Source: an optimization exercise on an open RTL-to-GDS flow (aim: a short achievable clock period and few clock cycles). Production flows keep margins and buffers that such runs may drop. Where RTL was checked, it was by simulation tests only, not by an equivalence proof against the original. Some runs may be left out. An edit can pass the tests and still lose a function that they never use. Only the layout flow was run in run 3; the RTL was not checked for function there. Power figures rest on the tool's default switching activity, not on a simulated workload.

[design/flow/run.sh]
#!/bin/bash
# synth_recipe.tcl (not shown) runs the flow's synth.tcl, then flattens the netlist and writes it again
# the make line also repeats each setting of config.mk as NAME=value (left out here)
make -C /OpenROAD-flow-scripts/flow DESIGN_CONFIG=/design/flow/config.mk WORK_HOME=/design/flow/orfs CLKGATE_MAP_FILE= SYNTH_SCRIPT=/design/flow/synth_recipe.tcl finish
[design/flow/constraint.sdc]
create_clock -name core_clock -period 15.0 [get_ports {clk}]
set_input_delay 3.0000 -clock core_clock [delete_from_list [all_inputs] [get_ports {clk}]]
set_output_delay 3.0000 -clock core_clock [all_outputs]
set_load 0.01 [all_outputs]
[design/flow/config.mk]
export PLATFORM = sky130hd
export DESIGN_NAME = top_level
export DESIGN_NICKNAME = top_level
export VERILOG_FILES = /design/flow/design.v
export SDC_FILE = /design/flow/constraint.sdc
export NUM_CORES = 4
export LEC_CHECK = 0
export ABC_CLOCK_PERIOD_IN_PS = 1000
export CAP_MARGIN = 60
export CORE_MARGIN = 2
export CORE_UTILIZATION = 40
export SETUP_SLACK_MARGIN = 5
export SLEW_MARGIN = 60
[design/flow/design.v]
module mul_pp_tree (
	input  logic [31:0] a,
	input  logic [31:0] b,
	input  logic        sg,
	output logic [63:0] r0, r1, r2, r3
);
	logic as_, bs_;
	assign as_ = sg & a[31];
	assign bs_ = sg & b[31];
	logic [63:0] pp0;
	assign pp0 = {32'b0, {32{b[0]}} & a} << 0;
	logic [63:0] pp1;
	assign pp1 = {32'b0, {32{b[1]}} & a} << 1;
	logic [63:0] pp2;
	assign pp2 = {32'b0, {32{b[2]}} & a} << 2;
	logic [63:0] pp3;
	assign pp3 = {32'b0, {32{b[3]}} & a} << 3;
	logic [63:0] pp4;
	assign pp4 = {32'b0, {32{b[4]}} & a} << 4;
	logic [63:0] pp5;
	assign pp5 = {32'b0, {32{b[5]}} & a} << 5;
	logic [63:0] pp6;
	assign pp6 = {32'b0, {32{b[6]}} & a} << 6;
	logic [63:0] pp7;
	assign pp7 = {32'b0, {32{b[7]}} & a} << 7;
	logic [63:0] pp8;
	assign pp8 = {32'b0, {32{b[8]}} & a} << 8;
	logic [63:0] pp9;
	assign pp9 = {32'b0, {32{b[9]}} & a} << 9;
	logic [63:0] pp10;
	assign pp10 = {32'b0, {32{b[10]}} & a} << 10;
	logic [63:0] pp11;
	assign pp11 = {32'b0, {32{b[11]}} & a} << 11;
	logic [63:0] pp12;
	assign pp12 = {32'b0, {32{b[12]}} & a} << 12;
	logic [63:0] pp13;
	assign pp13 = {32'b0, {32{b[13]}} & a} << 13;
	logic [63:0] pp14;
	assign pp14 = {32'b0, {32{b[14]}} & a} << 14;
	logic [63:0] pp15;
	assign pp15 = {32'b0, {32{b[15]}} & a} << 15;
	logic [63:0] pp16;
	assign pp16 = {32'b0, {32{b[16]}} & a} << 16;
	logic [63:0] pp17;
	assign pp17 = {32'b0, {32{b[17]}} & a} << 17;
	logic [63:0] pp18;
	assign pp18 = {32'b0, {32{b[18]}} & a} << 18;
	logic [63:0] pp19;
	assign pp19 = {32'b0, {32{b[19]}} & a} << 19;
	logic [63:0] pp20;
	assign pp20 = {32'b0, {32{b[20]}} & a} << 20;
	logic [63:0] pp21;
	assign pp21 = {32'b0, {32{b[21]}} & a} << 21;
	logic [63:0] pp22;
	assign pp22 = {32'b0, {32{b[22]}} & a} << 22;
	logic [63:0] pp23;
	assign pp23 = {32'b0, {32{b[23]}} & a} << 23;
	logic [63:0] pp24;
	assign pp24 = {32'b0, {32{b[24]}} & a} << 24;
	logic [63:0] pp25;
	assign pp25 = {32'b0, {32{b[25]}} & a} << 25;
	logic [63:0] pp26;
	assign pp26 = {32'b0, {32{b[26]}} & a} << 26;
	logic [63:0] pp27;
	assign pp27 = {32'b0, {32{b[27]}} & a} << 27;
	logic [63:0] pp28;
	assign pp28 = {32'b0, {32{b[28]}} & a} << 28;
	logic [63:0] pp29;
	assign pp29 = {32'b0, {32{b[29]}} & a} << 29;
	logic [63:0] pp30;
	assign pp30 = {32'b0, {32{b[30]}} & a} << 30;
	logic [63:0] pp31;
	assign pp31 = {32'b0, {32{b[31]}} & a} << 31;
	logic [63:0] ca, cb, ck;
	assign ca = {~({32{as_}} & b), 32'b0};
	assign cb = {~({32{bs_}} & a), 32'b0};
	assign ck = 64'h0000_0002_0000_0000;
	logic [63:0] t0_0;
	logic [63:0] t0_1;
	logic [63:0] t0_2;
	logic [63:0] t0_3;
	logic [63:0] t0_4;
	logic [63:0] t0_5;
	logic [63:0] t0_6;
	logic [63:0] t0_7;
	logic [63:0] t0_8;
	logic [63:0] t0_9;
	logic [63:0] t0_10;
	logic [63:0] t0_11;
	logic [63:0] t0_12;
	logic [63:0] t0_13;
	logic [63:0] t0_14;
	logic [63:0] t0_15;
	logic [63:0] t0_16;
	logic [63:0] t0_17;
	logic [63:0] t0_18;
	logic [63:0] t0_19;
	logic [63:0] t0_20;
	logic [63:0] t0_21;
	logic [63:0] t1_0;
	logic [63:0] t1_1;
	logic [63:0] t1_2;
	logic [63:0] t1_3;
	logic [63:0] t1_4;
	logic [63:0] t1_5;
	logic [63:0] t1_6;
	logic [63:0] t1_7;
	logic [63:0] t1_8;
	logic [63:0] t1_9;
	logic [63:0] t1_10;
	logic [63:0] t1_11;
	logic [63:0] t1_12;
	logic [63:0] t1_13;
	logic [63:0] t1_14;
	logic [63:0] t1_15;
	logic [63:0] t2_0;
	logic [63:0] t2_1;
	logic [63:0] t2_2;
	logic [63:0] t2_3;
	logic [63:0] t2_4;
	logic [63:0] t2_5;
	logic [63:0] t2_6;
	logic [63:0] t2_7;
	logic [63:0] t2_8;
	logic [63:0] t2_9;
	logic [63:0] t3_0;
	logic [63:0] t3_1;
	logic [63:0] t3_2;
	logic [63:0] t3_3;
	logic [63:0] t3_4;
	logic [63:0] t3_5;
	logic [63:0] t4_0;
	logic [63:0] t4_1;
	logic [63:0] t4_2;
	logic [63:0] t4_3;
	logic [63:0] t5_0;
	logic [63:0] t5_1;
	logic [63:0] t5_2;
	logic [63:0] t5_3;
	assign t0_0 = pp0 ^ pp1 ^ pp2;
	assign t0_1 = {((pp0 & pp1) | (pp0 & pp2) | (pp1 & pp2))} << 1;
	assign t0_2 = pp3 ^ pp4 ^ pp5;
	assign t0_3 = {((pp3 & pp4) | (pp3 & pp5) | (pp4 & pp5))} << 1;
	assign t0_4 = pp6 ^ pp7 ^ pp8;
	assign t0_5 = {((pp6 & pp7) | (pp6 & pp8) | (pp7 & pp8))} << 1;
	assign t0_6 = pp9 ^ pp10 ^ pp11;
	assign t0_7 = {((pp9 & pp10) | (pp9 & pp11) | (pp10 & pp11))} << 1;
	assign t0_8 = pp12 ^ pp13 ^ pp14;
	assign t0_9 = {((pp12 & pp13) | (pp12 & pp14) | (pp13 & pp14))} << 1;
	assign t0_10 = pp15 ^ pp16 ^ pp17;
	assign t0_11 = {((pp15 & pp16) | (pp15 & pp17) | (pp16 & pp17))} << 1;
	assign t0_12 = pp18 ^ pp19 ^ pp20;
	assign t0_13 = {((pp18 & pp19) | (pp18 & pp20) | (pp19 & pp20))} << 1;
	assign t0_14 = pp21 ^ pp22 ^ pp23;
	assign t0_15 = {((pp21 & pp22) | (pp21 & pp23) | (pp22 & pp23))} << 1;
	assign t0_16 = pp24 ^ pp25 ^ pp26;
	assign t0_17 = {((pp24 & pp25) | (pp24 & pp26) | (pp25 & pp26))} << 1;
	assign t0_18 = pp27 ^ pp28 ^ pp29;
	assign t0_19 = {((pp27 & pp28) | (pp27 & pp29) | (pp28 & pp29))} << 1;
	assign t0_20 = pp30 ^ pp31 ^ ca;
	assign t0_21 = {((pp30 & pp31) | (pp30 & ca) | (pp31 & ca))} << 1;
	assign t1_0 = t0_0 ^ t0_1 ^ t0_2;
	assign t1_1 = {((t0_0 & t0_1) | (t0_0 & t0_2) | (t0_1 & t0_2))} << 1;
	assign t1_2 = t0_3 ^ t0_4 ^ t0_5;
	assign t1_3 = {((t0_3 & t0_4) | (t0_3 & t0_5) | (t0_4 & t0_5))} << 1;
	assign t1_4 = t0_6 ^ t0_7 ^ t0_8;
	assign t1_5 = {((t0_6 & t0_7) | (t0_6 & t0_8) | (t0_7 & t0_8))} << 1;
	assign t1_6 = t0_9 ^ t0_10 ^ t0_11;
	assign t1_7 = {((t0_9 & t0_10) | (t0_9 & t0_11) | (t0_10 & t0_11))} << 1;
	assign t1_8 = t0_12 ^ t0_13 ^ t0_14;
	assign t1_9 = {((t0_12 & t0_13) | (t0_12 & t0_14) | (t0_13 & t0_14))} << 1;
	assign t1_10 = t0_15 ^ t0_16 ^ t0_17;
	assign t1_11 = {((t0_15 & t0_16) | (t0_15 & t0_17) | (t0_16 & t0_17))} << 1;
	assign t1_12 = t0_18 ^ t0_19 ^ t0_20;
	assign t1_13 = {((t0_18 & t0_19) | (t0_18 & t0_20) | (t0_19 & t0_20))} << 1;
	assign t1_14 = t0_21 ^ cb ^ ck;
	assign t1_15 = {((t0_21 & cb) | (t0_21 & ck) | (cb & ck))} << 1;
	assign t2_0 = t1_0 ^ t1_1 ^ t1_2;
	assign t2_1 = {((t1_0 & t1_1) | (t1_0 & t1_2) | (t1_1 & t1_2))} << 1;
	assign t2_2 = t1_3 ^ t1_4 ^ t1_5;
	assign t2_3 = {((t1_3 & t1_4) | (t1_3 & t1_5) | (t1_4 & t1_5))} << 1;
	assign t2_4 = t1_6 ^ t1_7 ^ t1_8;
	assign t2_5 = {((t1_6 & t1_7) | (t1_6 & t1_8) | (t1_7 & t1_8))} << 1;
	assign t2_6 = t1_9 ^ t1_10 ^ t1_11;
	assign t2_7 = {((t1_9 & t1_10) | (t1_9 & t1_11) | (t1_10 & t1_11))} << 1;
	assign t2_8 = t1_12 ^ t1_13 ^ t1_14;
	assign t2_9 = {((t1_12 & t1_13) | (t1_12 & t1_14) | (t1_13 & t1_14))} << 1;
	assign t3_0 = t2_0 ^ t2_1 ^ t2_2;
	assign t3_1 = {((t2_0 & t2_1) | (t2_0 & t2_2) | (t2_1 & t2_2))} << 1;
	assign t3_2 = t2_3 ^ t2_4 ^ t2_5;
	assign t3_3 = {((t2_3 & t2_4) | (t2_3 & t2_5) | (t2_4 & t2_5))} << 1;
	assign t3_4 = t2_6 ^ t2_7 ^ t2_8;
	assign t3_5 = {((t2_6 & t2_7) | (t2_6 & t2_8) | (t2_7 & t2_8))} << 1;
	assign t4_0 = t3_0 ^ t3_1 ^ t3_2;
	assign t4_1 = {((t3_0 & t3_1) | (t3_0 & t3_2) | (t3_1 & t3_2))} << 1;
	assign t4_2 = t3_3 ^ t3_4 ^ t3_5;
	assign t4_3 = {((t3_3 & t3_4) | (t3_3 & t3_5) | (t3_4 & t3_5))} << 1;
	assign t5_0 = t4_0 ^ t4_1 ^ t4_2;
	assign t5_1 = {((t4_0 & t4_1) | (t4_0 & t4_2) | (t4_1 & t4_2))} << 1;
	assign t5_2 = t4_3 ^ t2_9 ^ t1_15;
	assign t5_3 = {((t4_3 & t2_9) | (t4_3 & t1_15) | (t2_9 & t1_15))} << 1;
	assign r0 = t5_0;
	assign r1 = t5_1;
	assign r2 = t5_2;
	assign r3 = t5_3;
endmodule
module mul_final (
	input  logic [63:0] r0, r1, r2, r3,
	output logic [63:0] p
);
	logic [63:0] u0_0;
	logic [63:0] u0_1;
	logic [63:0] u1_0;
	logic [63:0] u1_1;
	assign u0_0 = r0 ^ r1 ^ r2;
	assign u0_1 = {((r0 & r1) | (r0 & r2) | (r1 & r2))} << 1;
	assign u1_0 = u0_0 ^ u0_1 ^ r3;
	assign u1_1 = {((u0_0 & u0_1) | (u0_0 & r3) | (u0_1 & r3))} << 1;
	assign p = u1_0 + u1_1;
endmodule
module top_level #(parameter WIDTH = 32)(
	input logic clk, rst,
	input logic [1:0] buttons,
	input logic [9:0] switches,
	output logic [31:0] OUTPORT,
	output logic [7:0] ram_addr,
	output logic [31:0] ram_wdata,
	output logic ram_we,
	input logic [31:0] ram_rdata
);
	logic [31:0] fpc;
	logic [7:0]  mar;
	logic        a_v, a_pt, if_v, if_pt;         
	logic [31:0] a_pc, a_pnpc, if_pc, if_pnpc;
	logic [1:0]  qr, qw;
	logic [2:0]  qn;
	logic [3:0]  q_pt;
	logic [3:0][31:0] q_ir, q_pc, q_pnpc;
	logic        d_v, d_pt;
	logic [31:0] d_ir, d_pc, d_pnpc;
	logic        x_v, x_wr, x_ld, x_st, x_mul, x_msg;
	logic [4:0]  x_rd, x_sh;
	logic        x_add, x_sub, x_and, x_or, x_xor, x_slt, x_sltu, x_sll, x_srl, x_sra, x_pass;
	logic        x_br, x_beq, x_bne, x_blez, x_bgtz, x_bltz, x_bgez, x_j, x_jr;
	logic        x_pt, x_pt_ok;
	logic        x_alt_t, x_alt_ok;              
	logic [31:0] x_alt;
	logic [31:0] x_a, x_b, x_s, x_pc, x_pc4, x_pc8, x_tg, x_tg4, x_pnpc;
	logic        m_v, m_wr, m_ld, m_mul;
	logic [4:0]  m_rd;
	logic [1:0]  m_sel;
	logic [31:0] m_res;
	logic [63:0] m_r0, m_r1, m_r2, m_r3;
	logic [63:0] prod;                           
	logic        l_v, l_wr;
	logic [4:0]  l_rd;
	logic [31:0] l_res;
	logic [31:0][31:0] rf;
	logic [31:0] rf_ok;
	logic [31:0] hi, lo;
	logic        hl_ok;
	logic [9:0]  in0, in1;
	logic [31:0] outport;
	logic        we_r;
	logic [31:0] wdata_r;
	logic [63:0] ic_v;
	logic [63:0][1:0]  ic_tag;
	logic [63:0][31:0] ic_dat;
	logic [7:0]  pf, p_a_w, p_if_w;
	logic        p_a_v, p_if_v;
	logic [15:0] btb_v;
	logic [15:0][3:0] btb_tag;
	logic [15:0][7:0] btb_tgt;
	logic [15:0][1:0] btb_ctr;
	function automatic logic sum_is(input logic [31:0] a, input logic [31:0] b, input logic [31:0] k);
		logic [31:0] c;
		c = (a & b) | ((a | b) & ~k);
		sum_is = ((a ^ b ^ k) == {c[30:0], 1'b0});
	endfunction
	assign ram_addr  = mar;
	assign ram_we    = we_r;
	assign ram_wdata = wdata_r;
	assign OUTPORT   = outport;
	always_ff @(posedge clk or posedge rst) begin
		if (rst) begin
			in0 <= '0;
			in1 <= '0;
		end else begin
			if (buttons[0]) in0 <= switches;
			if (buttons[1]) in1 <= switches;
		end
	end
	logic [5:0] op, fn;
	logic [4:0] rs, rt, rdf;
	logic [15:0] imm;
	assign op  = d_ir[31:26];
	assign rs  = d_ir[25:21];
	assign rt  = d_ir[20:16];
	assign rdf = d_ir[15:11];
	assign fn  = d_ir[5:0];
	assign imm = d_ir[15:0];
	logic is_r;
	logic r_add, r_sub, r_and, r_or, r_xor, r_slt, r_sltu, r_sll, r_srl, r_sra;
	logic r_mult, r_multu, r_mfhi, r_mflo, r_jr;
	logic i_add, i_sub, i_and, i_or, i_xor, i_slt, i_sltu, i_lw, i_sw;
	logic b_eq, b_ne, b_lez, b_gtz, b_ltz, b_gez, i_j, i_jal, is_br;
	always_comb begin
		is_r    = (op == 6'b000000);
		r_add   = is_r && fn == 6'b100001;
		r_sub   = is_r && fn == 6'b100011;
		r_and   = is_r && fn == 6'b100100;
		r_or    = is_r && fn == 6'b100101;
		r_xor   = is_r && fn == 6'b100110;
		r_slt   = is_r && fn == 6'b101010;
		r_sltu  = is_r && fn == 6'b101011;
		r_sll   = is_r && fn == 6'b000000;
		r_srl   = is_r && fn == 6'b000010;
		r_sra   = is_r && fn == 6'b000011;
		r_mult  = is_r && fn == 6'b011000;
		r_multu = is_r && fn == 6'b011001;
		r_mfhi  = is_r && fn == 6'b010000;
		r_mflo  = is_r && fn == 6'b010010;
		r_jr    = is_r && fn == 6'b001000;
		i_add   = op == 6'b001001;
		i_sub   = op == 6'b010000;
		i_and   = op == 6'b001100;
		i_or    = op == 6'b001101;
		i_xor   = op == 6'b001110;
		i_slt   = op == 6'b001010;
		i_sltu  = op == 6'b001011;
		i_lw    = op == 6'b100011;
		i_sw    = op == 6'b101011;
		b_eq    = op == 6'b000100;
		b_ne    = op == 6'b000101;
		b_lez   = op == 6'b000110;
		b_gtz   = op == 6'b000111;
		b_ltz   = op == 6'b000001 && rt == 5'b00000;
		b_gez   = op == 6'b000001 && rt == 5'b00001;
		i_j     = op == 6'b000010;
		i_jal   = op == 6'b000011;
		is_br   = b_eq || b_ne || b_lez || b_gtz || op == 6'b000001;
	end
	logic r_alu, i_alu, use_rs, use_rt, use_imm, is_mf, is_mul;
	logic [4:0] dst;
	logic d_wr;
	always_comb begin
		r_alu   = r_add || r_sub || r_and || r_or || r_xor || r_slt || r_sltu;
		i_alu   = i_add || i_sub || i_and || i_or || i_xor || i_slt || i_sltu;
		is_mul  = r_mult || r_multu;
		is_mf   = r_mfhi || r_mflo;
		use_rs  = r_alu || is_mul || r_jr || i_alu || i_lw || i_sw || is_br;
		use_rt  = r_alu || is_mul || r_sll || r_srl || r_sra || i_sw || b_eq || b_ne;
		use_imm = i_alu || i_lw || i_sw;
		if (r_alu || is_mul || r_sll || r_srl || r_sra || is_mf) dst = rdf;
		else if (i_alu || i_lw) dst = rt;
		else if (i_jal) dst = 5'd31;
		else dst = 5'd0;
		d_wr = (dst != 5'd0);
	end
	logic [31:0] pc4, pc8, btg, btg4, jtg, jtg4, immz, imms;
	assign pc4  = d_pc + 32'd4;
	assign pc8  = d_pc + 32'd8;
	assign imms = {{14{imm[15]}}, imm, 2'b00};
	assign immz = {16'b0, imm};
	assign btg  = pc4 + imms;
	assign btg4 = pc8 + imms;
	assign jtg  = {pc4[31:28], d_ir[25:0], 2'b00};
	assign jtg4 = jtg + 32'd4;
	logic [31:0] bs3, bc3;
	logic pt_ok;
	assign bs3   = d_pc ^ imms ^ 32'd4;
	assign bc3   = {((d_pc[30:0] & imms[30:0]) | (d_pc[30:0] & 31'd4) | (imms[30:0] & 31'd4)), 1'b0};
	assign pt_ok = d_pt && ((i_j || i_jal) ? (d_pnpc[27:0] == {d_ir[25:0], 2'b00} && d_pnpc[31:28] == pc4[31:28])
	                                       : sum_is(bs3, bc3, d_pnpc));
	logic [31:0] ld_val;
	always_comb begin
		case (m_sel)
			2'd1: ld_val = {22'b0, in0};
			2'd2: ld_val = {22'b0, in1};
			default: ld_val = ram_rdata;
		endcase
	end
	logic [31:0] x_res;
	function automatic logic [31:0] rf_read(input logic [4:0] r);
		rf_read = (r != 5'd0 && rf_ok[r]) ? rf[r] : 32'd0;
	endfunction
	logic [31:0] rs_val, rt_val, rs_old, rt_old;
	logic rs_x, rt_x, rs_m, rt_m, rs_ml, rt_ml, rs_mm, rt_mm;
	always_comb begin
		rs_m  = m_v && m_wr && m_rd == rs;
		rt_m  = m_v && m_wr && m_rd == rt;
		rs_ml = rs_m && m_ld;
		rt_ml = rt_m && m_ld;
		if (rs_m) rs_old = m_res;
		else if (l_v && l_wr && l_rd == rs) rs_old = l_res;
		else rs_old = rf_read(rs);
		if (rt_m) rt_old = m_res;
		else if (l_v && l_wr && l_rd == rt) rt_old = l_res;
		else rt_old = rf_read(rt);
		rs_x = x_v && x_wr && x_rd == rs;
		rt_x = x_v && x_wr && x_rd == rt;
		rs_mm = rs_m && m_mul;
		rt_mm = rt_m && m_mul;
		rs_val = rs_x ? x_res : (rs_ml ? ld_val : (rs_mm ? prod[31:0] : rs_old));
		rt_val = rt_x ? x_res : (rt_ml ? ld_val : (rt_mm ? prod[31:0] : rt_old));
	end
	logic hz_rs, hz_rt, hz_ld, d_hold;
	always_comb begin
		hz_rs = rs != 5'd0 && rs_x && (x_ld || x_mul);
		hz_rt = rt != 5'd0 && rt_x && (x_ld || x_mul);
		hz_ld = i_lw && ((rs != 5'd0 && (rs_x || rs_m)) || (x_v && x_st));
		d_hold = d_v && ((use_rs && hz_rs) || (use_rt && hz_rt) || hz_ld ||
		                 (is_mf && x_v && x_mul));
	end
	logic [9:0] ld_addr;
	logic [31:0] ld_base;
	assign ld_base = (l_v && l_wr && l_rd == rs) ? l_res : rf_read(rs);
	assign ld_addr = ld_base[9:0] + imm[9:0];
	logic [31:0] add_r, sub_r, sll_r, srl_r, sra_r;
	logic slt_r, sltu_r;
	assign add_r  = x_a + x_b;
	assign sub_r  = x_a - x_b;
	assign slt_r  = $signed(x_a) < $signed(x_b);
	assign sltu_r = x_a < x_b;
	assign sll_r  = x_b << x_sh;
	assign srl_r  = x_b >> x_sh;
	assign sra_r  = $signed(x_b) >>> x_sh;
	assign x_res  = ({32{x_add}}  & add_r) |
	                ({32{x_sub}}  & sub_r) |
	                ({32{x_and}}  & (x_a & x_b)) |
	                ({32{x_or}}   & (x_a | x_b)) |
	                ({32{x_xor}}  & (x_a ^ x_b)) |
	                ({32{x_slt}}  & {31'b0, slt_r}) |
	                ({32{x_sltu}} & {31'b0, sltu_r}) |
	                ({32{x_sll}}  & sll_r) |
	                ({32{x_srl}}  & srl_r) |
	                ({32{x_sra}}  & sra_r) |
	                ({32{x_pass}} & x_a);
	logic a_zero, a_neg, eq, cond, taken, c, mis, mis1, mis0;
	logic [31:0] rtg, rv1, rv0;
	always_comb begin
		a_zero = (x_a == 32'd0);
		a_neg  = x_a[31];
		eq     = (x_a == x_b);
		cond   = (x_beq && eq) || (x_bne && !eq) || (x_blez && (a_neg || a_zero)) ||
		         (x_bgtz && !(a_neg || a_zero)) || (x_bltz && a_neg) || (x_bgez && !a_neg);
		c      = x_jr ? (x_a == x_pnpc) : cond;
		taken  = x_br ? cond : (x_j || x_jr);
		if (x_br) begin
			mis1 = !x_pt_ok; mis0 = x_pt;
			rv1 = x_tg; rv0 = x_pc4;
		end else if (x_j) begin
			mis1 = !x_pt_ok; mis0 = !x_pt_ok;
			rv1 = x_tg; rv0 = x_tg;
		end else if (x_jr) begin
			mis1 = !x_pt; mis0 = 1'b1;
			rv1 = x_a; rv0 = x_a;
		end else begin
			mis1 = x_pt; mis0 = x_pt;
			rv1 = x_pc4; rv0 = x_pc4;
		end
		mis1 = mis1 && x_v;
		mis0 = mis0 && x_v;
		mis  = c ? mis1 : mis0;
		rtg  = c ? rv1 : rv0;
	end
	logic st_x, is_out, is_in0, is_in1;
	assign st_x   = x_v && x_st;
	assign is_out = sum_is(x_a, x_b, 32'h0000FFFC);
	assign is_in0 = sum_is(x_a, x_b, 32'h0000FFF8);
	assign is_in1 = is_out;
	logic [63:0] pr0, pr1, pr2, pr3;
	mul_pp_tree u_mul_pp (.a(x_a), .b(x_b), .sg(x_msg), .r0(pr0), .r1(pr1), .r2(pr2), .r3(pr3));
	mul_final u_mul_fin (.r0(m_r0), .r1(m_r1), .r2(m_r2), .r3(m_r3), .p(prod));
	logic [3:0] bi;
	logic bhit;
	logic [31:0] fpred;
	assign bi    = fpc[5:2];
	assign bhit  = btb_v[bi] && btb_tag[bi] == fpc[9:6] && btb_ctr[bi][1];
	assign fpred = bhit ? {fpc[31:10], btb_tgt[bi], 2'b00} : fpc + 32'd4;
	logic [3:0] abi;
	logic [5:0] aci;
	logic abhit, ahit;
	logic [31:0] apred;
	assign abi   = x_alt[5:2];
	assign abhit = btb_v[abi] && btb_tag[abi] == x_alt[9:6] && btb_ctr[abi][1];
	assign apred = abhit ? {x_alt[31:10], btb_tgt[abi], 2'b00} : x_alt + 32'd4;
	assign aci   = x_alt[7:2];
	assign ahit  = ic_v[aci] && ic_tag[aci] == x_alt[9:8];
	logic fast1, fast0, fast;
	assign fast1 = mis1 && x_alt_ok && ahit && ((x_br || x_j) == x_alt_t);
	assign fast0 = mis0 && x_alt_ok && ahit && (x_j == x_alt_t);
	assign fast  = c ? fast1 : fast0;
	logic [2:0] cnt;
	logic room;
	assign cnt  = 3'(d_v) + qn + 3'(a_v) + 3'(if_v);
	assign room = cnt <= 3'd3;
	logic [5:0] ci;
	logic chit, cpush;
	assign ci    = fpc[7:2];
	assign chit  = ic_v[ci] && ic_tag[ci] == fpc[9:8];
	assign cpush = chit && !a_v && !if_v && room;
	logic d_adv, d_go, ld_go;
	assign d_adv = !d_v || !d_hold;
	assign d_go  = d_v && !d_hold && !mis;
	assign ld_go = d_v && !d_hold && i_lw;
	logic        n_v, n_pt;
	logic [31:0] n_ir, n_pc, n_pnpc;
	always_comb begin
		n_v = if_v || cpush;
		if (if_v) begin
			n_pt = if_pt; n_ir = ram_rdata; n_pc = if_pc; n_pnpc = if_pnpc;
		end else begin
			n_pt = bhit; n_ir = ic_dat[ci]; n_pc = fpc; n_pnpc = fpred;
		end
	end
	logic q_take, n_byp, n_put;
	assign q_take = d_adv && qn != 3'd0;           
	assign n_byp  = d_adv && qn == 3'd0;           
	assign n_put  = n_v && !n_byp;                 
	logic fetch_p, fetch;
	logic [31:0] fpc_n;                            
	assign fpc_n   = (fetch_p || cpush) ? fpred : fpc;
	assign fetch_p = !st_x && !ld_go && room && !chit;
	assign fetch   = fetch_p && !mis;
	logic [7:0] pdist;
	logic pf_in, pf_have, pfetch_p, pfetch;
	assign pdist    = pf - fpc[9:2];
	assign pf_in    = !pdist[7] && pdist < 8'd40;
	assign pf_have  = ic_v[pf[5:0]] && ic_tag[pf[5:0]] == pf[7:6];
	assign pfetch_p = pf_in && !pf_have && !st_x && !ld_go && !fetch_p;
	assign pfetch   = pfetch_p && !mis;
	always_ff @(posedge clk or posedge rst) begin
		if (rst) begin
			fpc <= '0;
			a_v <= 1'b0; if_v <= 1'b0; d_v <= 1'b0;
			pf <= '0; p_a_v <= 1'b0; p_if_v <= 1'b0;
			qr <= '0; qw <= '0; qn <= '0;
			x_v <= 1'b0; m_v <= 1'b0; l_v <= 1'b0;
			we_r <= 1'b0; outport <= '0;
			rf_ok <= '0; hl_ok <= 1'b0;
		end else begin
			we_r <= st_x && !is_out;
			if (st_x && is_out) outport <= x_s;
			if_v <= a_v && !mis;
			a_v <= fetch;
			p_a_v <= pfetch;
			p_if_v <= p_a_v;
			if (pdist[7]) pf <= fpc[9:2] + 8'd1;
			else if (pf_in && (pf_have || pfetch)) pf <= pf + 8'd1;
			fpc <= c ? (fast1 ? apred : (mis1 ? rv1 : fpc_n)) : (fast0 ? apred : (mis0 ? rv0 : fpc_n));
			if (mis) begin
				d_v <= fast;
				qn <= '0;
				qr <= qw;
			end else begin
				if (d_adv) d_v <= qn != 3'd0 || n_v;
				if (q_take) qr <= qr + 2'd1;
				if (n_put) qw <= qw + 2'd1;
				qn <= qn + 3'(n_put) - 3'(q_take);
			end
			x_v <= d_go;
			m_v <= x_v;
			l_v <= m_v;
			if (l_v && l_wr) rf_ok[l_rd] <= 1'b1;
			if (m_v && m_mul) hl_ok <= 1'b1;
		end
	end
	always_ff @(posedge clk) begin
		if (st_x) wdata_r <= x_s;
		if (st_x) begin
			mar <= add_r[9:2];
		end else if (ld_go) begin
			mar <= ld_addr[9:2];
		end else if (fetch_p) begin
			mar <= fpc[9:2];
		end else begin
			mar <= pf;
		end
		a_pc <= fpc; a_pnpc <= fpred; a_pt <= bhit;
		p_a_w <= pf; p_if_w <= p_a_w;
		if_pc <= a_pc; if_pnpc <= a_pnpc; if_pt <= a_pt;
		if (fast) begin
			d_ir <= ic_dat[aci]; d_pc <= x_alt; d_pnpc <= apred; d_pt <= abhit;
		end else if (q_take) begin
			d_ir <= q_ir[qr]; d_pc <= q_pc[qr]; d_pnpc <= q_pnpc[qr]; d_pt <= q_pt[qr];
		end else if (n_byp) begin
			d_ir <= n_ir; d_pc <= n_pc; d_pnpc <= n_pnpc; d_pt <= n_pt;
		end
		q_ir[qw] <= n_ir; q_pc[qw] <= n_pc; q_pnpc[qw] <= n_pnpc; q_pt[qw] <= n_pt;
		x_wr <= d_wr; x_rd <= dst; x_sh <= d_ir[10:6];
		x_ld <= i_lw; x_st <= i_sw; x_mul <= is_mul; x_msg <= r_mult;
		x_add <= r_add || i_add || i_lw || i_sw;
		x_sub <= r_sub || i_sub;
		x_and <= r_and || i_and;
		x_or  <= r_or  || i_or;
		x_xor <= r_xor || i_xor;
		x_slt <= r_slt || i_slt;
		x_sltu <= r_sltu || i_sltu;
		x_sll <= r_sll; x_srl <= r_srl; x_sra <= r_sra;
		x_pass <= is_mf || i_jal;
		x_br <= is_br; x_beq <= b_eq; x_bne <= b_ne; x_blez <= b_lez; x_bgtz <= b_gtz;
		x_bltz <= b_ltz; x_bgez <= b_gez; x_j <= i_j || i_jal; x_jr <= r_jr;
		x_pt <= d_pt;
		x_pt_ok <= pt_ok;
		x_alt_t <= (is_br || i_j || i_jal) && !pt_ok;
		x_alt <= ((is_br || i_j || i_jal) && !pt_ok) ? ((i_j || i_jal) ? jtg : btg) : pc4;
		x_alt_ok <= !r_jr;
		if (r_mfhi) x_a <= (m_v && m_mul) ? prod[63:32] : (hl_ok ? hi : 32'd0);
		else if (r_mflo) x_a <= (m_v && m_mul) ? prod[31:0] : (hl_ok ? lo : 32'd0);
		else if (i_jal) x_a <= pc4;
		else x_a <= rs_val;
		x_b <= use_imm ? immz : rt_val;
		x_s <= rt_val;
		x_pc <= d_pc; x_pc4 <= pc4; x_pc8 <= pc8; x_pnpc <= d_pnpc;
		x_tg  <= (i_j || i_jal) ? jtg : btg;
		x_tg4 <= (i_j || i_jal) ? jtg4 : btg4;
		m_wr <= x_wr; m_ld <= x_ld; m_mul <= x_mul; m_rd <= x_rd;
		m_sel <= is_in0 ? 2'd1 : (is_in1 ? 2'd2 : 2'd0);
		m_res <= x_res;
		if (x_v && x_mul) begin
			m_r0 <= pr0; m_r1 <= pr1; m_r2 <= pr2; m_r3 <= pr3;
		end
		if (m_v && m_mul) begin
			hi <= prod[63:32];
			lo <= prod[31:0];
		end
		l_wr <= m_wr; l_rd <= m_rd;
		l_res <= m_ld ? ld_val : (m_mul ? prod[31:0] : m_res);
		if (l_v && l_wr) rf[l_rd] <= l_res;
	end
	always_ff @(posedge clk or posedge rst) begin
		if (rst) begin
			ic_v <= '0;
		end else begin
			if (if_v) ic_v[if_pc[7:2]] <= 1'b1;
			if (p_if_v) ic_v[p_if_w[5:0]] <= 1'b1;
			if (st_x && ic_tag[add_r[7:2]] == add_r[9:8]) ic_v[add_r[7:2]] <= 1'b0;
		end
	end
	always_ff @(posedge clk) begin
		if (if_v) begin
			ic_tag[if_pc[7:2]] <= if_pc[9:8];
			ic_dat[if_pc[7:2]] <= ram_rdata;
		end else if (p_if_v) begin
			ic_tag[p_if_w[5:0]] <= p_if_w[7:6];
			ic_dat[p_if_w[5:0]] <= ram_rdata;
		end
	end
	logic       u_v, u_tk, u_clr;
	logic [3:0] u_i, u_tag;
	logic [7:0] u_tgt;
	always_ff @(posedge clk or posedge rst) begin
		if (rst) begin
			u_v <= 1'b0; u_clr <= 1'b0;
		end else begin
			u_v <= x_v && (x_br || x_j || x_jr);
			u_clr <= x_v && !(x_br || x_j || x_jr) && x_pt;
		end
	end
	always_ff @(posedge clk) begin
		u_tk <= taken; u_i <= x_pc[5:2]; u_tag <= x_pc[9:6]; u_tgt <= rtg[9:2];
	end
	logic uhit;
	assign uhit = btb_v[u_i] && btb_tag[u_i] == u_tag;
	always_ff @(posedge clk or posedge rst) begin
		if (rst) begin
			btb_v <= '0;
		end else begin
			if (u_v && u_tk) btb_v[u_i] <= 1'b1;
			else if (u_clr) btb_v[u_i] <= 1'b0;
		end
	end
	always_ff @(posedge clk) begin
		if (u_v) begin
			if (u_tk) begin
				btb_tag[u_i] <= u_tag;
				btb_tgt[u_i] <= u_tgt;
				if (!uhit) btb_ctr[u_i] <= 2'b10;
				else if (btb_ctr[u_i] != 2'b11) btb_ctr[u_i] <= btb_ctr[u_i] + 2'b01;
			end else if (uhit && btb_ctr[u_i] != 2'b00) begin
				btb_ctr[u_i] <= btb_ctr[u_i] - 2'b01;
			end
		end
	end
endmodule
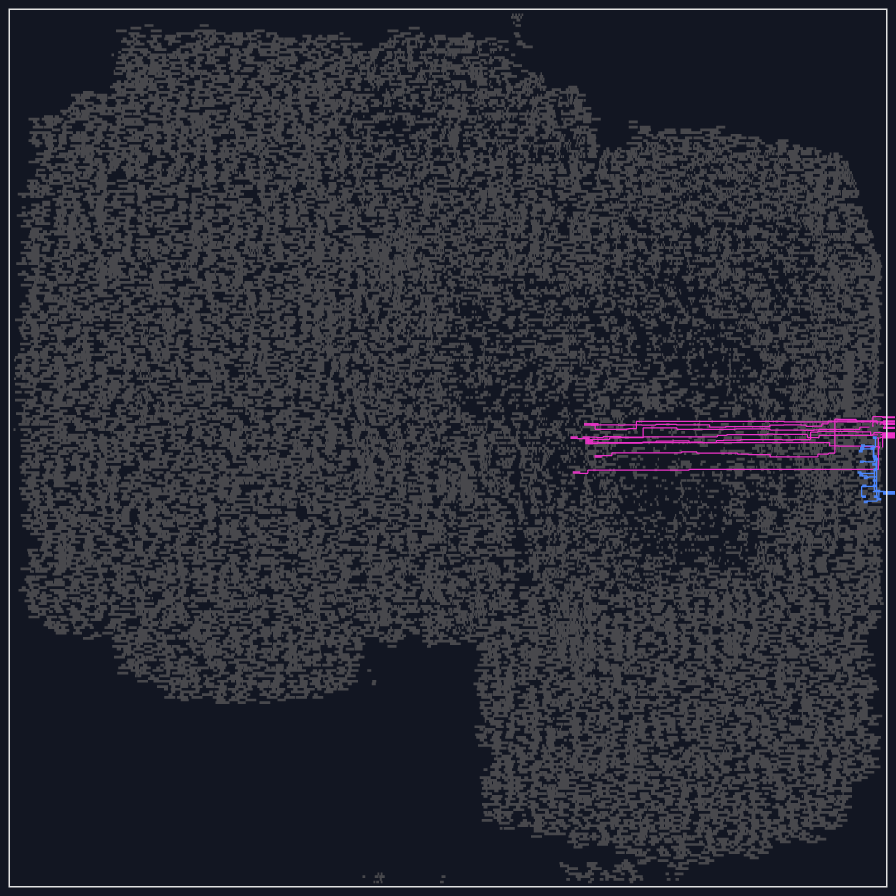
Fig. 1. I/O nets highlighted (run 1).
`ram_addr` -> magenta  # direction output, edge east, end cells 8, buffers 8, wire 2590 um
`buttons` -> blue  # direction input, edge east, end cells 20, buffers 2, wire 274 um
Port Buffers: 118
num ports: 119

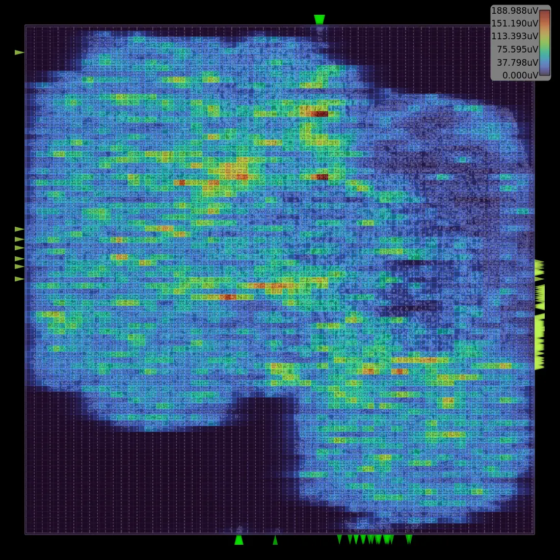
Fig. 2. Static IR drop (run 1).
NetSw: 38.3 mW
internal power: 52.2 mW

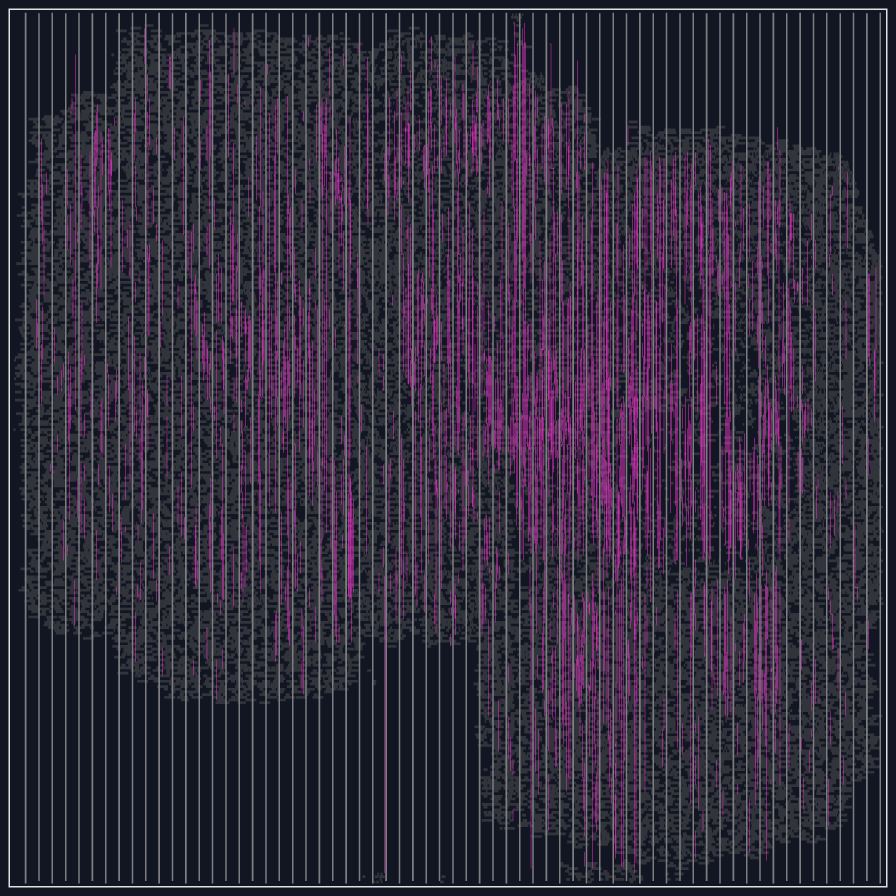
Fig. 3. Metal 4 (run 1).
Supply wires on this layer in gray.
main direction = vertical
longest straight run = 446 um
total wire length: 1210000 um
Via Count: 219k

-- run 1: registers in the layout (all words and copies together) (netlist names), 42 cells and up, named ones only --
register / flops
ic_dat: 2048
btb_tag: 64
q_ir: 128
q_pnpc: 128
m_r0: 64
btb_tgt: 128
m_r1: 49
ic_v: 64
ic_tag: 128
rf: 1024
q_pc: 128
m_r2: 42
-- run 1: cell type report --
class / instances / area share
multi-input cells: 14700 / 0.464
clock buffers: 798 / 0.0450
well taps: 10500 / 0.0368
clock inverters: 247 / 0.00755
inverters: 1796 / 0.0191
diodes: 53 / 0.000373
flip-flops and latches: 4937 / 0.388
repair buffers: 1140 / 0.0390
-- run 1: worst min-delay path by stage --
stage / from / end / slack (ns) / depth (start not counted)
4_1_cts: p_a_w[6] / p_if_w[6] / 0.23 / 0
3_3_place_gp: p_a_w[3] / p_if_w[3] / 0.31 / 0
2_1_floorplan: a_pc[0] / if_pc[0] / 0.31 / 0
3_5_place_dp: a_pc[9] / if_pc[9] / 0.31 / 0
5_1_grt: p_a_w[6] / p_if_w[6] / 0.23 / 0
6_report: p_a_w[6] / p_if_w[6] / 0.25 / 0
==> run notes, run 1 <==
status=complete, no violations; Initial Utilization=0.401; wl on met1=464000 um; final setup TNS=0 ns; Inst Count DP=33.0k; WL per Instance=35.5 um; Commonest cells post-synth=edfxtp_1 (3804), mux2_2 (3340), mux4_2 (2459); top cell type's share of synthesized area=0.364; clock latency on the worst-skew pair=1.18 ns; Synth Area in Compound Gates=0.0558; buffer and inverter count on the worst path=5; Layout area overhead=13.2%; P_comb=48.6 mW; final count of hold timing violations=0; leading area contributor after synthesis=edfxtp_1; fin area=356000 um2; Max-slew headroom=0.540; crit-path max cell delay=0.59 ns; RSZ-0062 raised after global routing=false; busiest grt layer=met2; final-layout fill cell count=69.2k; Placement Setup Slack=8.85 ns; antenna viol nets, final=0; Leak=126 nW; Clock Power Share=0.157; TritonRoute pass-1 iters=7; count leader, synth=edfxtp_1; power in sequential cells=27.7 mW; syn nets=25.0k; DRC viols=0; register area share after synthesis=0.439; synth top area cells=edfxtp_1 (36%), mux4_2 (18%), mux2_2 (12%); Pwr Density=254 nW/um2; met2 routed WL=538000 um; multiplexer area fraction after synthesis=0.310; vias in the first global route=214k; Multi-input gate area=165000 um2; post-cts resize count=0; Die Wd=890 um; initial antenna violation count=80; Finished Layout Cells=34.1k; Final Util=0.454; routability cong.=1.01; most common cell after layout, fill and taps aside=edfxtp_1; drt first-iter violations=30.6k; maxcap violations=0; met1 Use GR=0.396; drt via density=6.42; register area=138000 um2; CTS Buffer Depth=4; Worst R2R End=d_pnpc[20]; largest family of logic cells by synthesized area=multiplexers; Post-synth ARST share=0.0452; critical path depth=16; Core Region=783000 um2; worst path cell trace=buf_4 > inv_1 > ha_1 > nor3_1 > nand2_1 > nor4_2 > buf_2 > mux2i_1 > a31oi_1 > or2_4 > mux2_2 > nand2_4 > buf_6 > buf_8 > nor2_1 > a221o_1; post-synthesis cell type count=109; post-route total power=90.5 mW; WL met3=125000 um; Synth warnings=1; Worst-Margin Slew=0.688 ns; clk slew on worst S/H paths=0.06 ns; CTS H-tree lvls=6; EDFF count, synth=3804; DR top layer=met5; cells on worst reg2reg path=16; count of final max-slew check failures=0; Final Cycle Share=0.426; Primary FF master, synth=edfxtp_1; grt met2 use=0.449; Worst Path Required=15.90 ns; CTS tree=done; crit-path max FO=57; worst-case register-to-register setup slack=8.61 ns; Final min period=6.39 ns; most frequent cells in the layout=edfxtp_1 (3804), mux2_2 (3340), mux4_2 (2459); largest net degree at the start of global routing=85; CP Launch Point=x_b[21]; setup violators final=0; first-pass GRT wire length=1690000 um; CTS sink cnt=4937; Layout Skew=0.0998 ns; syn avg cell area=13.4 um2; hold crit path type=register to register; crit path launch type=register; # hold bufs at CTS=0; Simple-Gate Fraction of Synth Area=0.0525; layout cells sized above 1=0.354; Clock Power=14.2 mW; Site Rows=325; combinational share of power=0.537; met3 capacity usage during global routing=0.0635; Post-Synth XOR/XNOR Area=0.0117; GRT overflow=0; adder-cell share of the synthesized area=0.0831; overall die height=890 um; RR Startpoint=x_b[21]; Post-Place Cell Area=335000 um2; Crit-path slowest cell=ha_1; nets=24.7k; setup repair bufs after CTS=0; CP Capture Type=register; Sequential Power Share=0.306; fmax=0.157 GHz; worst vdd ir=0.166 mV; Num CTS Buffers=574; total track usage=0.296; Root Driver=clkbuf_16; worst path arrival time=7.29 ns; Cells after Synth=23.5k; highest-power group=combinational cells; DP Wirelength=824000 um; cell family with most CP delay=buffers and inverters; Die Area=792000 um2; Critical Path Sink=d_pnpc[20]; Post-Syn Area=314000 um2; Yosys reg bits=4937; fin worst setup slack=8.61 ns; type of the worst setup path=register to register; switching portion of total power=0.423; hold slack=0.246 ns
Testbench counts for the RTL of run 1, summed over its fixed seeds: cycles 58,051.
==> run 2: changes to the inputs <==
--- a/design/flow/design.v
+++ b/design/flow/design.v
@@ -238,6 +238,7 @@
 	logic [3:0][31:0] q_ir, q_pc, q_pnpc;
 	logic        d_v, d_pt;
 	logic [31:0] d_ir, d_pc, d_pnpc;
+	logic [4:0]  rs_f, rt_f;                      
 	logic        x_v, x_wr, x_ld, x_st, x_mul, x_msg;
 	logic [4:0]  x_rd, x_sh;
 	logic        x_add, x_sub, x_and, x_or, x_xor, x_slt, x_sltu, x_sll, x_srl, x_sra, x_pass;
@@ -246,6 +247,7 @@
 	logic        x_alt_t, x_alt_ok;              
 	logic [31:0] x_alt;
 	logic [31:0] x_a, x_b, x_s, x_pc, x_pc4, x_pc8, x_tg, x_tg4, x_pnpc;
+	logic [31:0] x_ma, x_mb, x_ba, x_bb;         
 	logic        m_v, m_wr, m_ld, m_mul;
 	logic [4:0]  m_rd;
 	logic [1:0]  m_sel;
@@ -381,28 +383,33 @@
 		endcase
 	end
 	logic [31:0] x_res;
-	function automatic logic [31:0] rf_read(input logic [4:0] r);
-		rf_read = (r != 5'd0 && rf_ok[r]) ? rf[r] : 32'd0;
-	endfunction
-	logic [31:0] rs_val, rt_val, rs_old, rt_old;
-	logic rs_x, rt_x, rs_m, rt_m, rs_ml, rt_ml, rs_mm, rt_mm;
+	logic [31:0][31:0] rf_g;
+	always_comb begin
+		for (int i = 0; i < 32; i++) rf_g[i] = rf[i] & {32{rf_ok[i]}};
+	end
+	logic [31:0] rs_rd, rt_rd, rs_val, rt_val, rs_nx, rt_nx;
+	logic rs_x, rt_x, rs_m, rt_m, rs_ml, rt_ml, rs_mm, rt_mm, rs_l, rt_l;
 	always_comb begin
+		rs_rd = rf_g[rs_f];
+		rt_rd = rf_g[rt_f];
+		rs_x  = x_v && x_wr && x_rd == rs;
+		rt_x  = x_v && x_wr && x_rd == rt;
 		rs_m  = m_v && m_wr && m_rd == rs;
 		rt_m  = m_v && m_wr && m_rd == rt;
+		rs_l  = l_v && l_wr && l_rd == rs;
+		rt_l  = l_v && l_wr && l_rd == rt;
 		rs_ml = rs_m && m_ld;
 		rt_ml = rt_m && m_ld;
-		if (rs_m) rs_old = m_res;
-		else if (l_v && l_wr && l_rd == rs) rs_old = l_res;
-		else rs_old = rf_read(rs);
-		if (rt_m) rt_old = m_res;
-		else if (l_v && l_wr && l_rd == rt) rt_old = l_res;
-		else rt_old = rf_read(rt);
-		rs_x = x_v && x_wr && x_rd == rs;
-		rt_x = x_v && x_wr && x_rd == rt;
 		rs_mm = rs_m && m_mul;
 		rt_mm = rt_m && m_mul;
-		rs_val = rs_x ? x_res : (rs_ml ? ld_val : (rs_mm ? prod[31:0] : rs_old));
-		rt_val = rt_x ? x_res : (rt_ml ? ld_val : (rt_mm ? prod[31:0] : rt_old));
+		rs_nx = ({32{rs_ml}} & ld_val) | ({32{rs_mm}} & prod[31:0]) |
+		        ({32{rs_m && !m_ld && !m_mul}} & m_res) | ({32{!rs_m && rs_l}} & l_res) |
+		        ({32{!rs_m && !rs_l}} & rs_rd);
+		rt_nx = ({32{rt_ml}} & ld_val) | ({32{rt_mm}} & prod[31:0]) |
+		        ({32{rt_m && !m_ld && !m_mul}} & m_res) | ({32{!rt_m && rt_l}} & l_res) |
+		        ({32{!rt_m && !rt_l}} & rt_rd);
+		rs_val = rs_x ? x_res : rs_nx;
+		rt_val = rt_x ? x_res : rt_nx;
 	end
 	logic hz_rs, hz_rt, hz_ld, d_hold;
 	always_comb begin
@@ -414,7 +421,7 @@
 	end
 	logic [9:0] ld_addr;
 	logic [31:0] ld_base;
-	assign ld_base = (l_v && l_wr && l_rd == rs) ? l_res : rf_read(rs);
+	assign ld_base = rs_l ? l_res : rs_rd;
 	assign ld_addr = ld_base[9:0] + imm[9:0];
 	logic [31:0] add_r, sub_r, sll_r, srl_r, sra_r;
 	logic slt_r, sltu_r;
@@ -439,12 +446,12 @@
 	logic a_zero, a_neg, eq, cond, taken, c, mis, mis1, mis0;
 	logic [31:0] rtg, rv1, rv0;
 	always_comb begin
-		a_zero = (x_a == 32'd0);
-		a_neg  = x_a[31];
-		eq     = (x_a == x_b);
+		a_zero = (x_ba == 32'd0);
+		a_neg  = x_ba[31];
+		eq     = (x_ba == x_bb);
 		cond   = (x_beq && eq) || (x_bne && !eq) || (x_blez && (a_neg || a_zero)) ||
 		         (x_bgtz && !(a_neg || a_zero)) || (x_bltz && a_neg) || (x_bgez && !a_neg);
-		c      = x_jr ? (x_a == x_pnpc) : cond;
+		c      = x_jr ? (x_ba == x_pnpc) : cond;
 		taken  = x_br ? cond : (x_j || x_jr);
 		if (x_br) begin
 			mis1 = !x_pt_ok; mis0 = x_pt;
@@ -470,7 +477,7 @@
 	assign is_in0 = sum_is(x_a, x_b, 32'h0000FFF8);
 	assign is_in1 = is_out;
 	logic [63:0] pr0, pr1, pr2, pr3;
-	mul_pp_tree u_mul_pp (.a(x_a), .b(x_b), .sg(x_msg), .r0(pr0), .r1(pr1), .r2(pr2), .r3(pr3));
+	mul_pp_tree u_mul_pp (.a(x_ma), .b(x_mb), .sg(x_msg), .r0(pr0), .r1(pr1), .r2(pr2), .r3(pr3));
 	mul_final u_mul_fin (.r0(m_r0), .r1(m_r1), .r2(m_r2), .r3(m_r3), .p(prod));
 	logic [3:0] bi;
 	logic bhit;
@@ -503,7 +510,7 @@
 	logic d_adv, d_go, ld_go;
 	assign d_adv = !d_v || !d_hold;
 	assign d_go  = d_v && !d_hold && !mis;
-	assign ld_go = d_v && !d_hold && i_lw;
+	assign ld_go = d_v && i_lw;                  
 	logic        n_v, n_pt;
 	logic [31:0] n_ir, n_pc, n_pnpc;
 	always_comb begin
@@ -518,6 +525,10 @@
 	assign q_take = d_adv && qn != 3'd0;           
 	assign n_byp  = d_adv && qn == 3'd0;           
 	assign n_put  = n_v && !n_byp;                 
+	logic        dn_ld;
+	logic [31:0] dn_ir;
+	assign dn_ld = fast || q_take || n_byp;
+	assign dn_ir = fast ? ic_dat[aci] : (q_take ? q_ir[qr] : n_ir);
 	logic fetch_p, fetch;
 	logic [31:0] fpc_n;                            
 	assign fpc_n   = (fetch_p || cpush) ? fpred : fpc;
@@ -534,6 +545,7 @@
 		if (rst) begin
 			fpc <= '0;
 			a_v <= 1'b0; if_v <= 1'b0; d_v <= 1'b0;
+			rs_f <= '0; rt_f <= '0;
 			pf <= '0; p_a_v <= 1'b0; p_if_v <= 1'b0;
 			qr <= '0; qw <= '0; qn <= '0;
 			x_v <= 1'b0; m_v <= 1'b0; l_v <= 1'b0;
@@ -544,10 +556,10 @@
 			if (st_x && is_out) outport <= x_s;
 			if_v <= a_v && !mis;
 			a_v <= fetch;
-			p_a_v <= pfetch;
+			p_a_v <= pfetch_p;
 			p_if_v <= p_a_v;
 			if (pdist[7]) pf <= fpc[9:2] + 8'd1;
-			else if (pf_in && (pf_have || pfetch)) pf <= pf + 8'd1;
+			else if (pf_in && (pf_have || pfetch_p)) pf <= pf + 8'd1;
 			fpc <= c ? (fast1 ? apred : (mis1 ? rv1 : fpc_n)) : (fast0 ? apred : (mis0 ? rv0 : fpc_n));
 			if (mis) begin
 				d_v <= fast;
@@ -560,6 +572,10 @@
 				qn <= qn + 3'(n_put) - 3'(q_take);
 			end
 			x_v <= d_go;
+			if (dn_ld) begin
+				rs_f <= dn_ir[25:21];
+				rt_f <= dn_ir[20:16];
+			end
 			m_v <= x_v;
 			l_v <= m_v;
 			if (l_v && l_wr) rf_ok[l_rd] <= 1'b1;
@@ -581,12 +597,13 @@
 		p_a_w <= pf; p_if_w <= p_a_w;
 		if_pc <= a_pc; if_pnpc <= a_pnpc; if_pt <= a_pt;
 		if (fast) begin
-			d_ir <= ic_dat[aci]; d_pc <= x_alt; d_pnpc <= apred; d_pt <= abhit;
+			d_pc <= x_alt; d_pnpc <= apred; d_pt <= abhit;
 		end else if (q_take) begin
-			d_ir <= q_ir[qr]; d_pc <= q_pc[qr]; d_pnpc <= q_pnpc[qr]; d_pt <= q_pt[qr];
+			d_pc <= q_pc[qr]; d_pnpc <= q_pnpc[qr]; d_pt <= q_pt[qr];
 		end else if (n_byp) begin
-			d_ir <= n_ir; d_pc <= n_pc; d_pnpc <= n_pnpc; d_pt <= n_pt;
+			d_pc <= n_pc; d_pnpc <= n_pnpc; d_pt <= n_pt;
 		end
+		if (dn_ld) d_ir <= dn_ir;
 		q_ir[qw] <= n_ir; q_pc[qw] <= n_pc; q_pnpc[qw] <= n_pnpc; q_pt[qw] <= n_pt;
 		x_wr <= d_wr; x_rd <= dst; x_sh <= d_ir[10:6];
 		x_ld <= i_lw; x_st <= i_sw; x_mul <= is_mul; x_msg <= r_mult;
@@ -606,12 +623,19 @@
 		x_alt_t <= (is_br || i_j || i_jal) && !pt_ok;
 		x_alt <= ((is_br || i_j || i_jal) && !pt_ok) ? ((i_j || i_jal) ? jtg : btg) : pc4;
 		x_alt_ok <= !r_jr;
-		if (r_mfhi) x_a <= (m_v && m_mul) ? prod[63:32] : (hl_ok ? hi : 32'd0);
+		if (rs_x && !(is_mf || i_jal)) x_a <= x_res;
+		else if (r_mfhi) x_a <= (m_v && m_mul) ? prod[63:32] : (hl_ok ? hi : 32'd0);
 		else if (r_mflo) x_a <= (m_v && m_mul) ? prod[31:0] : (hl_ok ? lo : 32'd0);
 		else if (i_jal) x_a <= pc4;
-		else x_a <= rs_val;
-		x_b <= use_imm ? immz : rt_val;
+		else x_a <= rs_nx;
+		if (rt_x && !use_imm) x_b <= x_res;
+		else x_b <= use_imm ? immz : rt_nx;
 		x_s <= rt_val;
+		if (is_mul) begin
+			x_ma <= rs_val; x_mb <= rt_val;
+		end
+		if (is_br || r_jr) x_ba <= rs_val;
+		if (b_eq || b_ne) x_bb <= rt_val;
 		x_pc <= d_pc; x_pc4 <= pc4; x_pc8 <= pc8; x_pnpc <= d_pnpc;
 		x_tg  <= (i_j || i_jal) ? jtg : btg;
 		x_tg4 <= (i_j || i_jal) ? jtg4 : btg4;
@@ -629,22 +653,29 @@
 		l_res <= m_ld ? ld_val : (m_mul ? prod[31:0] : m_res);
 		if (l_v && l_wr) rf[l_rd] <= l_res;
 	end
+	logic [63:0] f_oh;
+	logic [1:0]  f_tag;
+	logic        inv_v;
+	logic [7:0]  inv_w;
 	always_ff @(posedge clk or posedge rst) begin
 		if (rst) begin
 			ic_v <= '0;
+			f_oh <= '0;
+			inv_v <= 1'b0;
 		end else begin
-			if (if_v) ic_v[if_pc[7:2]] <= 1'b1;
-			if (p_if_v) ic_v[p_if_w[5:0]] <= 1'b1;
-			if (st_x && ic_tag[add_r[7:2]] == add_r[9:8]) ic_v[add_r[7:2]] <= 1'b0;
+			f_oh <= (a_v || p_a_v) ? (64'd1 << (a_v ? a_pc[7:2] : p_a_w[5:0])) : 64'd0;
+			inv_v <= st_x;
+			ic_v <= (ic_v | f_oh) & ~((inv_v && ic_tag[inv_w[5:0]] == inv_w[7:6]) ? (64'd1 << inv_w[5:0]) : 64'd0);
 		end
 	end
 	always_ff @(posedge clk) begin
-		if (if_v) begin
-			ic_tag[if_pc[7:2]] <= if_pc[9:8];
-			ic_dat[if_pc[7:2]] <= ram_rdata;
-		end else if (p_if_v) begin
-			ic_tag[p_if_w[5:0]] <= p_if_w[7:6];
-			ic_dat[p_if_w[5:0]] <= ram_rdata;
+		f_tag <= a_v ? a_pc[9:8] : p_a_w[7:6];
+		inv_w <= add_r[9:2];
+		for (int i = 0; i < 64; i++) begin
+			if (f_oh[i]) begin
+				ic_tag[i] <= f_tag;
+				ic_dat[i] <= ram_rdata;
+			end
 		end
 	end
 	logic       u_v, u_tk, u_clr;
==> design/flow/flow/run.sh (new file) <==
#!/bin/bash
# Own flow: the standard layout (standard.sh), with one step added after placement:
# the port buffers that the standard flow inserts are resized to buf_4, and the flip-flops
# that drive output ports to their _4 drive strength (same cell type), then the placement is
# legalized again. Everything else, including synthesis, is the standard flow unchanged.
# Each tool's output goes to a log file of its own in this folder.
set -euo pipefail
R=orfs/results/${FLOW_PLATFORM}/top_level/base
bash standard.sh place > flow_std_place.log 2>&1
IN_ODB=$R/3_place.odb OUT_ODB=$R/3_place_io.odb IO_BUF=sky130_fd_sc_hd__buf_4 \
  openroad -no_init -exit flow/resize_io.tcl > flow_resize_io.log 2>&1
mv $R/3_place_io.odb $R/3_place.odb
bash standard.sh finish > flow_std_finish.log 2>&1
==> design/flow/flow/resize_io.tcl (new file) <==
# Resize the port buffers that buffer_ports placed (instances input<N> / output<N>) to IO_BUF,
# and the flip-flops that drive the output buffers to the _4 drive strength of the same cell
# type where the library has it; then legalize the placement.
read_liberty $::env(FLOW_HOME)/platforms/sky130hd/lib/sky130_fd_sc_hd__tt_025C_1v80.lib
read_db $::env(IN_ODB)
set n 0
foreach inst [[ord::get_db_block] getInsts] {
  set name [$inst getName]
  set master [[$inst getMaster] getName]
  if {[regexp {^(input|output)[0-9]+$} $name] && [string match "sky130_fd_sc_hd__*buf*" $master]} {
    if {$master ne $::env(IO_BUF)} {
      replace_cell [get_cells $name] $::env(IO_BUF)
      incr n
    }
  }
}
puts "port buffers resized: $n"
set m 0
foreach inst [[ord::get_db_block] getInsts] {
  if {![regexp {^output[0-9]+$} [$inst getName]]} { continue }
  foreach iterm [$inst getITerms] {
    if {![$iterm isInputSignal]} { continue }
    set net [$iterm getNet]
    if {$net eq "NULL"} { continue }
    foreach d [$net getITerms] {
      if {![$d isOutputSignal]} { continue }
      set di [$d getInst]
      set dm [[$di getMaster] getName]
      if {[regexp {^(sky130_fd_sc_hd__(dfxtp|dfrtp))_[0-9]+$} $dm -> base]} {
        set nm ${base}_4
        if {$dm ne $nm} { replace_cell [get_cells [$di getName]] $nm; incr m }
      }
    }
  }
}
puts "output flip-flops resized: $m"
detailed_placement
check_placement -verbose
write_db $::env(OUT_ODB)
==> design/flow/standard.sh (new file) <==
#!/bin/bash
# synth_recipe.tcl (not shown) runs the flow's synth.tcl, then flattens the netlist and writes it again
# the make line also repeats each setting of config.mk as NAME=value (left out here)
make -C /OpenROAD-flow-scripts/flow DESIGN_CONFIG=/design/flow/config.mk WORK_HOME=/design/flow/orfs CLKGATE_MAP_FILE= SYNTH_SCRIPT=/design/flow/synth_recipe.tcl "${@:-finish}"
removed: design/flow/run.sh
==> run 2 against run 1 <==
  * Clock skew increased by 0.0033 ns
  * Sequential power decreased by about 20%
  * Wire length decreased by 7.6%
  * Sequential share of layout area increased by 4.6 points
  * Area after synthesis decreased by 6.7%
  * Register-to-register slack improved by 0.32 ns
  * Utilization about the same
  * Fmax increased by 5.3%
  * Cell count decreased by 6.2%
  * Non-clock buffer count decreased by 127
  * Die area decreased by 6.7%
  * Largest cell class is now flip-flops and latches
  * Largest power group unchanged
  * Highest routed layer unchanged
==> run notes, run 2 <==
met2 routed WL=484000 um (-10%); final-layout non-clock buffer area share=0.0350 (-0.00404); Finished Layout Cells=32.0k (-6.2%); hold crit path type=register to register; adder-cell share of the synthesized area=0.0884 (+0.00537); crit-path max cell delay=0.60 ns (about the same); Post-synth ARST share=0.0578 (+0.0126); Final Util=0.455 (about the same); buffer and inverter count on the worst path=8 (+3); busiest grt layer=met2; Leak=117 nW (-7.6%); worst path arrival time=6.85 ns (-0.44 ns); Inst Count DP=30.9k (-6.4%); Post-Place Cell Area=311000 um2 (-7.2%); Pwr Density=216 nW/um2 (-15%); count of final max-slew check failures=0 (unchanged); drt first-iter violations=30.2k (-1.4%); CTS tree=done; Yosys reg bits=5141 (+4.1%); Final min period=6.07 ns (-0.319 ns); Primary FF master, synth=edfxtp_1; DR top layer=met5; post-route total power=71.6 mW (-21%); Die Area=739000 um2 (-6.7%); post-cts resize count=0 (unchanged); met1 Use GR=0.387 (-0.00886); Commonest cells post-synth=edfxtp_1 (3932), mux4_2 (1809), inv_1 (1778); leading area contributor after synthesis=edfxtp_1; worst path cell trace=buf_12 > buf_6 > nor2b_1 > buf_4 > a22oi_1 > nand3_1 > o211ai_1 > a21o_1 > a2111oi_4 > buf_2 > nor2_4 > buf_4 > o22a_4 > nand2b_4 > buf_8 > buf_8 > buf_12; Die Wd=860 um (-3.4%); syn nets=23.6k (-5.8%); RR Startpoint=x_alt[4]; num ports=119 (unchanged); clock buffer count=779 (-2.4%); seq_cells=5141 (+4.1%); CTS sink cnt=5141 (+4.1%); multiplexer area fraction after synthesis=0.200 (-0.110); vias in the first global route=202k (-5.7%); worst-case register-to-register setup slack=8.93 ns (+0.32 ns); worst hold path depth=0 (unchanged); clk slew on worst S/H paths=0.06 ns (about the same); fmax=0.165 GHz (+5.3%); antenna cells=78 (+47%); crit-path max FO=40 (-30%); Clock-cell share=0.0576 (+0.00507); DP Wirelength=742000 um (-10%); layout cells sized above 1=0.252 (-0.102); worst vdd ir=0.201 mV (+22%); clock latency on the worst-skew pair=1.17 ns (about the same); top cell type's share of synthesized area=0.403 (+0.0394); Cells after Synth=22.1k (-6.1%); Initial Utilization=0.401 (about the same); grt met2 use=0.434 (-0.0150); most common cell after layout, fill and taps aside=edfxtp_1; Crit-path slowest cell=dfxtp_4; CTS Buffer Depth=4 (unchanged); overall die height=860 um (-3.4%); register area=144000 um2 (+4.4%); WL met3=141000 um (+13%); wl on met1=415000 um (-11%); EDFF count, synth=3932 (+3.4%); status=complete, no violations; Core Region=730000 um2 (-6.7%); Root Driver=clkbuf_16; Post-Syn Area=293000 um2 (-6.7%); non-clock buffer count in the final layout=1013 (-11%); final setup TNS=0 ns (unchanged); cells on worst reg2reg path=17 (+1); final count of hold timing violations=0 (unchanged); # hold bufs at CTS=0 (unchanged); Hold Path End=if_pnpc[11]; CP Capture Type=register; Multi-input gate area=138000 um2 (-16%); setup violators final=0 (unchanged); fin area=332000 um2 (-6.7%); largest net degree at the start of global routing=110 (+29%); Num CTS Buffers=574 (unchanged); max reg flops=2048 (unchanged); multi-input gates=13.3k (-9.4%); antenna viol nets, final=0 (unchanged); drt via density=6.49 (+1.1%); Worst-Margin Slew=0.721 ns (+0.0326 ns); count leader, synth=edfxtp_1; hold wc startpoint=a_pnpc[11]; routability cong.=0.983 (-2.5%); number of non-clock inverters=1793 (-0.17%); type of the worst setup path=register to register; total track usage=0.294 (-0.00202); Max-slew headroom=0.519 (-0.0202); synth top area cells=edfxtp_1 (40%), mux4_2 (14%), fa_1 (6.9%); CTS H-tree lvls=6 (unchanged); Layout Skew=0.103 ns (+0.00335 ns); Site Rows=314 (-3.4%); crit path launch type=register; Worst R2R End=d_pnpc[16]; GRT overflow=0 (unchanged); sequential cell area share=0.435 (+0.0463); WL per Instance=34.9 um (-1.5%); maxcap violations=0 (unchanged); initial antenna violation count=90 (+13%); DRC viols=0 (unchanged); Synth Area in Compound Gates=0.0977 (+0.0419); Worst Path Required=15.78 ns (-0.12 ns); cell family with most CP delay=buffers and inverters; Port Buffers=118 (unchanged); fraction of area in multi-input gates=0.415 (-0.0483); setup repair bufs after CTS=0 (unchanged); final-layout fill cell count=64.1k (-7.4%); largest family of logic cells by synthesized area=multiplexers
Testbench counts for the RTL of run 2, summed over its fixed seeds: cycles 57,928.
[run 2: cell types whose count changed after synthesis, sizes merged, moves of 102 or more]
cell,previous run,this run
mux2,3360,1273
and2,55,857
nor2,1554,754
mux4,2459,1820
a221oi,117,654
a22oi,42,546
a21oi,750,1045
buf,465,313
edfxtp,3804,3932
a211oi,167,279
clkbuf,1590,1488
nand2,1319,1217
[run 2: metrics by stage]
step	hold WS [ns]	worst slack [ns]
2_1_floorplan	0.310	7.21
3_3_place_gp	0.310	7.30
3_5_place_dp	0.312	9.15
4_1_cts	0.313	9.16
5_1_grt	0.318	8.85
6_report	0.309	8.93
[run 2: worst max-delay path by stage]
stage,start,to,slack [ns],cells after the start
final,x_alt[4],d_pnpc[16],8.93,17
after global routing,rs_f[1],mar[5],8.85,18
after CTS,x_alt[4],d_pnpc[16],9.16,17
after detailed placement,x_alt[4],d_pc[30],9.15,16
after global placement,x_alt[3],d_pc[24],7.30,14
after floorplan,l_v,mar[6],7.21,19
[run 2: report_power, final]
part	internal, mW	leakage, nW	total, mW	switching (mW)
registers	19.2	47.3	22.1	2.84
clock network	8.24	9.30	14.5	6.24
logic	13.5	60.0	35.1	21.5
total	41.0	117	71.6	30.6
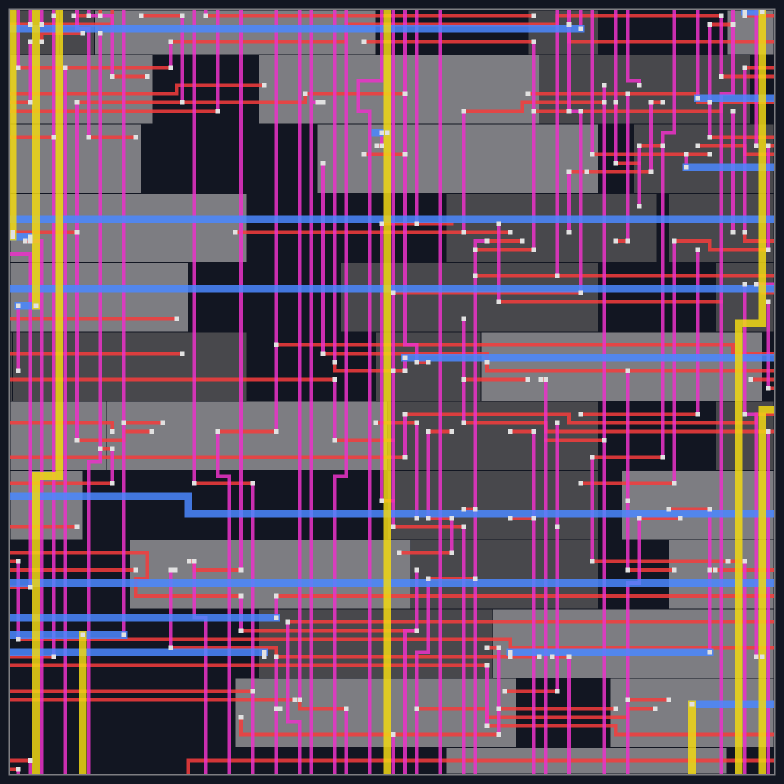
Fig. 4. Close-up of the layout (run 2).
Window x 200 to 230, y 630 to 660 um. Cells in gray, sequential cells in the stronger gray; small squares are vias.
met4 -> yellow
met2 -> magenta
met1 -> red
met3 -> blue
netlist names of flops here include = `ic_dat` (12), `q_ir` (3)
most frequent = edfxtp_1 (12), mux4_2 (5), dfxtp_1 (3)
cells with their middle in the window = 28
sequential cells in the window = 15

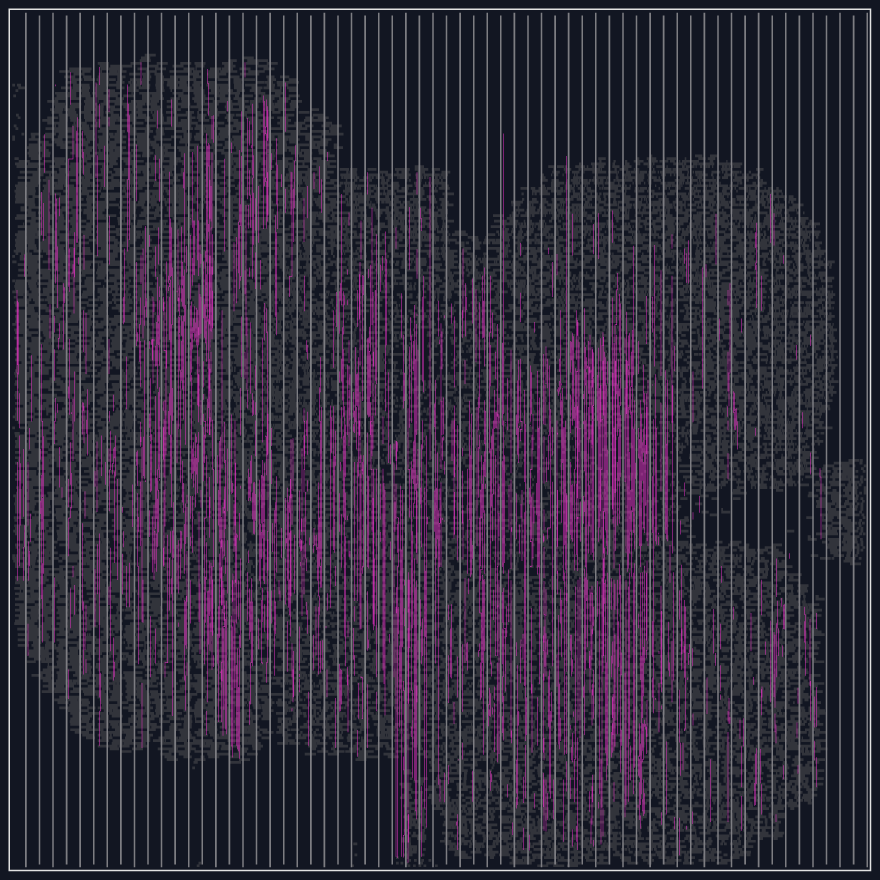
Fig. 5. Metal 4 (run 2).
Drawn at 1 px/um. Supply wires on this layer in gray.
longest straight run = 392 um
wire length on this layer = 79.4 mm
share of all routed wire = 7.1%
total wire length: 1120000 um
Via Count: 208k

--- run 3 (changed files replaced; the others as in run 2) ---
removed: design/flow/flow/run.sh
removed: design/flow/flow/resize_io.tcl
removed: design/flow/standard.sh
==> design/flow/design.v <==
module mul_pp_tree (
	input  logic [31:0] a,
	input  logic [31:0] b,
	input  logic        sg,
	output logic [63:0] r0, r1, r2, r3
);
	logic [63:0] ax;
	logic        bs;
	assign ax = {{32{sg & a[31]}}, a};
	assign bs = sg & b[31];
	logic [63:0] pp0;
	assign pp0 = {64{b[0]}} & (ax << 0);
	logic [63:0] pp1;
	assign pp1 = {64{b[1]}} & (ax << 1);
	logic [63:0] pp2;
	assign pp2 = {64{b[2]}} & (ax << 2);
	logic [63:0] pp3;
	assign pp3 = {64{b[3]}} & (ax << 3);
	logic [63:0] pp4;
	assign pp4 = {64{b[4]}} & (ax << 4);
	logic [63:0] pp5;
	assign pp5 = {64{b[5]}} & (ax << 5);
	logic [63:0] pp6;
	assign pp6 = {64{b[6]}} & (ax << 6);
	logic [63:0] pp7;
	assign pp7 = {64{b[7]}} & (ax << 7);
	logic [63:0] pp8;
	assign pp8 = {64{b[8]}} & (ax << 8);
	logic [63:0] pp9;
	assign pp9 = {64{b[9]}} & (ax << 9);
	logic [63:0] pp10;
	assign pp10 = {64{b[10]}} & (ax << 10);
	logic [63:0] pp11;
	assign pp11 = {64{b[11]}} & (ax << 11);
	logic [63:0] pp12;
	assign pp12 = {64{b[12]}} & (ax << 12);
	logic [63:0] pp13;
	assign pp13 = {64{b[13]}} & (ax << 13);
	logic [63:0] pp14;
	assign pp14 = {64{b[14]}} & (ax << 14);
	logic [63:0] pp15;
	assign pp15 = {64{b[15]}} & (ax << 15);
	logic [63:0] pp16;
	assign pp16 = {64{b[16]}} & (ax << 16);
	logic [63:0] pp17;
	assign pp17 = {64{b[17]}} & (ax << 17);
	logic [63:0] pp18;
	assign pp18 = {64{b[18]}} & (ax << 18);
	logic [63:0] pp19;
	assign pp19 = {64{b[19]}} & (ax << 19);
	logic [63:0] pp20;
	assign pp20 = {64{b[20]}} & (ax << 20);
	logic [63:0] pp21;
	assign pp21 = {64{b[21]}} & (ax << 21);
	logic [63:0] pp22;
	assign pp22 = {64{b[22]}} & (ax << 22);
	logic [63:0] pp23;
	assign pp23 = {64{b[23]}} & (ax << 23);
	logic [63:0] pp24;
	assign pp24 = {64{b[24]}} & (ax << 24);
	logic [63:0] pp25;
	assign pp25 = {64{b[25]}} & (ax << 25);
	logic [63:0] pp26;
	assign pp26 = {64{b[26]}} & (ax << 26);
	logic [63:0] pp27;
	assign pp27 = {64{b[27]}} & (ax << 27);
	logic [63:0] pp28;
	assign pp28 = {64{b[28]}} & (ax << 28);
	logic [63:0] pp29;
	assign pp29 = {64{b[29]}} & (ax << 29);
	logic [63:0] pp30;
	assign pp30 = {64{b[30]}} & (ax << 30);
	logic [63:0] pp31;
	assign pp31 = {64{b[31]}} & (ax << 31);
	logic [63:0] pp32, pp33;
	assign pp32 = {64{bs}} & ((~ax) << 32);
	assign pp33 = {31'b0, bs, 32'b0};
	logic [63:0] t0_0;
	logic [63:0] t0_1;
	logic [63:0] t0_2;
	logic [63:0] t0_3;
	logic [63:0] t0_4;
	logic [63:0] t0_5;
	logic [63:0] t0_6;
	logic [63:0] t0_7;
	logic [63:0] t0_8;
	logic [63:0] t0_9;
	logic [63:0] t0_10;
	logic [63:0] t0_11;
	logic [63:0] t0_12;
	logic [63:0] t0_13;
	logic [63:0] t0_14;
	logic [63:0] t0_15;
	logic [63:0] t0_16;
	logic [63:0] t0_17;
	logic [63:0] t0_18;
	logic [63:0] t0_19;
	logic [63:0] t0_20;
	logic [63:0] t0_21;
	logic [63:0] t1_0;
	logic [63:0] t1_1;
	logic [63:0] t1_2;
	logic [63:0] t1_3;
	logic [63:0] t1_4;
	logic [63:0] t1_5;
	logic [63:0] t1_6;
	logic [63:0] t1_7;
	logic [63:0] t1_8;
	logic [63:0] t1_9;
	logic [63:0] t1_10;
	logic [63:0] t1_11;
	logic [63:0] t1_12;
	logic [63:0] t1_13;
	logic [63:0] t2_0;
	logic [63:0] t2_1;
	logic [63:0] t2_2;
	logic [63:0] t2_3;
	logic [63:0] t2_4;
	logic [63:0] t2_5;
	logic [63:0] t2_6;
	logic [63:0] t2_7;
	logic [63:0] t2_8;
	logic [63:0] t2_9;
	logic [63:0] t3_0;
	logic [63:0] t3_1;
	logic [63:0] t3_2;
	logic [63:0] t3_3;
	logic [63:0] t3_4;
	logic [63:0] t3_5;
	logic [63:0] t4_0;
	logic [63:0] t4_1;
	logic [63:0] t4_2;
	logic [63:0] t4_3;
	logic [63:0] t5_0;
	logic [63:0] t5_1;
	logic [63:0] t5_2;
	logic [63:0] t5_3;
	assign t0_0 = pp0 ^ pp1 ^ pp2;
	assign t0_1 = {((pp0 & pp1) | (pp0 & pp2) | (pp1 & pp2))} << 1;
	assign t0_2 = pp3 ^ pp4 ^ pp5;
	assign t0_3 = {((pp3 & pp4) | (pp3 & pp5) | (pp4 & pp5))} << 1;
	assign t0_4 = pp6 ^ pp7 ^ pp8;
	assign t0_5 = {((pp6 & pp7) | (pp6 & pp8) | (pp7 & pp8))} << 1;
	assign t0_6 = pp9 ^ pp10 ^ pp11;
	assign t0_7 = {((pp9 & pp10) | (pp9 & pp11) | (pp10 & pp11))} << 1;
	assign t0_8 = pp12 ^ pp13 ^ pp14;
	assign t0_9 = {((pp12 & pp13) | (pp12 & pp14) | (pp13 & pp14))} << 1;
	assign t0_10 = pp15 ^ pp16 ^ pp17;
	assign t0_11 = {((pp15 & pp16) | (pp15 & pp17) | (pp16 & pp17))} << 1;
	assign t0_12 = pp18 ^ pp19 ^ pp20;
	assign t0_13 = {((pp18 & pp19) | (pp18 & pp20) | (pp19 & pp20))} << 1;
	assign t0_14 = pp21 ^ pp22 ^ pp23;
	assign t0_15 = {((pp21 & pp22) | (pp21 & pp23) | (pp22 & pp23))} << 1;
	assign t0_16 = pp24 ^ pp25 ^ pp26;
	assign t0_17 = {((pp24 & pp25) | (pp24 & pp26) | (pp25 & pp26))} << 1;
	assign t0_18 = pp27 ^ pp28 ^ pp29;
	assign t0_19 = {((pp27 & pp28) | (pp27 & pp29) | (pp28 & pp29))} << 1;
	assign t0_20 = pp30 ^ pp31 ^ pp32;
	assign t0_21 = {((pp30 & pp31) | (pp30 & pp32) | (pp31 & pp32))} << 1;
	assign t1_0 = t0_0 ^ t0_1 ^ t0_2;
	assign t1_1 = {((t0_0 & t0_1) | (t0_0 & t0_2) | (t0_1 & t0_2))} << 1;
	assign t1_2 = t0_3 ^ t0_4 ^ t0_5;
	assign t1_3 = {((t0_3 & t0_4) | (t0_3 & t0_5) | (t0_4 & t0_5))} << 1;
	assign t1_4 = t0_6 ^ t0_7 ^ t0_8;
	assign t1_5 = {((t0_6 & t0_7) | (t0_6 & t0_8) | (t0_7 & t0_8))} << 1;
	assign t1_6 = t0_9 ^ t0_10 ^ t0_11;
	assign t1_7 = {((t0_9 & t0_10) | (t0_9 & t0_11) | (t0_10 & t0_11))} << 1;
	assign t1_8 = t0_12 ^ t0_13 ^ t0_14;
	assign t1_9 = {((t0_12 & t0_13) | (t0_12 & t0_14) | (t0_13 & t0_14))} << 1;
	assign t1_10 = t0_15 ^ t0_16 ^ t0_17;
	assign t1_11 = {((t0_15 & t0_16) | (t0_15 & t0_17) | (t0_16 & t0_17))} << 1;
	assign t1_12 = t0_18 ^ t0_19 ^ t0_20;
	assign t1_13 = {((t0_18 & t0_19) | (t0_18 & t0_20) | (t0_19 & t0_20))} << 1;
	assign t2_0 = t1_0 ^ t1_1 ^ t1_2;
	assign t2_1 = {((t1_0 & t1_1) | (t1_0 & t1_2) | (t1_1 & t1_2))} << 1;
	assign t2_2 = t1_3 ^ t1_4 ^ t1_5;
	assign t2_3 = {((t1_3 & t1_4) | (t1_3 & t1_5) | (t1_4 & t1_5))} << 1;
	assign t2_4 = t1_6 ^ t1_7 ^ t1_8;
	assign t2_5 = {((t1_6 & t1_7) | (t1_6 & t1_8) | (t1_7 & t1_8))} << 1;
	assign t2_6 = t1_9 ^ t1_10 ^ t1_11;
	assign t2_7 = {((t1_9 & t1_10) | (t1_9 & t1_11) | (t1_10 & t1_11))} << 1;
	assign t2_8 = t1_12 ^ t1_13 ^ t0_21;
	assign t2_9 = {((t1_12 & t1_13) | (t1_12 & t0_21) | (t1_13 & t0_21))} << 1;
	assign t3_0 = t2_0 ^ t2_1 ^ t2_2;
	assign t3_1 = {((t2_0 & t2_1) | (t2_0 & t2_2) | (t2_1 & t2_2))} << 1;
	assign t3_2 = t2_3 ^ t2_4 ^ t2_5;
	assign t3_3 = {((t2_3 & t2_4) | (t2_3 & t2_5) | (t2_4 & t2_5))} << 1;
	assign t3_4 = t2_6 ^ t2_7 ^ t2_8;
	assign t3_5 = {((t2_6 & t2_7) | (t2_6 & t2_8) | (t2_7 & t2_8))} << 1;
	assign t4_0 = t3_0 ^ t3_1 ^ t3_2;
	assign t4_1 = {((t3_0 & t3_1) | (t3_0 & t3_2) | (t3_1 & t3_2))} << 1;
	assign t4_2 = t3_3 ^ t3_4 ^ t3_5;
	assign t4_3 = {((t3_3 & t3_4) | (t3_3 & t3_5) | (t3_4 & t3_5))} << 1;
	assign t5_0 = t4_0 ^ t4_1 ^ t4_2;
	assign t5_1 = {((t4_0 & t4_1) | (t4_0 & t4_2) | (t4_1 & t4_2))} << 1;
	assign t5_2 = t4_3 ^ t2_9 ^ pp33;
	assign t5_3 = {((t4_3 & t2_9) | (t4_3 & pp33) | (t2_9 & pp33))} << 1;
	assign r0 = t5_0;
	assign r1 = t5_1;
	assign r2 = t5_2;
	assign r3 = t5_3;
endmodule
module mul_final (
	input  logic [63:0] r0, r1, r2, r3,
	output logic [63:0] p
);
	logic [63:0] u0_0;
	logic [63:0] u0_1;
	logic [63:0] u1_0;
	logic [63:0] u1_1;
	assign u0_0 = r0 ^ r1 ^ r2;
	assign u0_1 = {((r0 & r1) | (r0 & r2) | (r1 & r2))} << 1;
	assign u1_0 = u0_0 ^ u0_1 ^ r3;
	assign u1_1 = {((u0_0 & u0_1) | (u0_0 & r3) | (u0_1 & r3))} << 1;
	assign p = u1_0 + u1_1;
endmodule
module top_level #(parameter WIDTH = 32)(
	input logic clk, rst,
	input logic [1:0] buttons,
	input logic [9:0] switches,
	output logic [31:0] OUTPORT,
	output logic [7:0] ram_addr,
	output logic [31:0] ram_wdata,
	output logic ram_we,
	input logic [31:0] ram_rdata
);
	logic [31:0] fpc;
	logic [7:0]  mar;
	logic        a_v, a_pt, if_v, if_pt;         
	logic [31:0] a_pc, a_pnpc, if_pc, if_pnpc;
	logic [1:0]  qr, qw;
	logic [2:0]  qn;
	logic [3:0]  q_pt;
	logic [31:0] q_ir [0:3];
	logic [31:0] q_pc [0:3];
	logic [31:0] q_pnpc [0:3];
	logic        d_v, d_pt;
	logic [31:0] d_ir, d_pc, d_pnpc;
	logic        x_v, x_wr, x_ld, x_st, x_mul, x_msg;
	logic [4:0]  x_rd, x_sh;
	logic        x_add, x_sub, x_and, x_or, x_xor, x_slt, x_sltu, x_sll, x_srl, x_sra, x_pass;
	logic        x_br, x_beq, x_bne, x_blez, x_bgtz, x_bltz, x_bgez, x_j, x_jr;
	logic        x_pt, x_pt_ok;
	logic        x_alt_t, x_alt_ok;              
	logic [31:0] x_alt;
	logic [31:0] x_a, x_b, x_s, x_pc, x_pc4, x_pc8, x_tg, x_tg4, x_pnpc;
	logic        m_v, m_wr, m_ld, m_mul;
	logic [4:0]  m_rd;
	logic [1:0]  m_sel;
	logic [31:0] m_res;
	logic [63:0] m_r0, m_r1, m_r2, m_r3;
	logic [63:0] prod;                           
	logic        l_v, l_wr;
	logic [4:0]  l_rd;
	logic [31:0] l_res;
	logic [31:0] rf [1:31];
	logic [31:1] rf_ok;
	logic [31:0] hi, lo;
	logic        hl_ok;
	logic [9:0]  in0, in1;
	logic [31:0] outport;
	logic        we_r;
	logic [31:0] wdata_r;
	logic [31:0] ic_v;
	logic [2:0]  ic_tag [0:31];
	logic [31:0] ic_dat [0:31];
	logic [15:0] btb_v;
	logic [3:0]  btb_tag [0:15];
	logic [7:0]  btb_tgt [0:15];
	logic [1:0]  btb_ctr [0:15];
	assign ram_addr  = mar;
	assign ram_we    = we_r;
	assign ram_wdata = wdata_r;
	assign OUTPORT   = outport;
	always_ff @(posedge clk or posedge rst) begin
		if (rst) begin
			in0 <= '0;
			in1 <= '0;
		end else begin
			if (buttons[0]) in0 <= switches;
			if (buttons[1]) in1 <= switches;
		end
	end
	logic [5:0] op, fn;
	logic [4:0] rs, rt, rdf;
	logic [15:0] imm;
	assign op  = d_ir[31:26];
	assign rs  = d_ir[25:21];
	assign rt  = d_ir[20:16];
	assign rdf = d_ir[15:11];
	assign fn  = d_ir[5:0];
	assign imm = d_ir[15:0];
	logic is_r;
	logic r_add, r_sub, r_and, r_or, r_xor, r_slt, r_sltu, r_sll, r_srl, r_sra;
	logic r_mult, r_multu, r_mfhi, r_mflo, r_jr;
	logic i_add, i_sub, i_and, i_or, i_xor, i_slt, i_sltu, i_lw, i_sw;
	logic b_eq, b_ne, b_lez, b_gtz, b_ltz, b_gez, i_j, i_jal, is_br;
	always_comb begin
		is_r    = (op == 6'b000000);
		r_add   = is_r && fn == 6'b100001;
		r_sub   = is_r && fn == 6'b100011;
		r_and   = is_r && fn == 6'b100100;
		r_or    = is_r && fn == 6'b100101;
		r_xor   = is_r && fn == 6'b100110;
		r_slt   = is_r && fn == 6'b101010;
		r_sltu  = is_r && fn == 6'b101011;
		r_sll   = is_r && fn == 6'b000000;
		r_srl   = is_r && fn == 6'b000010;
		r_sra   = is_r && fn == 6'b000011;
		r_mult  = is_r && fn == 6'b011000;
		r_multu = is_r && fn == 6'b011001;
		r_mfhi  = is_r && fn == 6'b010000;
		r_mflo  = is_r && fn == 6'b010010;
		r_jr    = is_r && fn == 6'b001000;
		i_add   = op == 6'b001001;
		i_sub   = op == 6'b010000;
		i_and   = op == 6'b001100;
		i_or    = op == 6'b001101;
		i_xor   = op == 6'b001110;
		i_slt   = op == 6'b001010;
		i_sltu  = op == 6'b001011;
		i_lw    = op == 6'b100011;
		i_sw    = op == 6'b101011;
		b_eq    = op == 6'b000100;
		b_ne    = op == 6'b000101;
		b_lez   = op == 6'b000110;
		b_gtz   = op == 6'b000111;
		b_ltz   = op == 6'b000001 && rt == 5'b00000;
		b_gez   = op == 6'b000001 && rt == 5'b00001;
		i_j     = op == 6'b000010;
		i_jal   = op == 6'b000011;
		is_br   = b_eq || b_ne || b_lez || b_gtz || op == 6'b000001;
	end
	logic r_alu, i_alu, use_rs, use_rt, use_imm, is_mf, is_mul;
	logic [4:0] dst;
	logic d_wr;
	always_comb begin
		r_alu   = r_add || r_sub || r_and || r_or || r_xor || r_slt || r_sltu;
		i_alu   = i_add || i_sub || i_and || i_or || i_xor || i_slt || i_sltu;
		is_mul  = r_mult || r_multu;
		is_mf   = r_mfhi || r_mflo;
		use_rs  = r_alu || is_mul || r_jr || i_alu || i_lw || i_sw || is_br;
		use_rt  = r_alu || is_mul || r_sll || r_srl || r_sra || i_sw || b_eq || b_ne;
		use_imm = i_alu || i_lw || i_sw;
		if (r_alu || is_mul || r_sll || r_srl || r_sra || is_mf) dst = rdf;
		else if (i_alu || i_lw) dst = rt;
		else if (i_jal) dst = 5'd31;
		else dst = 5'd0;
		d_wr = (dst != 5'd0);
	end
	logic [31:0] pc4, pc8, btg, btg4, jtg, jtg4, immz, imms;
	assign pc4  = d_pc + 32'd4;
	assign pc8  = d_pc + 32'd8;
	assign imms = {{14{imm[15]}}, imm, 2'b00};
	assign immz = {16'b0, imm};
	assign btg  = pc4 + imms;
	assign btg4 = pc8 + imms;
	assign jtg  = {pc4[31:28], d_ir[25:0], 2'b00};
	assign jtg4 = jtg + 32'd4;
	logic [31:0] ld_val;
	always_comb begin
		case (m_sel)
			2'd1: ld_val = {22'b0, in0};
			2'd2: ld_val = {22'b0, in1};
			default: ld_val = ram_rdata;
		endcase
	end
	logic [31:0] x_res;
	function automatic logic [31:0] rf_read(input logic [4:0] r);
		rf_read = (r != 5'd0 && rf_ok[r]) ? rf[r] : 32'd0;
	endfunction
	logic [31:0] rs_val, rt_val, rs_old, rt_old;
	logic rs_x, rt_x, rs_m, rt_m, rs_ml, rt_ml, rs_mm, rt_mm;
	always_comb begin
		rs_m  = m_v && m_wr && m_rd == rs;
		rt_m  = m_v && m_wr && m_rd == rt;
		rs_ml = rs_m && m_ld;
		rt_ml = rt_m && m_ld;
		if (rs_m) rs_old = m_res;
		else if (l_v && l_wr && l_rd == rs) rs_old = l_res;
		else rs_old = rf_read(rs);
		if (rt_m) rt_old = m_res;
		else if (l_v && l_wr && l_rd == rt) rt_old = l_res;
		else rt_old = rf_read(rt);
		rs_x = x_v && x_wr && x_rd == rs;
		rt_x = x_v && x_wr && x_rd == rt;
		rs_mm = rs_m && m_mul;
		rt_mm = rt_m && m_mul;
		rs_val = rs_x ? x_res : (rs_ml ? ld_val : (rs_mm ? prod[31:0] : rs_old));
		rt_val = rt_x ? x_res : (rt_ml ? ld_val : (rt_mm ? prod[31:0] : rt_old));
	end
	logic hz_rs, hz_rt, hz_ld, d_hold;
	always_comb begin
		hz_rs = rs != 5'd0 && rs_x && (x_ld || x_mul);
		hz_rt = rt != 5'd0 && rt_x && (x_ld || x_mul);
		hz_ld = i_lw && ((rs != 5'd0 && (rs_x || rs_ml || rs_mm)) || (x_v && x_st));
		d_hold = d_v && ((use_rs && hz_rs) || (use_rt && hz_rt) || hz_ld ||
		                 (is_mf && x_v && x_mul));
	end
	logic [9:0] ld_addr;
	assign ld_addr = rs_old[9:0] + imm[9:0];
	logic [31:0] add_r, sub_r, sll_r, srl_r, sra_r;
	logic slt_r, sltu_r;
	assign add_r  = x_a + x_b;
	assign sub_r  = x_a - x_b;
	assign slt_r  = $signed(x_a) < $signed(x_b);
	assign sltu_r = x_a < x_b;
	assign sll_r  = x_b << x_sh;
	assign srl_r  = x_b >> x_sh;
	assign sra_r  = $signed(x_b) >>> x_sh;
	assign x_res  = ({32{x_add}}  & add_r) |
	                ({32{x_sub}}  & sub_r) |
	                ({32{x_and}}  & (x_a & x_b)) |
	                ({32{x_or}}   & (x_a | x_b)) |
	                ({32{x_xor}}  & (x_a ^ x_b)) |
	                ({32{x_slt}}  & {31'b0, slt_r}) |
	                ({32{x_sltu}} & {31'b0, sltu_r}) |
	                ({32{x_sll}}  & sll_r) |
	                ({32{x_srl}}  & srl_r) |
	                ({32{x_sra}}  & sra_r) |
	                ({32{x_pass}} & x_a);
	logic a_zero, a_neg, eq, cond, taken, mis;
	logic [31:0] rtg, rtg4;
	always_comb begin
		a_zero = (x_a == 32'd0);
		a_neg  = x_a[31];
		eq     = (x_a == x_b);
		cond   = (x_beq && eq) || (x_bne && !eq) || (x_blez && (a_neg || a_zero)) ||
		         (x_bgtz && !(a_neg || a_zero)) || (x_bltz && a_neg) || (x_bgez && !a_neg);
		taken  = x_br ? cond : (x_j || x_jr);
		if (x_br)      mis = cond ? !x_pt_ok : x_pt;
		else if (x_j)  mis = !x_pt_ok;
		else if (x_jr) mis = !(x_pt && x_a == x_pnpc);
		else           mis = x_pt;
		mis = mis && x_v;
		if (x_jr) begin
			rtg  = x_a;
			rtg4 = x_a + 32'd4;
		end else if (taken) begin
			rtg  = x_tg;
			rtg4 = x_tg4;
		end else begin
			rtg  = x_pc4;
			rtg4 = x_pc8;
		end
	end
	logic st_x, is_out, is_in0, is_in1;
	assign st_x   = x_v && x_st;
	function automatic logic sum_is(input logic [31:0] a, input logic [31:0] b, input logic [31:0] k);
		logic [31:0] c;
		c = (a & b) | ((a | b) & ~k);
		sum_is = ((a ^ b ^ k) == {c[30:0], 1'b0});
	endfunction
	assign is_out = sum_is(x_a, x_b, 32'h0000FFFC);
	assign is_in0 = sum_is(x_a, x_b, 32'h0000FFF8);
	assign is_in1 = is_out;
	logic [63:0] pr0, pr1, pr2, pr3;
	mul_pp_tree u_mul_pp (.a(x_a), .b(x_b), .sg(x_msg), .r0(pr0), .r1(pr1), .r2(pr2), .r3(pr3));
	mul_final u_mul_fin (.r0(m_r0), .r1(m_r1), .r2(m_r2), .r3(m_r3), .p(prod));
	logic [3:0] bi;
	logic bhit;
	logic [31:0] fpred;
	assign bi    = fpc[5:2];
	assign bhit  = btb_v[bi] && btb_tag[bi] == fpc[9:6] && btb_ctr[bi][1];
	assign fpred = bhit ? {fpc[31:10], btb_tgt[bi], 2'b00} : fpc + 32'd4;
	logic [3:0] abi;
	logic [4:0] aci;
	logic abhit, ahit, fast;
	logic [31:0] apred;
	assign abi   = x_alt[5:2];
	assign abhit = btb_v[abi] && btb_tag[abi] == x_alt[9:6] && btb_ctr[abi][1];
	assign apred = abhit ? {x_alt[31:10], btb_tgt[abi], 2'b00} : x_alt + 32'd4;
	assign aci   = x_alt[6:2];
	assign ahit  = ic_v[aci] && ic_tag[aci] == x_alt[9:7];
	assign fast  = mis && x_alt_ok && ahit && ((x_br ? cond : x_j) == x_alt_t);
	logic [2:0] cnt;
	logic room;
	assign cnt  = 3'(d_v) + qn + 3'(a_v) + 3'(if_v);
	assign room = cnt <= 3'd4;
	logic [4:0] ci;
	logic chit, cpush;
	assign ci    = fpc[6:2];
	assign chit  = ic_v[ci] && ic_tag[ci] == fpc[9:7];
	assign cpush = !mis && chit && !a_v && !if_v && room;
	logic d_adv, d_go, ld_go;
	assign d_adv = !d_v || !d_hold;
	assign d_go  = d_v && !d_hold && !mis;
	assign ld_go = d_v && !d_hold && i_lw;
	logic        n_v, n_pt;
	logic [31:0] n_ir, n_pc, n_pnpc;
	always_comb begin
		n_v = if_v || cpush;
		if (if_v) begin
			n_pt = if_pt; n_ir = ram_rdata; n_pc = if_pc; n_pnpc = if_pnpc;
		end else begin
			n_pt = bhit; n_ir = ic_dat[ci]; n_pc = fpc; n_pnpc = fpred;
		end
	end
	logic q_take, n_byp, n_put;
	assign q_take = d_adv && qn != 3'd0;           
	assign n_byp  = d_adv && qn == 3'd0;           
	assign n_put  = n_v && !n_byp;                 
	logic fetch;
	assign fetch = !mis && !st_x && !ld_go && room && !chit;
	always_ff @(posedge clk or posedge rst) begin
		if (rst) begin
			fpc <= '0;
			a_v <= 1'b0; if_v <= 1'b0; d_v <= 1'b0;
			qr <= '0; qw <= '0; qn <= '0;
			x_v <= 1'b0; m_v <= 1'b0; l_v <= 1'b0;
			we_r <= 1'b0; outport <= '0;
			rf_ok <= '0; hl_ok <= 1'b0;
		end else begin
			we_r <= st_x && !is_out;
			if (st_x && is_out) outport <= x_s;
			if_v <= a_v && !mis;
			a_v <= fetch;
			if (fast) fpc <= apred;
			else if (mis) fpc <= rtg;
			else if (fetch || cpush) fpc <= fpred;
			if (mis) begin
				d_v <= fast;
				qn <= '0;
				qr <= qw;
			end else begin
				if (d_adv) d_v <= qn != 3'd0 || n_v;
				if (q_take) qr <= qr + 2'd1;
				if (n_put) qw <= qw + 2'd1;
				qn <= qn + 3'(n_put) - 3'(q_take);
			end
			x_v <= d_go;
			m_v <= x_v;
			l_v <= m_v;
			if (l_v && l_wr) rf_ok[l_rd] <= 1'b1;
			if (m_v && m_mul) hl_ok <= 1'b1;
		end
	end
	always_ff @(posedge clk) begin
		if (st_x) wdata_r <= x_s;
		if (st_x) begin
			mar <= add_r[9:2];
		end else if (ld_go) begin
			mar <= ld_addr[9:2];
		end else begin
			mar <= fpc[9:2];
			a_pc <= fpc; a_pnpc <= fpred; a_pt <= bhit;
		end
		if_pc <= a_pc; if_pnpc <= a_pnpc; if_pt <= a_pt;
		if (fast) begin
			d_ir <= ic_dat[aci]; d_pc <= x_alt; d_pnpc <= apred; d_pt <= abhit;
		end else if (q_take) begin
			d_ir <= q_ir[qr]; d_pc <= q_pc[qr]; d_pnpc <= q_pnpc[qr]; d_pt <= q_pt[qr];
		end else if (n_byp) begin
			d_ir <= n_ir; d_pc <= n_pc; d_pnpc <= n_pnpc; d_pt <= n_pt;
		end
		if (n_put) begin
			q_ir[qw] <= n_ir; q_pc[qw] <= n_pc; q_pnpc[qw] <= n_pnpc; q_pt[qw] <= n_pt;
		end
		x_wr <= d_wr; x_rd <= dst; x_sh <= d_ir[10:6];
		x_ld <= i_lw; x_st <= i_sw; x_mul <= is_mul; x_msg <= r_mult;
		x_add <= r_add || i_add || i_lw || i_sw;
		x_sub <= r_sub || i_sub;
		x_and <= r_and || i_and;
		x_or  <= r_or  || i_or;
		x_xor <= r_xor || i_xor;
		x_slt <= r_slt || i_slt;
		x_sltu <= r_sltu || i_sltu;
		x_sll <= r_sll; x_srl <= r_srl; x_sra <= r_sra;
		x_pass <= is_mf || i_jal;
		x_br <= is_br; x_beq <= b_eq; x_bne <= b_ne; x_blez <= b_lez; x_bgtz <= b_gtz;
		x_bltz <= b_ltz; x_bgez <= b_gez; x_j <= i_j || i_jal; x_jr <= r_jr;
		x_pt <= d_pt;
		x_pt_ok <= d_pt && (d_pnpc == ((i_j || i_jal) ? jtg : btg));
		x_alt_t <= (is_br || i_j || i_jal) && !(d_pt && (d_pnpc == ((i_j || i_jal) ? jtg : btg)));
		x_alt <= ((is_br || i_j || i_jal) && !(d_pt && (d_pnpc == ((i_j || i_jal) ? jtg : btg)))) ?
		         ((i_j || i_jal) ? jtg : btg) : pc4;
		x_alt_ok <= !r_jr;
		if (r_mfhi) x_a <= (m_v && m_mul) ? prod[63:32] : (hl_ok ? hi : 32'd0);
		else if (r_mflo) x_a <= (m_v && m_mul) ? prod[31:0] : (hl_ok ? lo : 32'd0);
		else if (i_jal) x_a <= pc4;
		else x_a <= rs_val;
		x_b <= use_imm ? immz : rt_val;
		x_s <= rt_val;
		x_pc <= d_pc; x_pc4 <= pc4; x_pc8 <= pc8; x_pnpc <= d_pnpc;
		x_tg  <= (i_j || i_jal) ? jtg : btg;
		x_tg4 <= (i_j || i_jal) ? jtg4 : btg4;
		m_wr <= x_wr; m_ld <= x_ld; m_mul <= x_mul; m_rd <= x_rd;
		m_sel <= is_in0 ? 2'd1 : (is_in1 ? 2'd2 : 2'd0);
		m_res <= x_res;
		if (x_v && x_mul) begin
			m_r0 <= pr0; m_r1 <= pr1; m_r2 <= pr2; m_r3 <= pr3;
		end
		if (m_v && m_mul) begin
			hi <= prod[63:32];
			lo <= prod[31:0];
		end
		l_wr <= m_wr; l_rd <= m_rd;
		l_res <= m_ld ? ld_val : (m_mul ? prod[31:0] : m_res);
		if (l_v && l_wr) rf[l_rd] <= l_res;
	end
	always_ff @(posedge clk or posedge rst) begin
		if (rst) begin
			ic_v <= '0;
		end else begin
			if (if_v) ic_v[if_pc[6:2]] <= 1'b1;
			if (st_x && ic_tag[add_r[6:2]] == add_r[9:7]) ic_v[add_r[6:2]] <= 1'b0;
		end
	end
	always_ff @(posedge clk) begin
		if (if_v) begin
			ic_tag[if_pc[6:2]] <= if_pc[9:7];
			ic_dat[if_pc[6:2]] <= ram_rdata;
		end
	end
	logic       u_v, u_tk, u_clr;
	logic [3:0] u_i, u_tag;
	logic [7:0] u_tgt;
	always_ff @(posedge clk or posedge rst) begin
		if (rst) begin
			u_v <= 1'b0; u_clr <= 1'b0;
		end else begin
			u_v <= x_v && (x_br || x_j || x_jr);
			u_clr <= x_v && !(x_br || x_j || x_jr) && x_pt;
		end
	end
	always_ff @(posedge clk) begin
		u_tk <= taken; u_i <= x_pc[5:2]; u_tag <= x_pc[9:6]; u_tgt <= rtg[9:2];
	end
	logic uhit;
	assign uhit = btb_v[u_i] && btb_tag[u_i] == u_tag;
	always_ff @(posedge clk or posedge rst) begin
		if (rst) begin
			btb_v <= '0;
		end else begin
			if (u_v && u_tk) btb_v[u_i] <= 1'b1;
			else if (u_clr) btb_v[u_i] <= 1'b0;
		end
	end
	always_ff @(posedge clk) begin
		if (u_v) begin
			if (u_tk) begin
				btb_tag[u_i] <= u_tag;
				btb_tgt[u_i] <= u_tgt;
				if (!uhit) btb_ctr[u_i] <= 2'b10;
				else if (btb_ctr[u_i] != 2'b11) btb_ctr[u_i] <= btb_ctr[u_i] + 2'b01;
			end else if (uhit && btb_ctr[u_i] != 2'b00) begin
				btb_ctr[u_i] <= btb_ctr[u_i] - 2'b01;
			end
		end
	end
endmodule
==> design/flow/run.sh <==
#!/bin/bash
# synth_recipe.tcl (not shown) runs the flow's synth.tcl, then flattens the netlist and writes it again
# the make line also repeats each setting of config.mk as NAME=value (left out here)
make -C /OpenROAD-flow-scripts/flow DESIGN_CONFIG=/design/flow/config.mk WORK_HOME=/design/flow/orfs CLKGATE_MAP_FILE= SYNTH_SCRIPT=/design/flow/synth_recipe.tcl finish
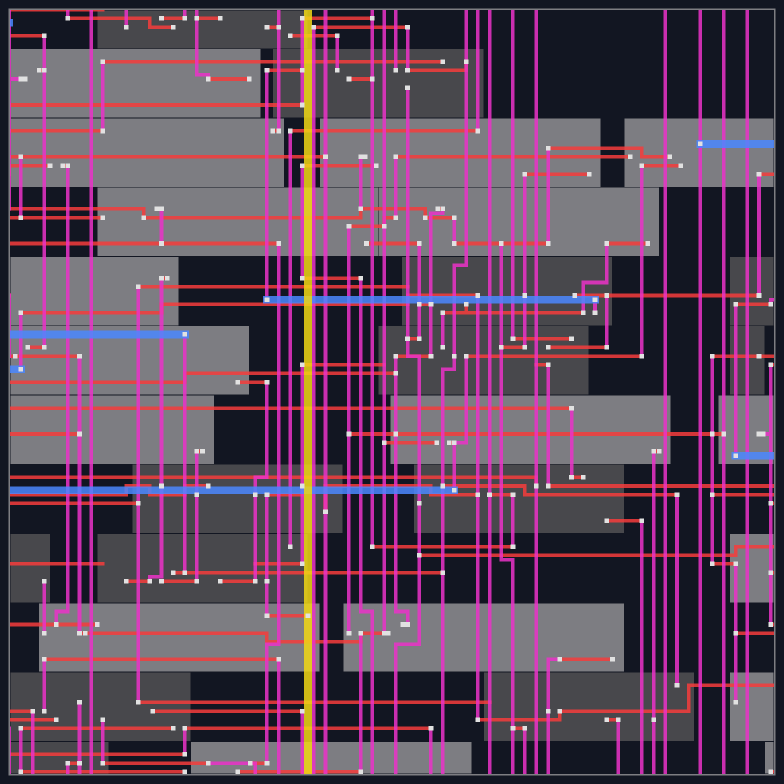
Fig. 6. Close-up of the layout (run 3).
Window x 170 to 200, y 540 to 570 um. Cells in gray, sequential cells in the stronger gray; small squares are vias.

==> run 3 against run 2 <==
  * Hold slack got worse by 0.0027 ns
  * Sequential share of layout area up 0.99 points
  * Still clean on timing, DRC and antenna
  * Clock skew up 0.019 ns
  * Sequential power fell by about 30%
==> run notes, run 3 <==
status=complete, no violations; seq_cells=3808 (-26%); CTS sink cnt=3808 (-26%); crit-path max FO=30 (-25%); drt via density=6.14 (-5.5%); Hold Path End=if_pnpc[9]; count leader, synth=edfxtp_1; routability cong.=1.02 (+3.8%); Yosys reg bits=3808 (-26%); Die Wd=740 um (-14%); Post-synth ARST share=0.0473 (-0.0105); vias in the first global route=140k (-31%); internal power=29.1 mW (-29%); Clock Power Share=0.209 (+0.007); Crit-path slowest cell=ha_1; syn nets=16.7k (-29%); most common cell after layout, fill and taps aside=edfxtp_1; EDFF count, synth=3177 (-19%); clock latency on the worst-skew pair=1.05 ns (-0.12 ns); overall die height=740 um (-14%); final count of hold timing violations=0 (unchanged); worst-case register-to-register setup slack=8.00 ns (-0.93 ns); WL per Instance=33.3 um (-4.6%); sequential cell area share=0.445 (+0.00986); Multi-input gate area=101000 um2 (-27%); Post-Place Cell Area=231000 um2 (-26%); post-cts resize count=0 (unchanged); drt first-iter violations=18.2k (-40%); fmax=0.143 GHz (-13%); # hold bufs at CTS=0 (unchanged); final-layout fill cell count=47.3k (-26%); hold slack=0.307 ns (-0.00270 ns); antenna cells=24 (-69%); hold crit path type=register to register; Initial Utilization=0.401 (about the same); Post-Syn Area=217000 um2 (-26%); multi-input gates=9048 (-32%); total wire length=762000 um (-32%); setup violators final=0 (unchanged); type of the worst setup path=register to register; CTS Buffer Depth=4 (unchanged); fin area=246000 um2 (-26%); Core Region=540000 um2 (-26%); final-layout non-clock buffer area share=0.0328 (-0.00221); Leak=86.9 nW (-25%); maxcap violations=0 (unchanged); crit path launch type=register; Worst Path Required=15.87 ns (+0.09 ns); worst vdd ir=0.158 mV (-21%); Final Util=0.455 (about the same); Worst R2R End=qn[2]; RR Startpoint=x_a[21]; layout cells sized above 1=0.229 (-0.0233); worst path arrival time=7.87 ns (+1.02 ns); fin worst setup slack=8.00 ns (-0.932 ns); Via Count=140k (-33%); Primary FF master, synth=edfxtp_1; setup repair bufs after CTS=0 (unchanged); GRT overflow=0 (unchanged); DP Wirelength=535000 um (-28%); combinational share of power=0.474 (-0.016); Clock-cell share=0.0546 (-0.00299); Finished Layout Cells=22.9k (-29%); fraction of area in multi-input gates=0.411 (-0.00393); Layout Skew=0.122 ns (+0.0189 ns); Site Rows=270 (-14%); final setup TNS=0 ns (unchanged); Placement Setup Slack=8.23 ns (-0.921 ns); Port Buffers=118 (unchanged); post-route total power=49.1 mW (-31%); largest net degree at the start of global routing=76 (-31%); buffer and inverter count on the worst path=6 (-2); Root Driver=clkbuf_16; CTS tree=done; Pwr Density=200 nW/um2 (-7.4%)
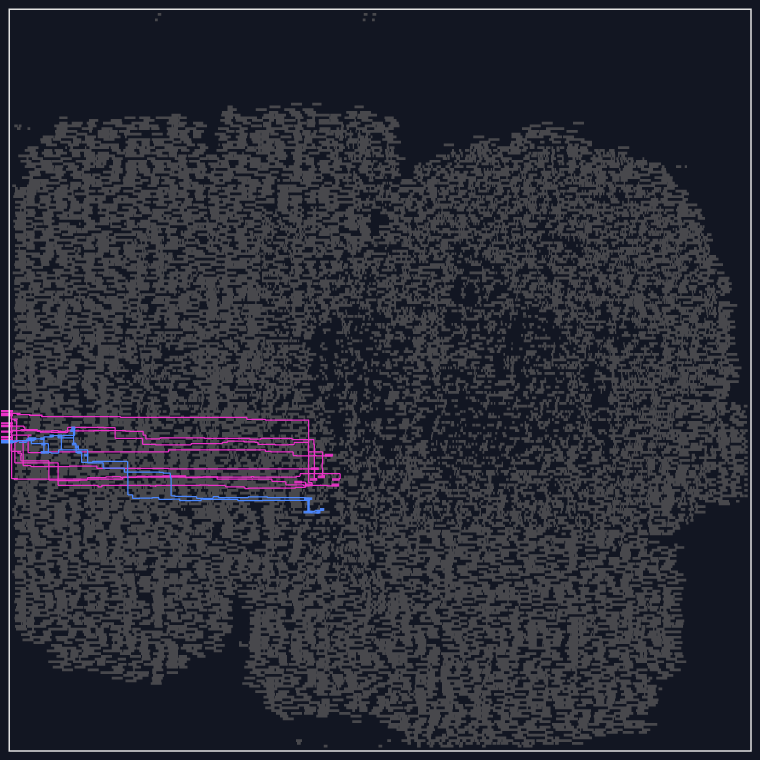
Fig. 7. I/O nets highlighted (run 3).
Drawn at 1 px/um.
`ram_addr` -> magenta  # direction output, edge west, end cells 8, buffers 8, wire 3030 um
`buttons` -> blue  # direction input, edge west, end cells 20, buffers 2, wire 872 um

run 3: routing by layer:
layer	up-vias	GRT usage	wire [um]
met5	-	0	256
met4	36	0.136	45700
met3	1580	0.0687	81700
met2	8075	0.415	340000
met1	73800	0.368	295000
li1	56800	-	-
run 3: cells by family (layout without fill, tap and decap cells):
logic type / count (synthesis) / in the layout / share of synthesized area
compound gates: 1775 / 1775 / 0.0535
xor+xnor: 355 / 355 / 0.0144
fa+ha+maj: 1485 / 1485 / 0.125
buf+inv: 2304 / 2766 / 0.0415
flops: 3808 / 3808 / 0.503
mux: 2182 / 2182 / 0.197
other cells: 0 / 24 / 0
simple gates: 3251 / 3251 / 0.0660
run 3: power by group through the flow:
stage	Combinational, mW	Sequential (mW)	Clock [mW]
5_1_grt	24.4	15.7	10.8
6_report	23.3	15.5	10.3
3_5_place_dp	22.7	15.7	0
2_1_floorplan	14.8	14.7	0
4_1_cts	22.8	15.5	10.4
3_3_place_gp	21.7	15.9	0

[static timing again, ports no longer ideal]
The results above use ideal ports. As a check the final layouts listed here were re-extracted and re-timed, cells and wires unchanged.
Step 1 sets driving cells, clkbuf_16 on the clock port and buf_2 on the other inputs (assumed; they add their load-dependent delay and slew).
Step 2 moves the port delays by t, midway between the first and last clock arrival at a register: inputs arrive t later, outputs are due t later. That takes back most of the time a late clock gives input paths.
Slacks: no drivers / after step 1 / after step 2; pairs: no drivers / after step 1.
| run | shift t [ns] | setup slack, ns | worst hold slack (ns) | worst register clock-pin slew, ns |
|---|---|---|---|---|
| run 1 | 1.288 | 8.613 / 8.613 / 8.613 | 0.246 / 0.246 / 0.246 | 0.07 / 0.07 |
| run 2 | 1.274 | 8.932 / 8.932 / 8.932 | 0.309 / 0.309 / 0.309 | 0.08 / 0.08 |
| run 3 | 1.128 | 8.001 / 8.001 / 8.001 | 0.307 / 0.307 / 0.307 | 0.07 / 0.07 |
After both steps every run listed still meets setup and hold.
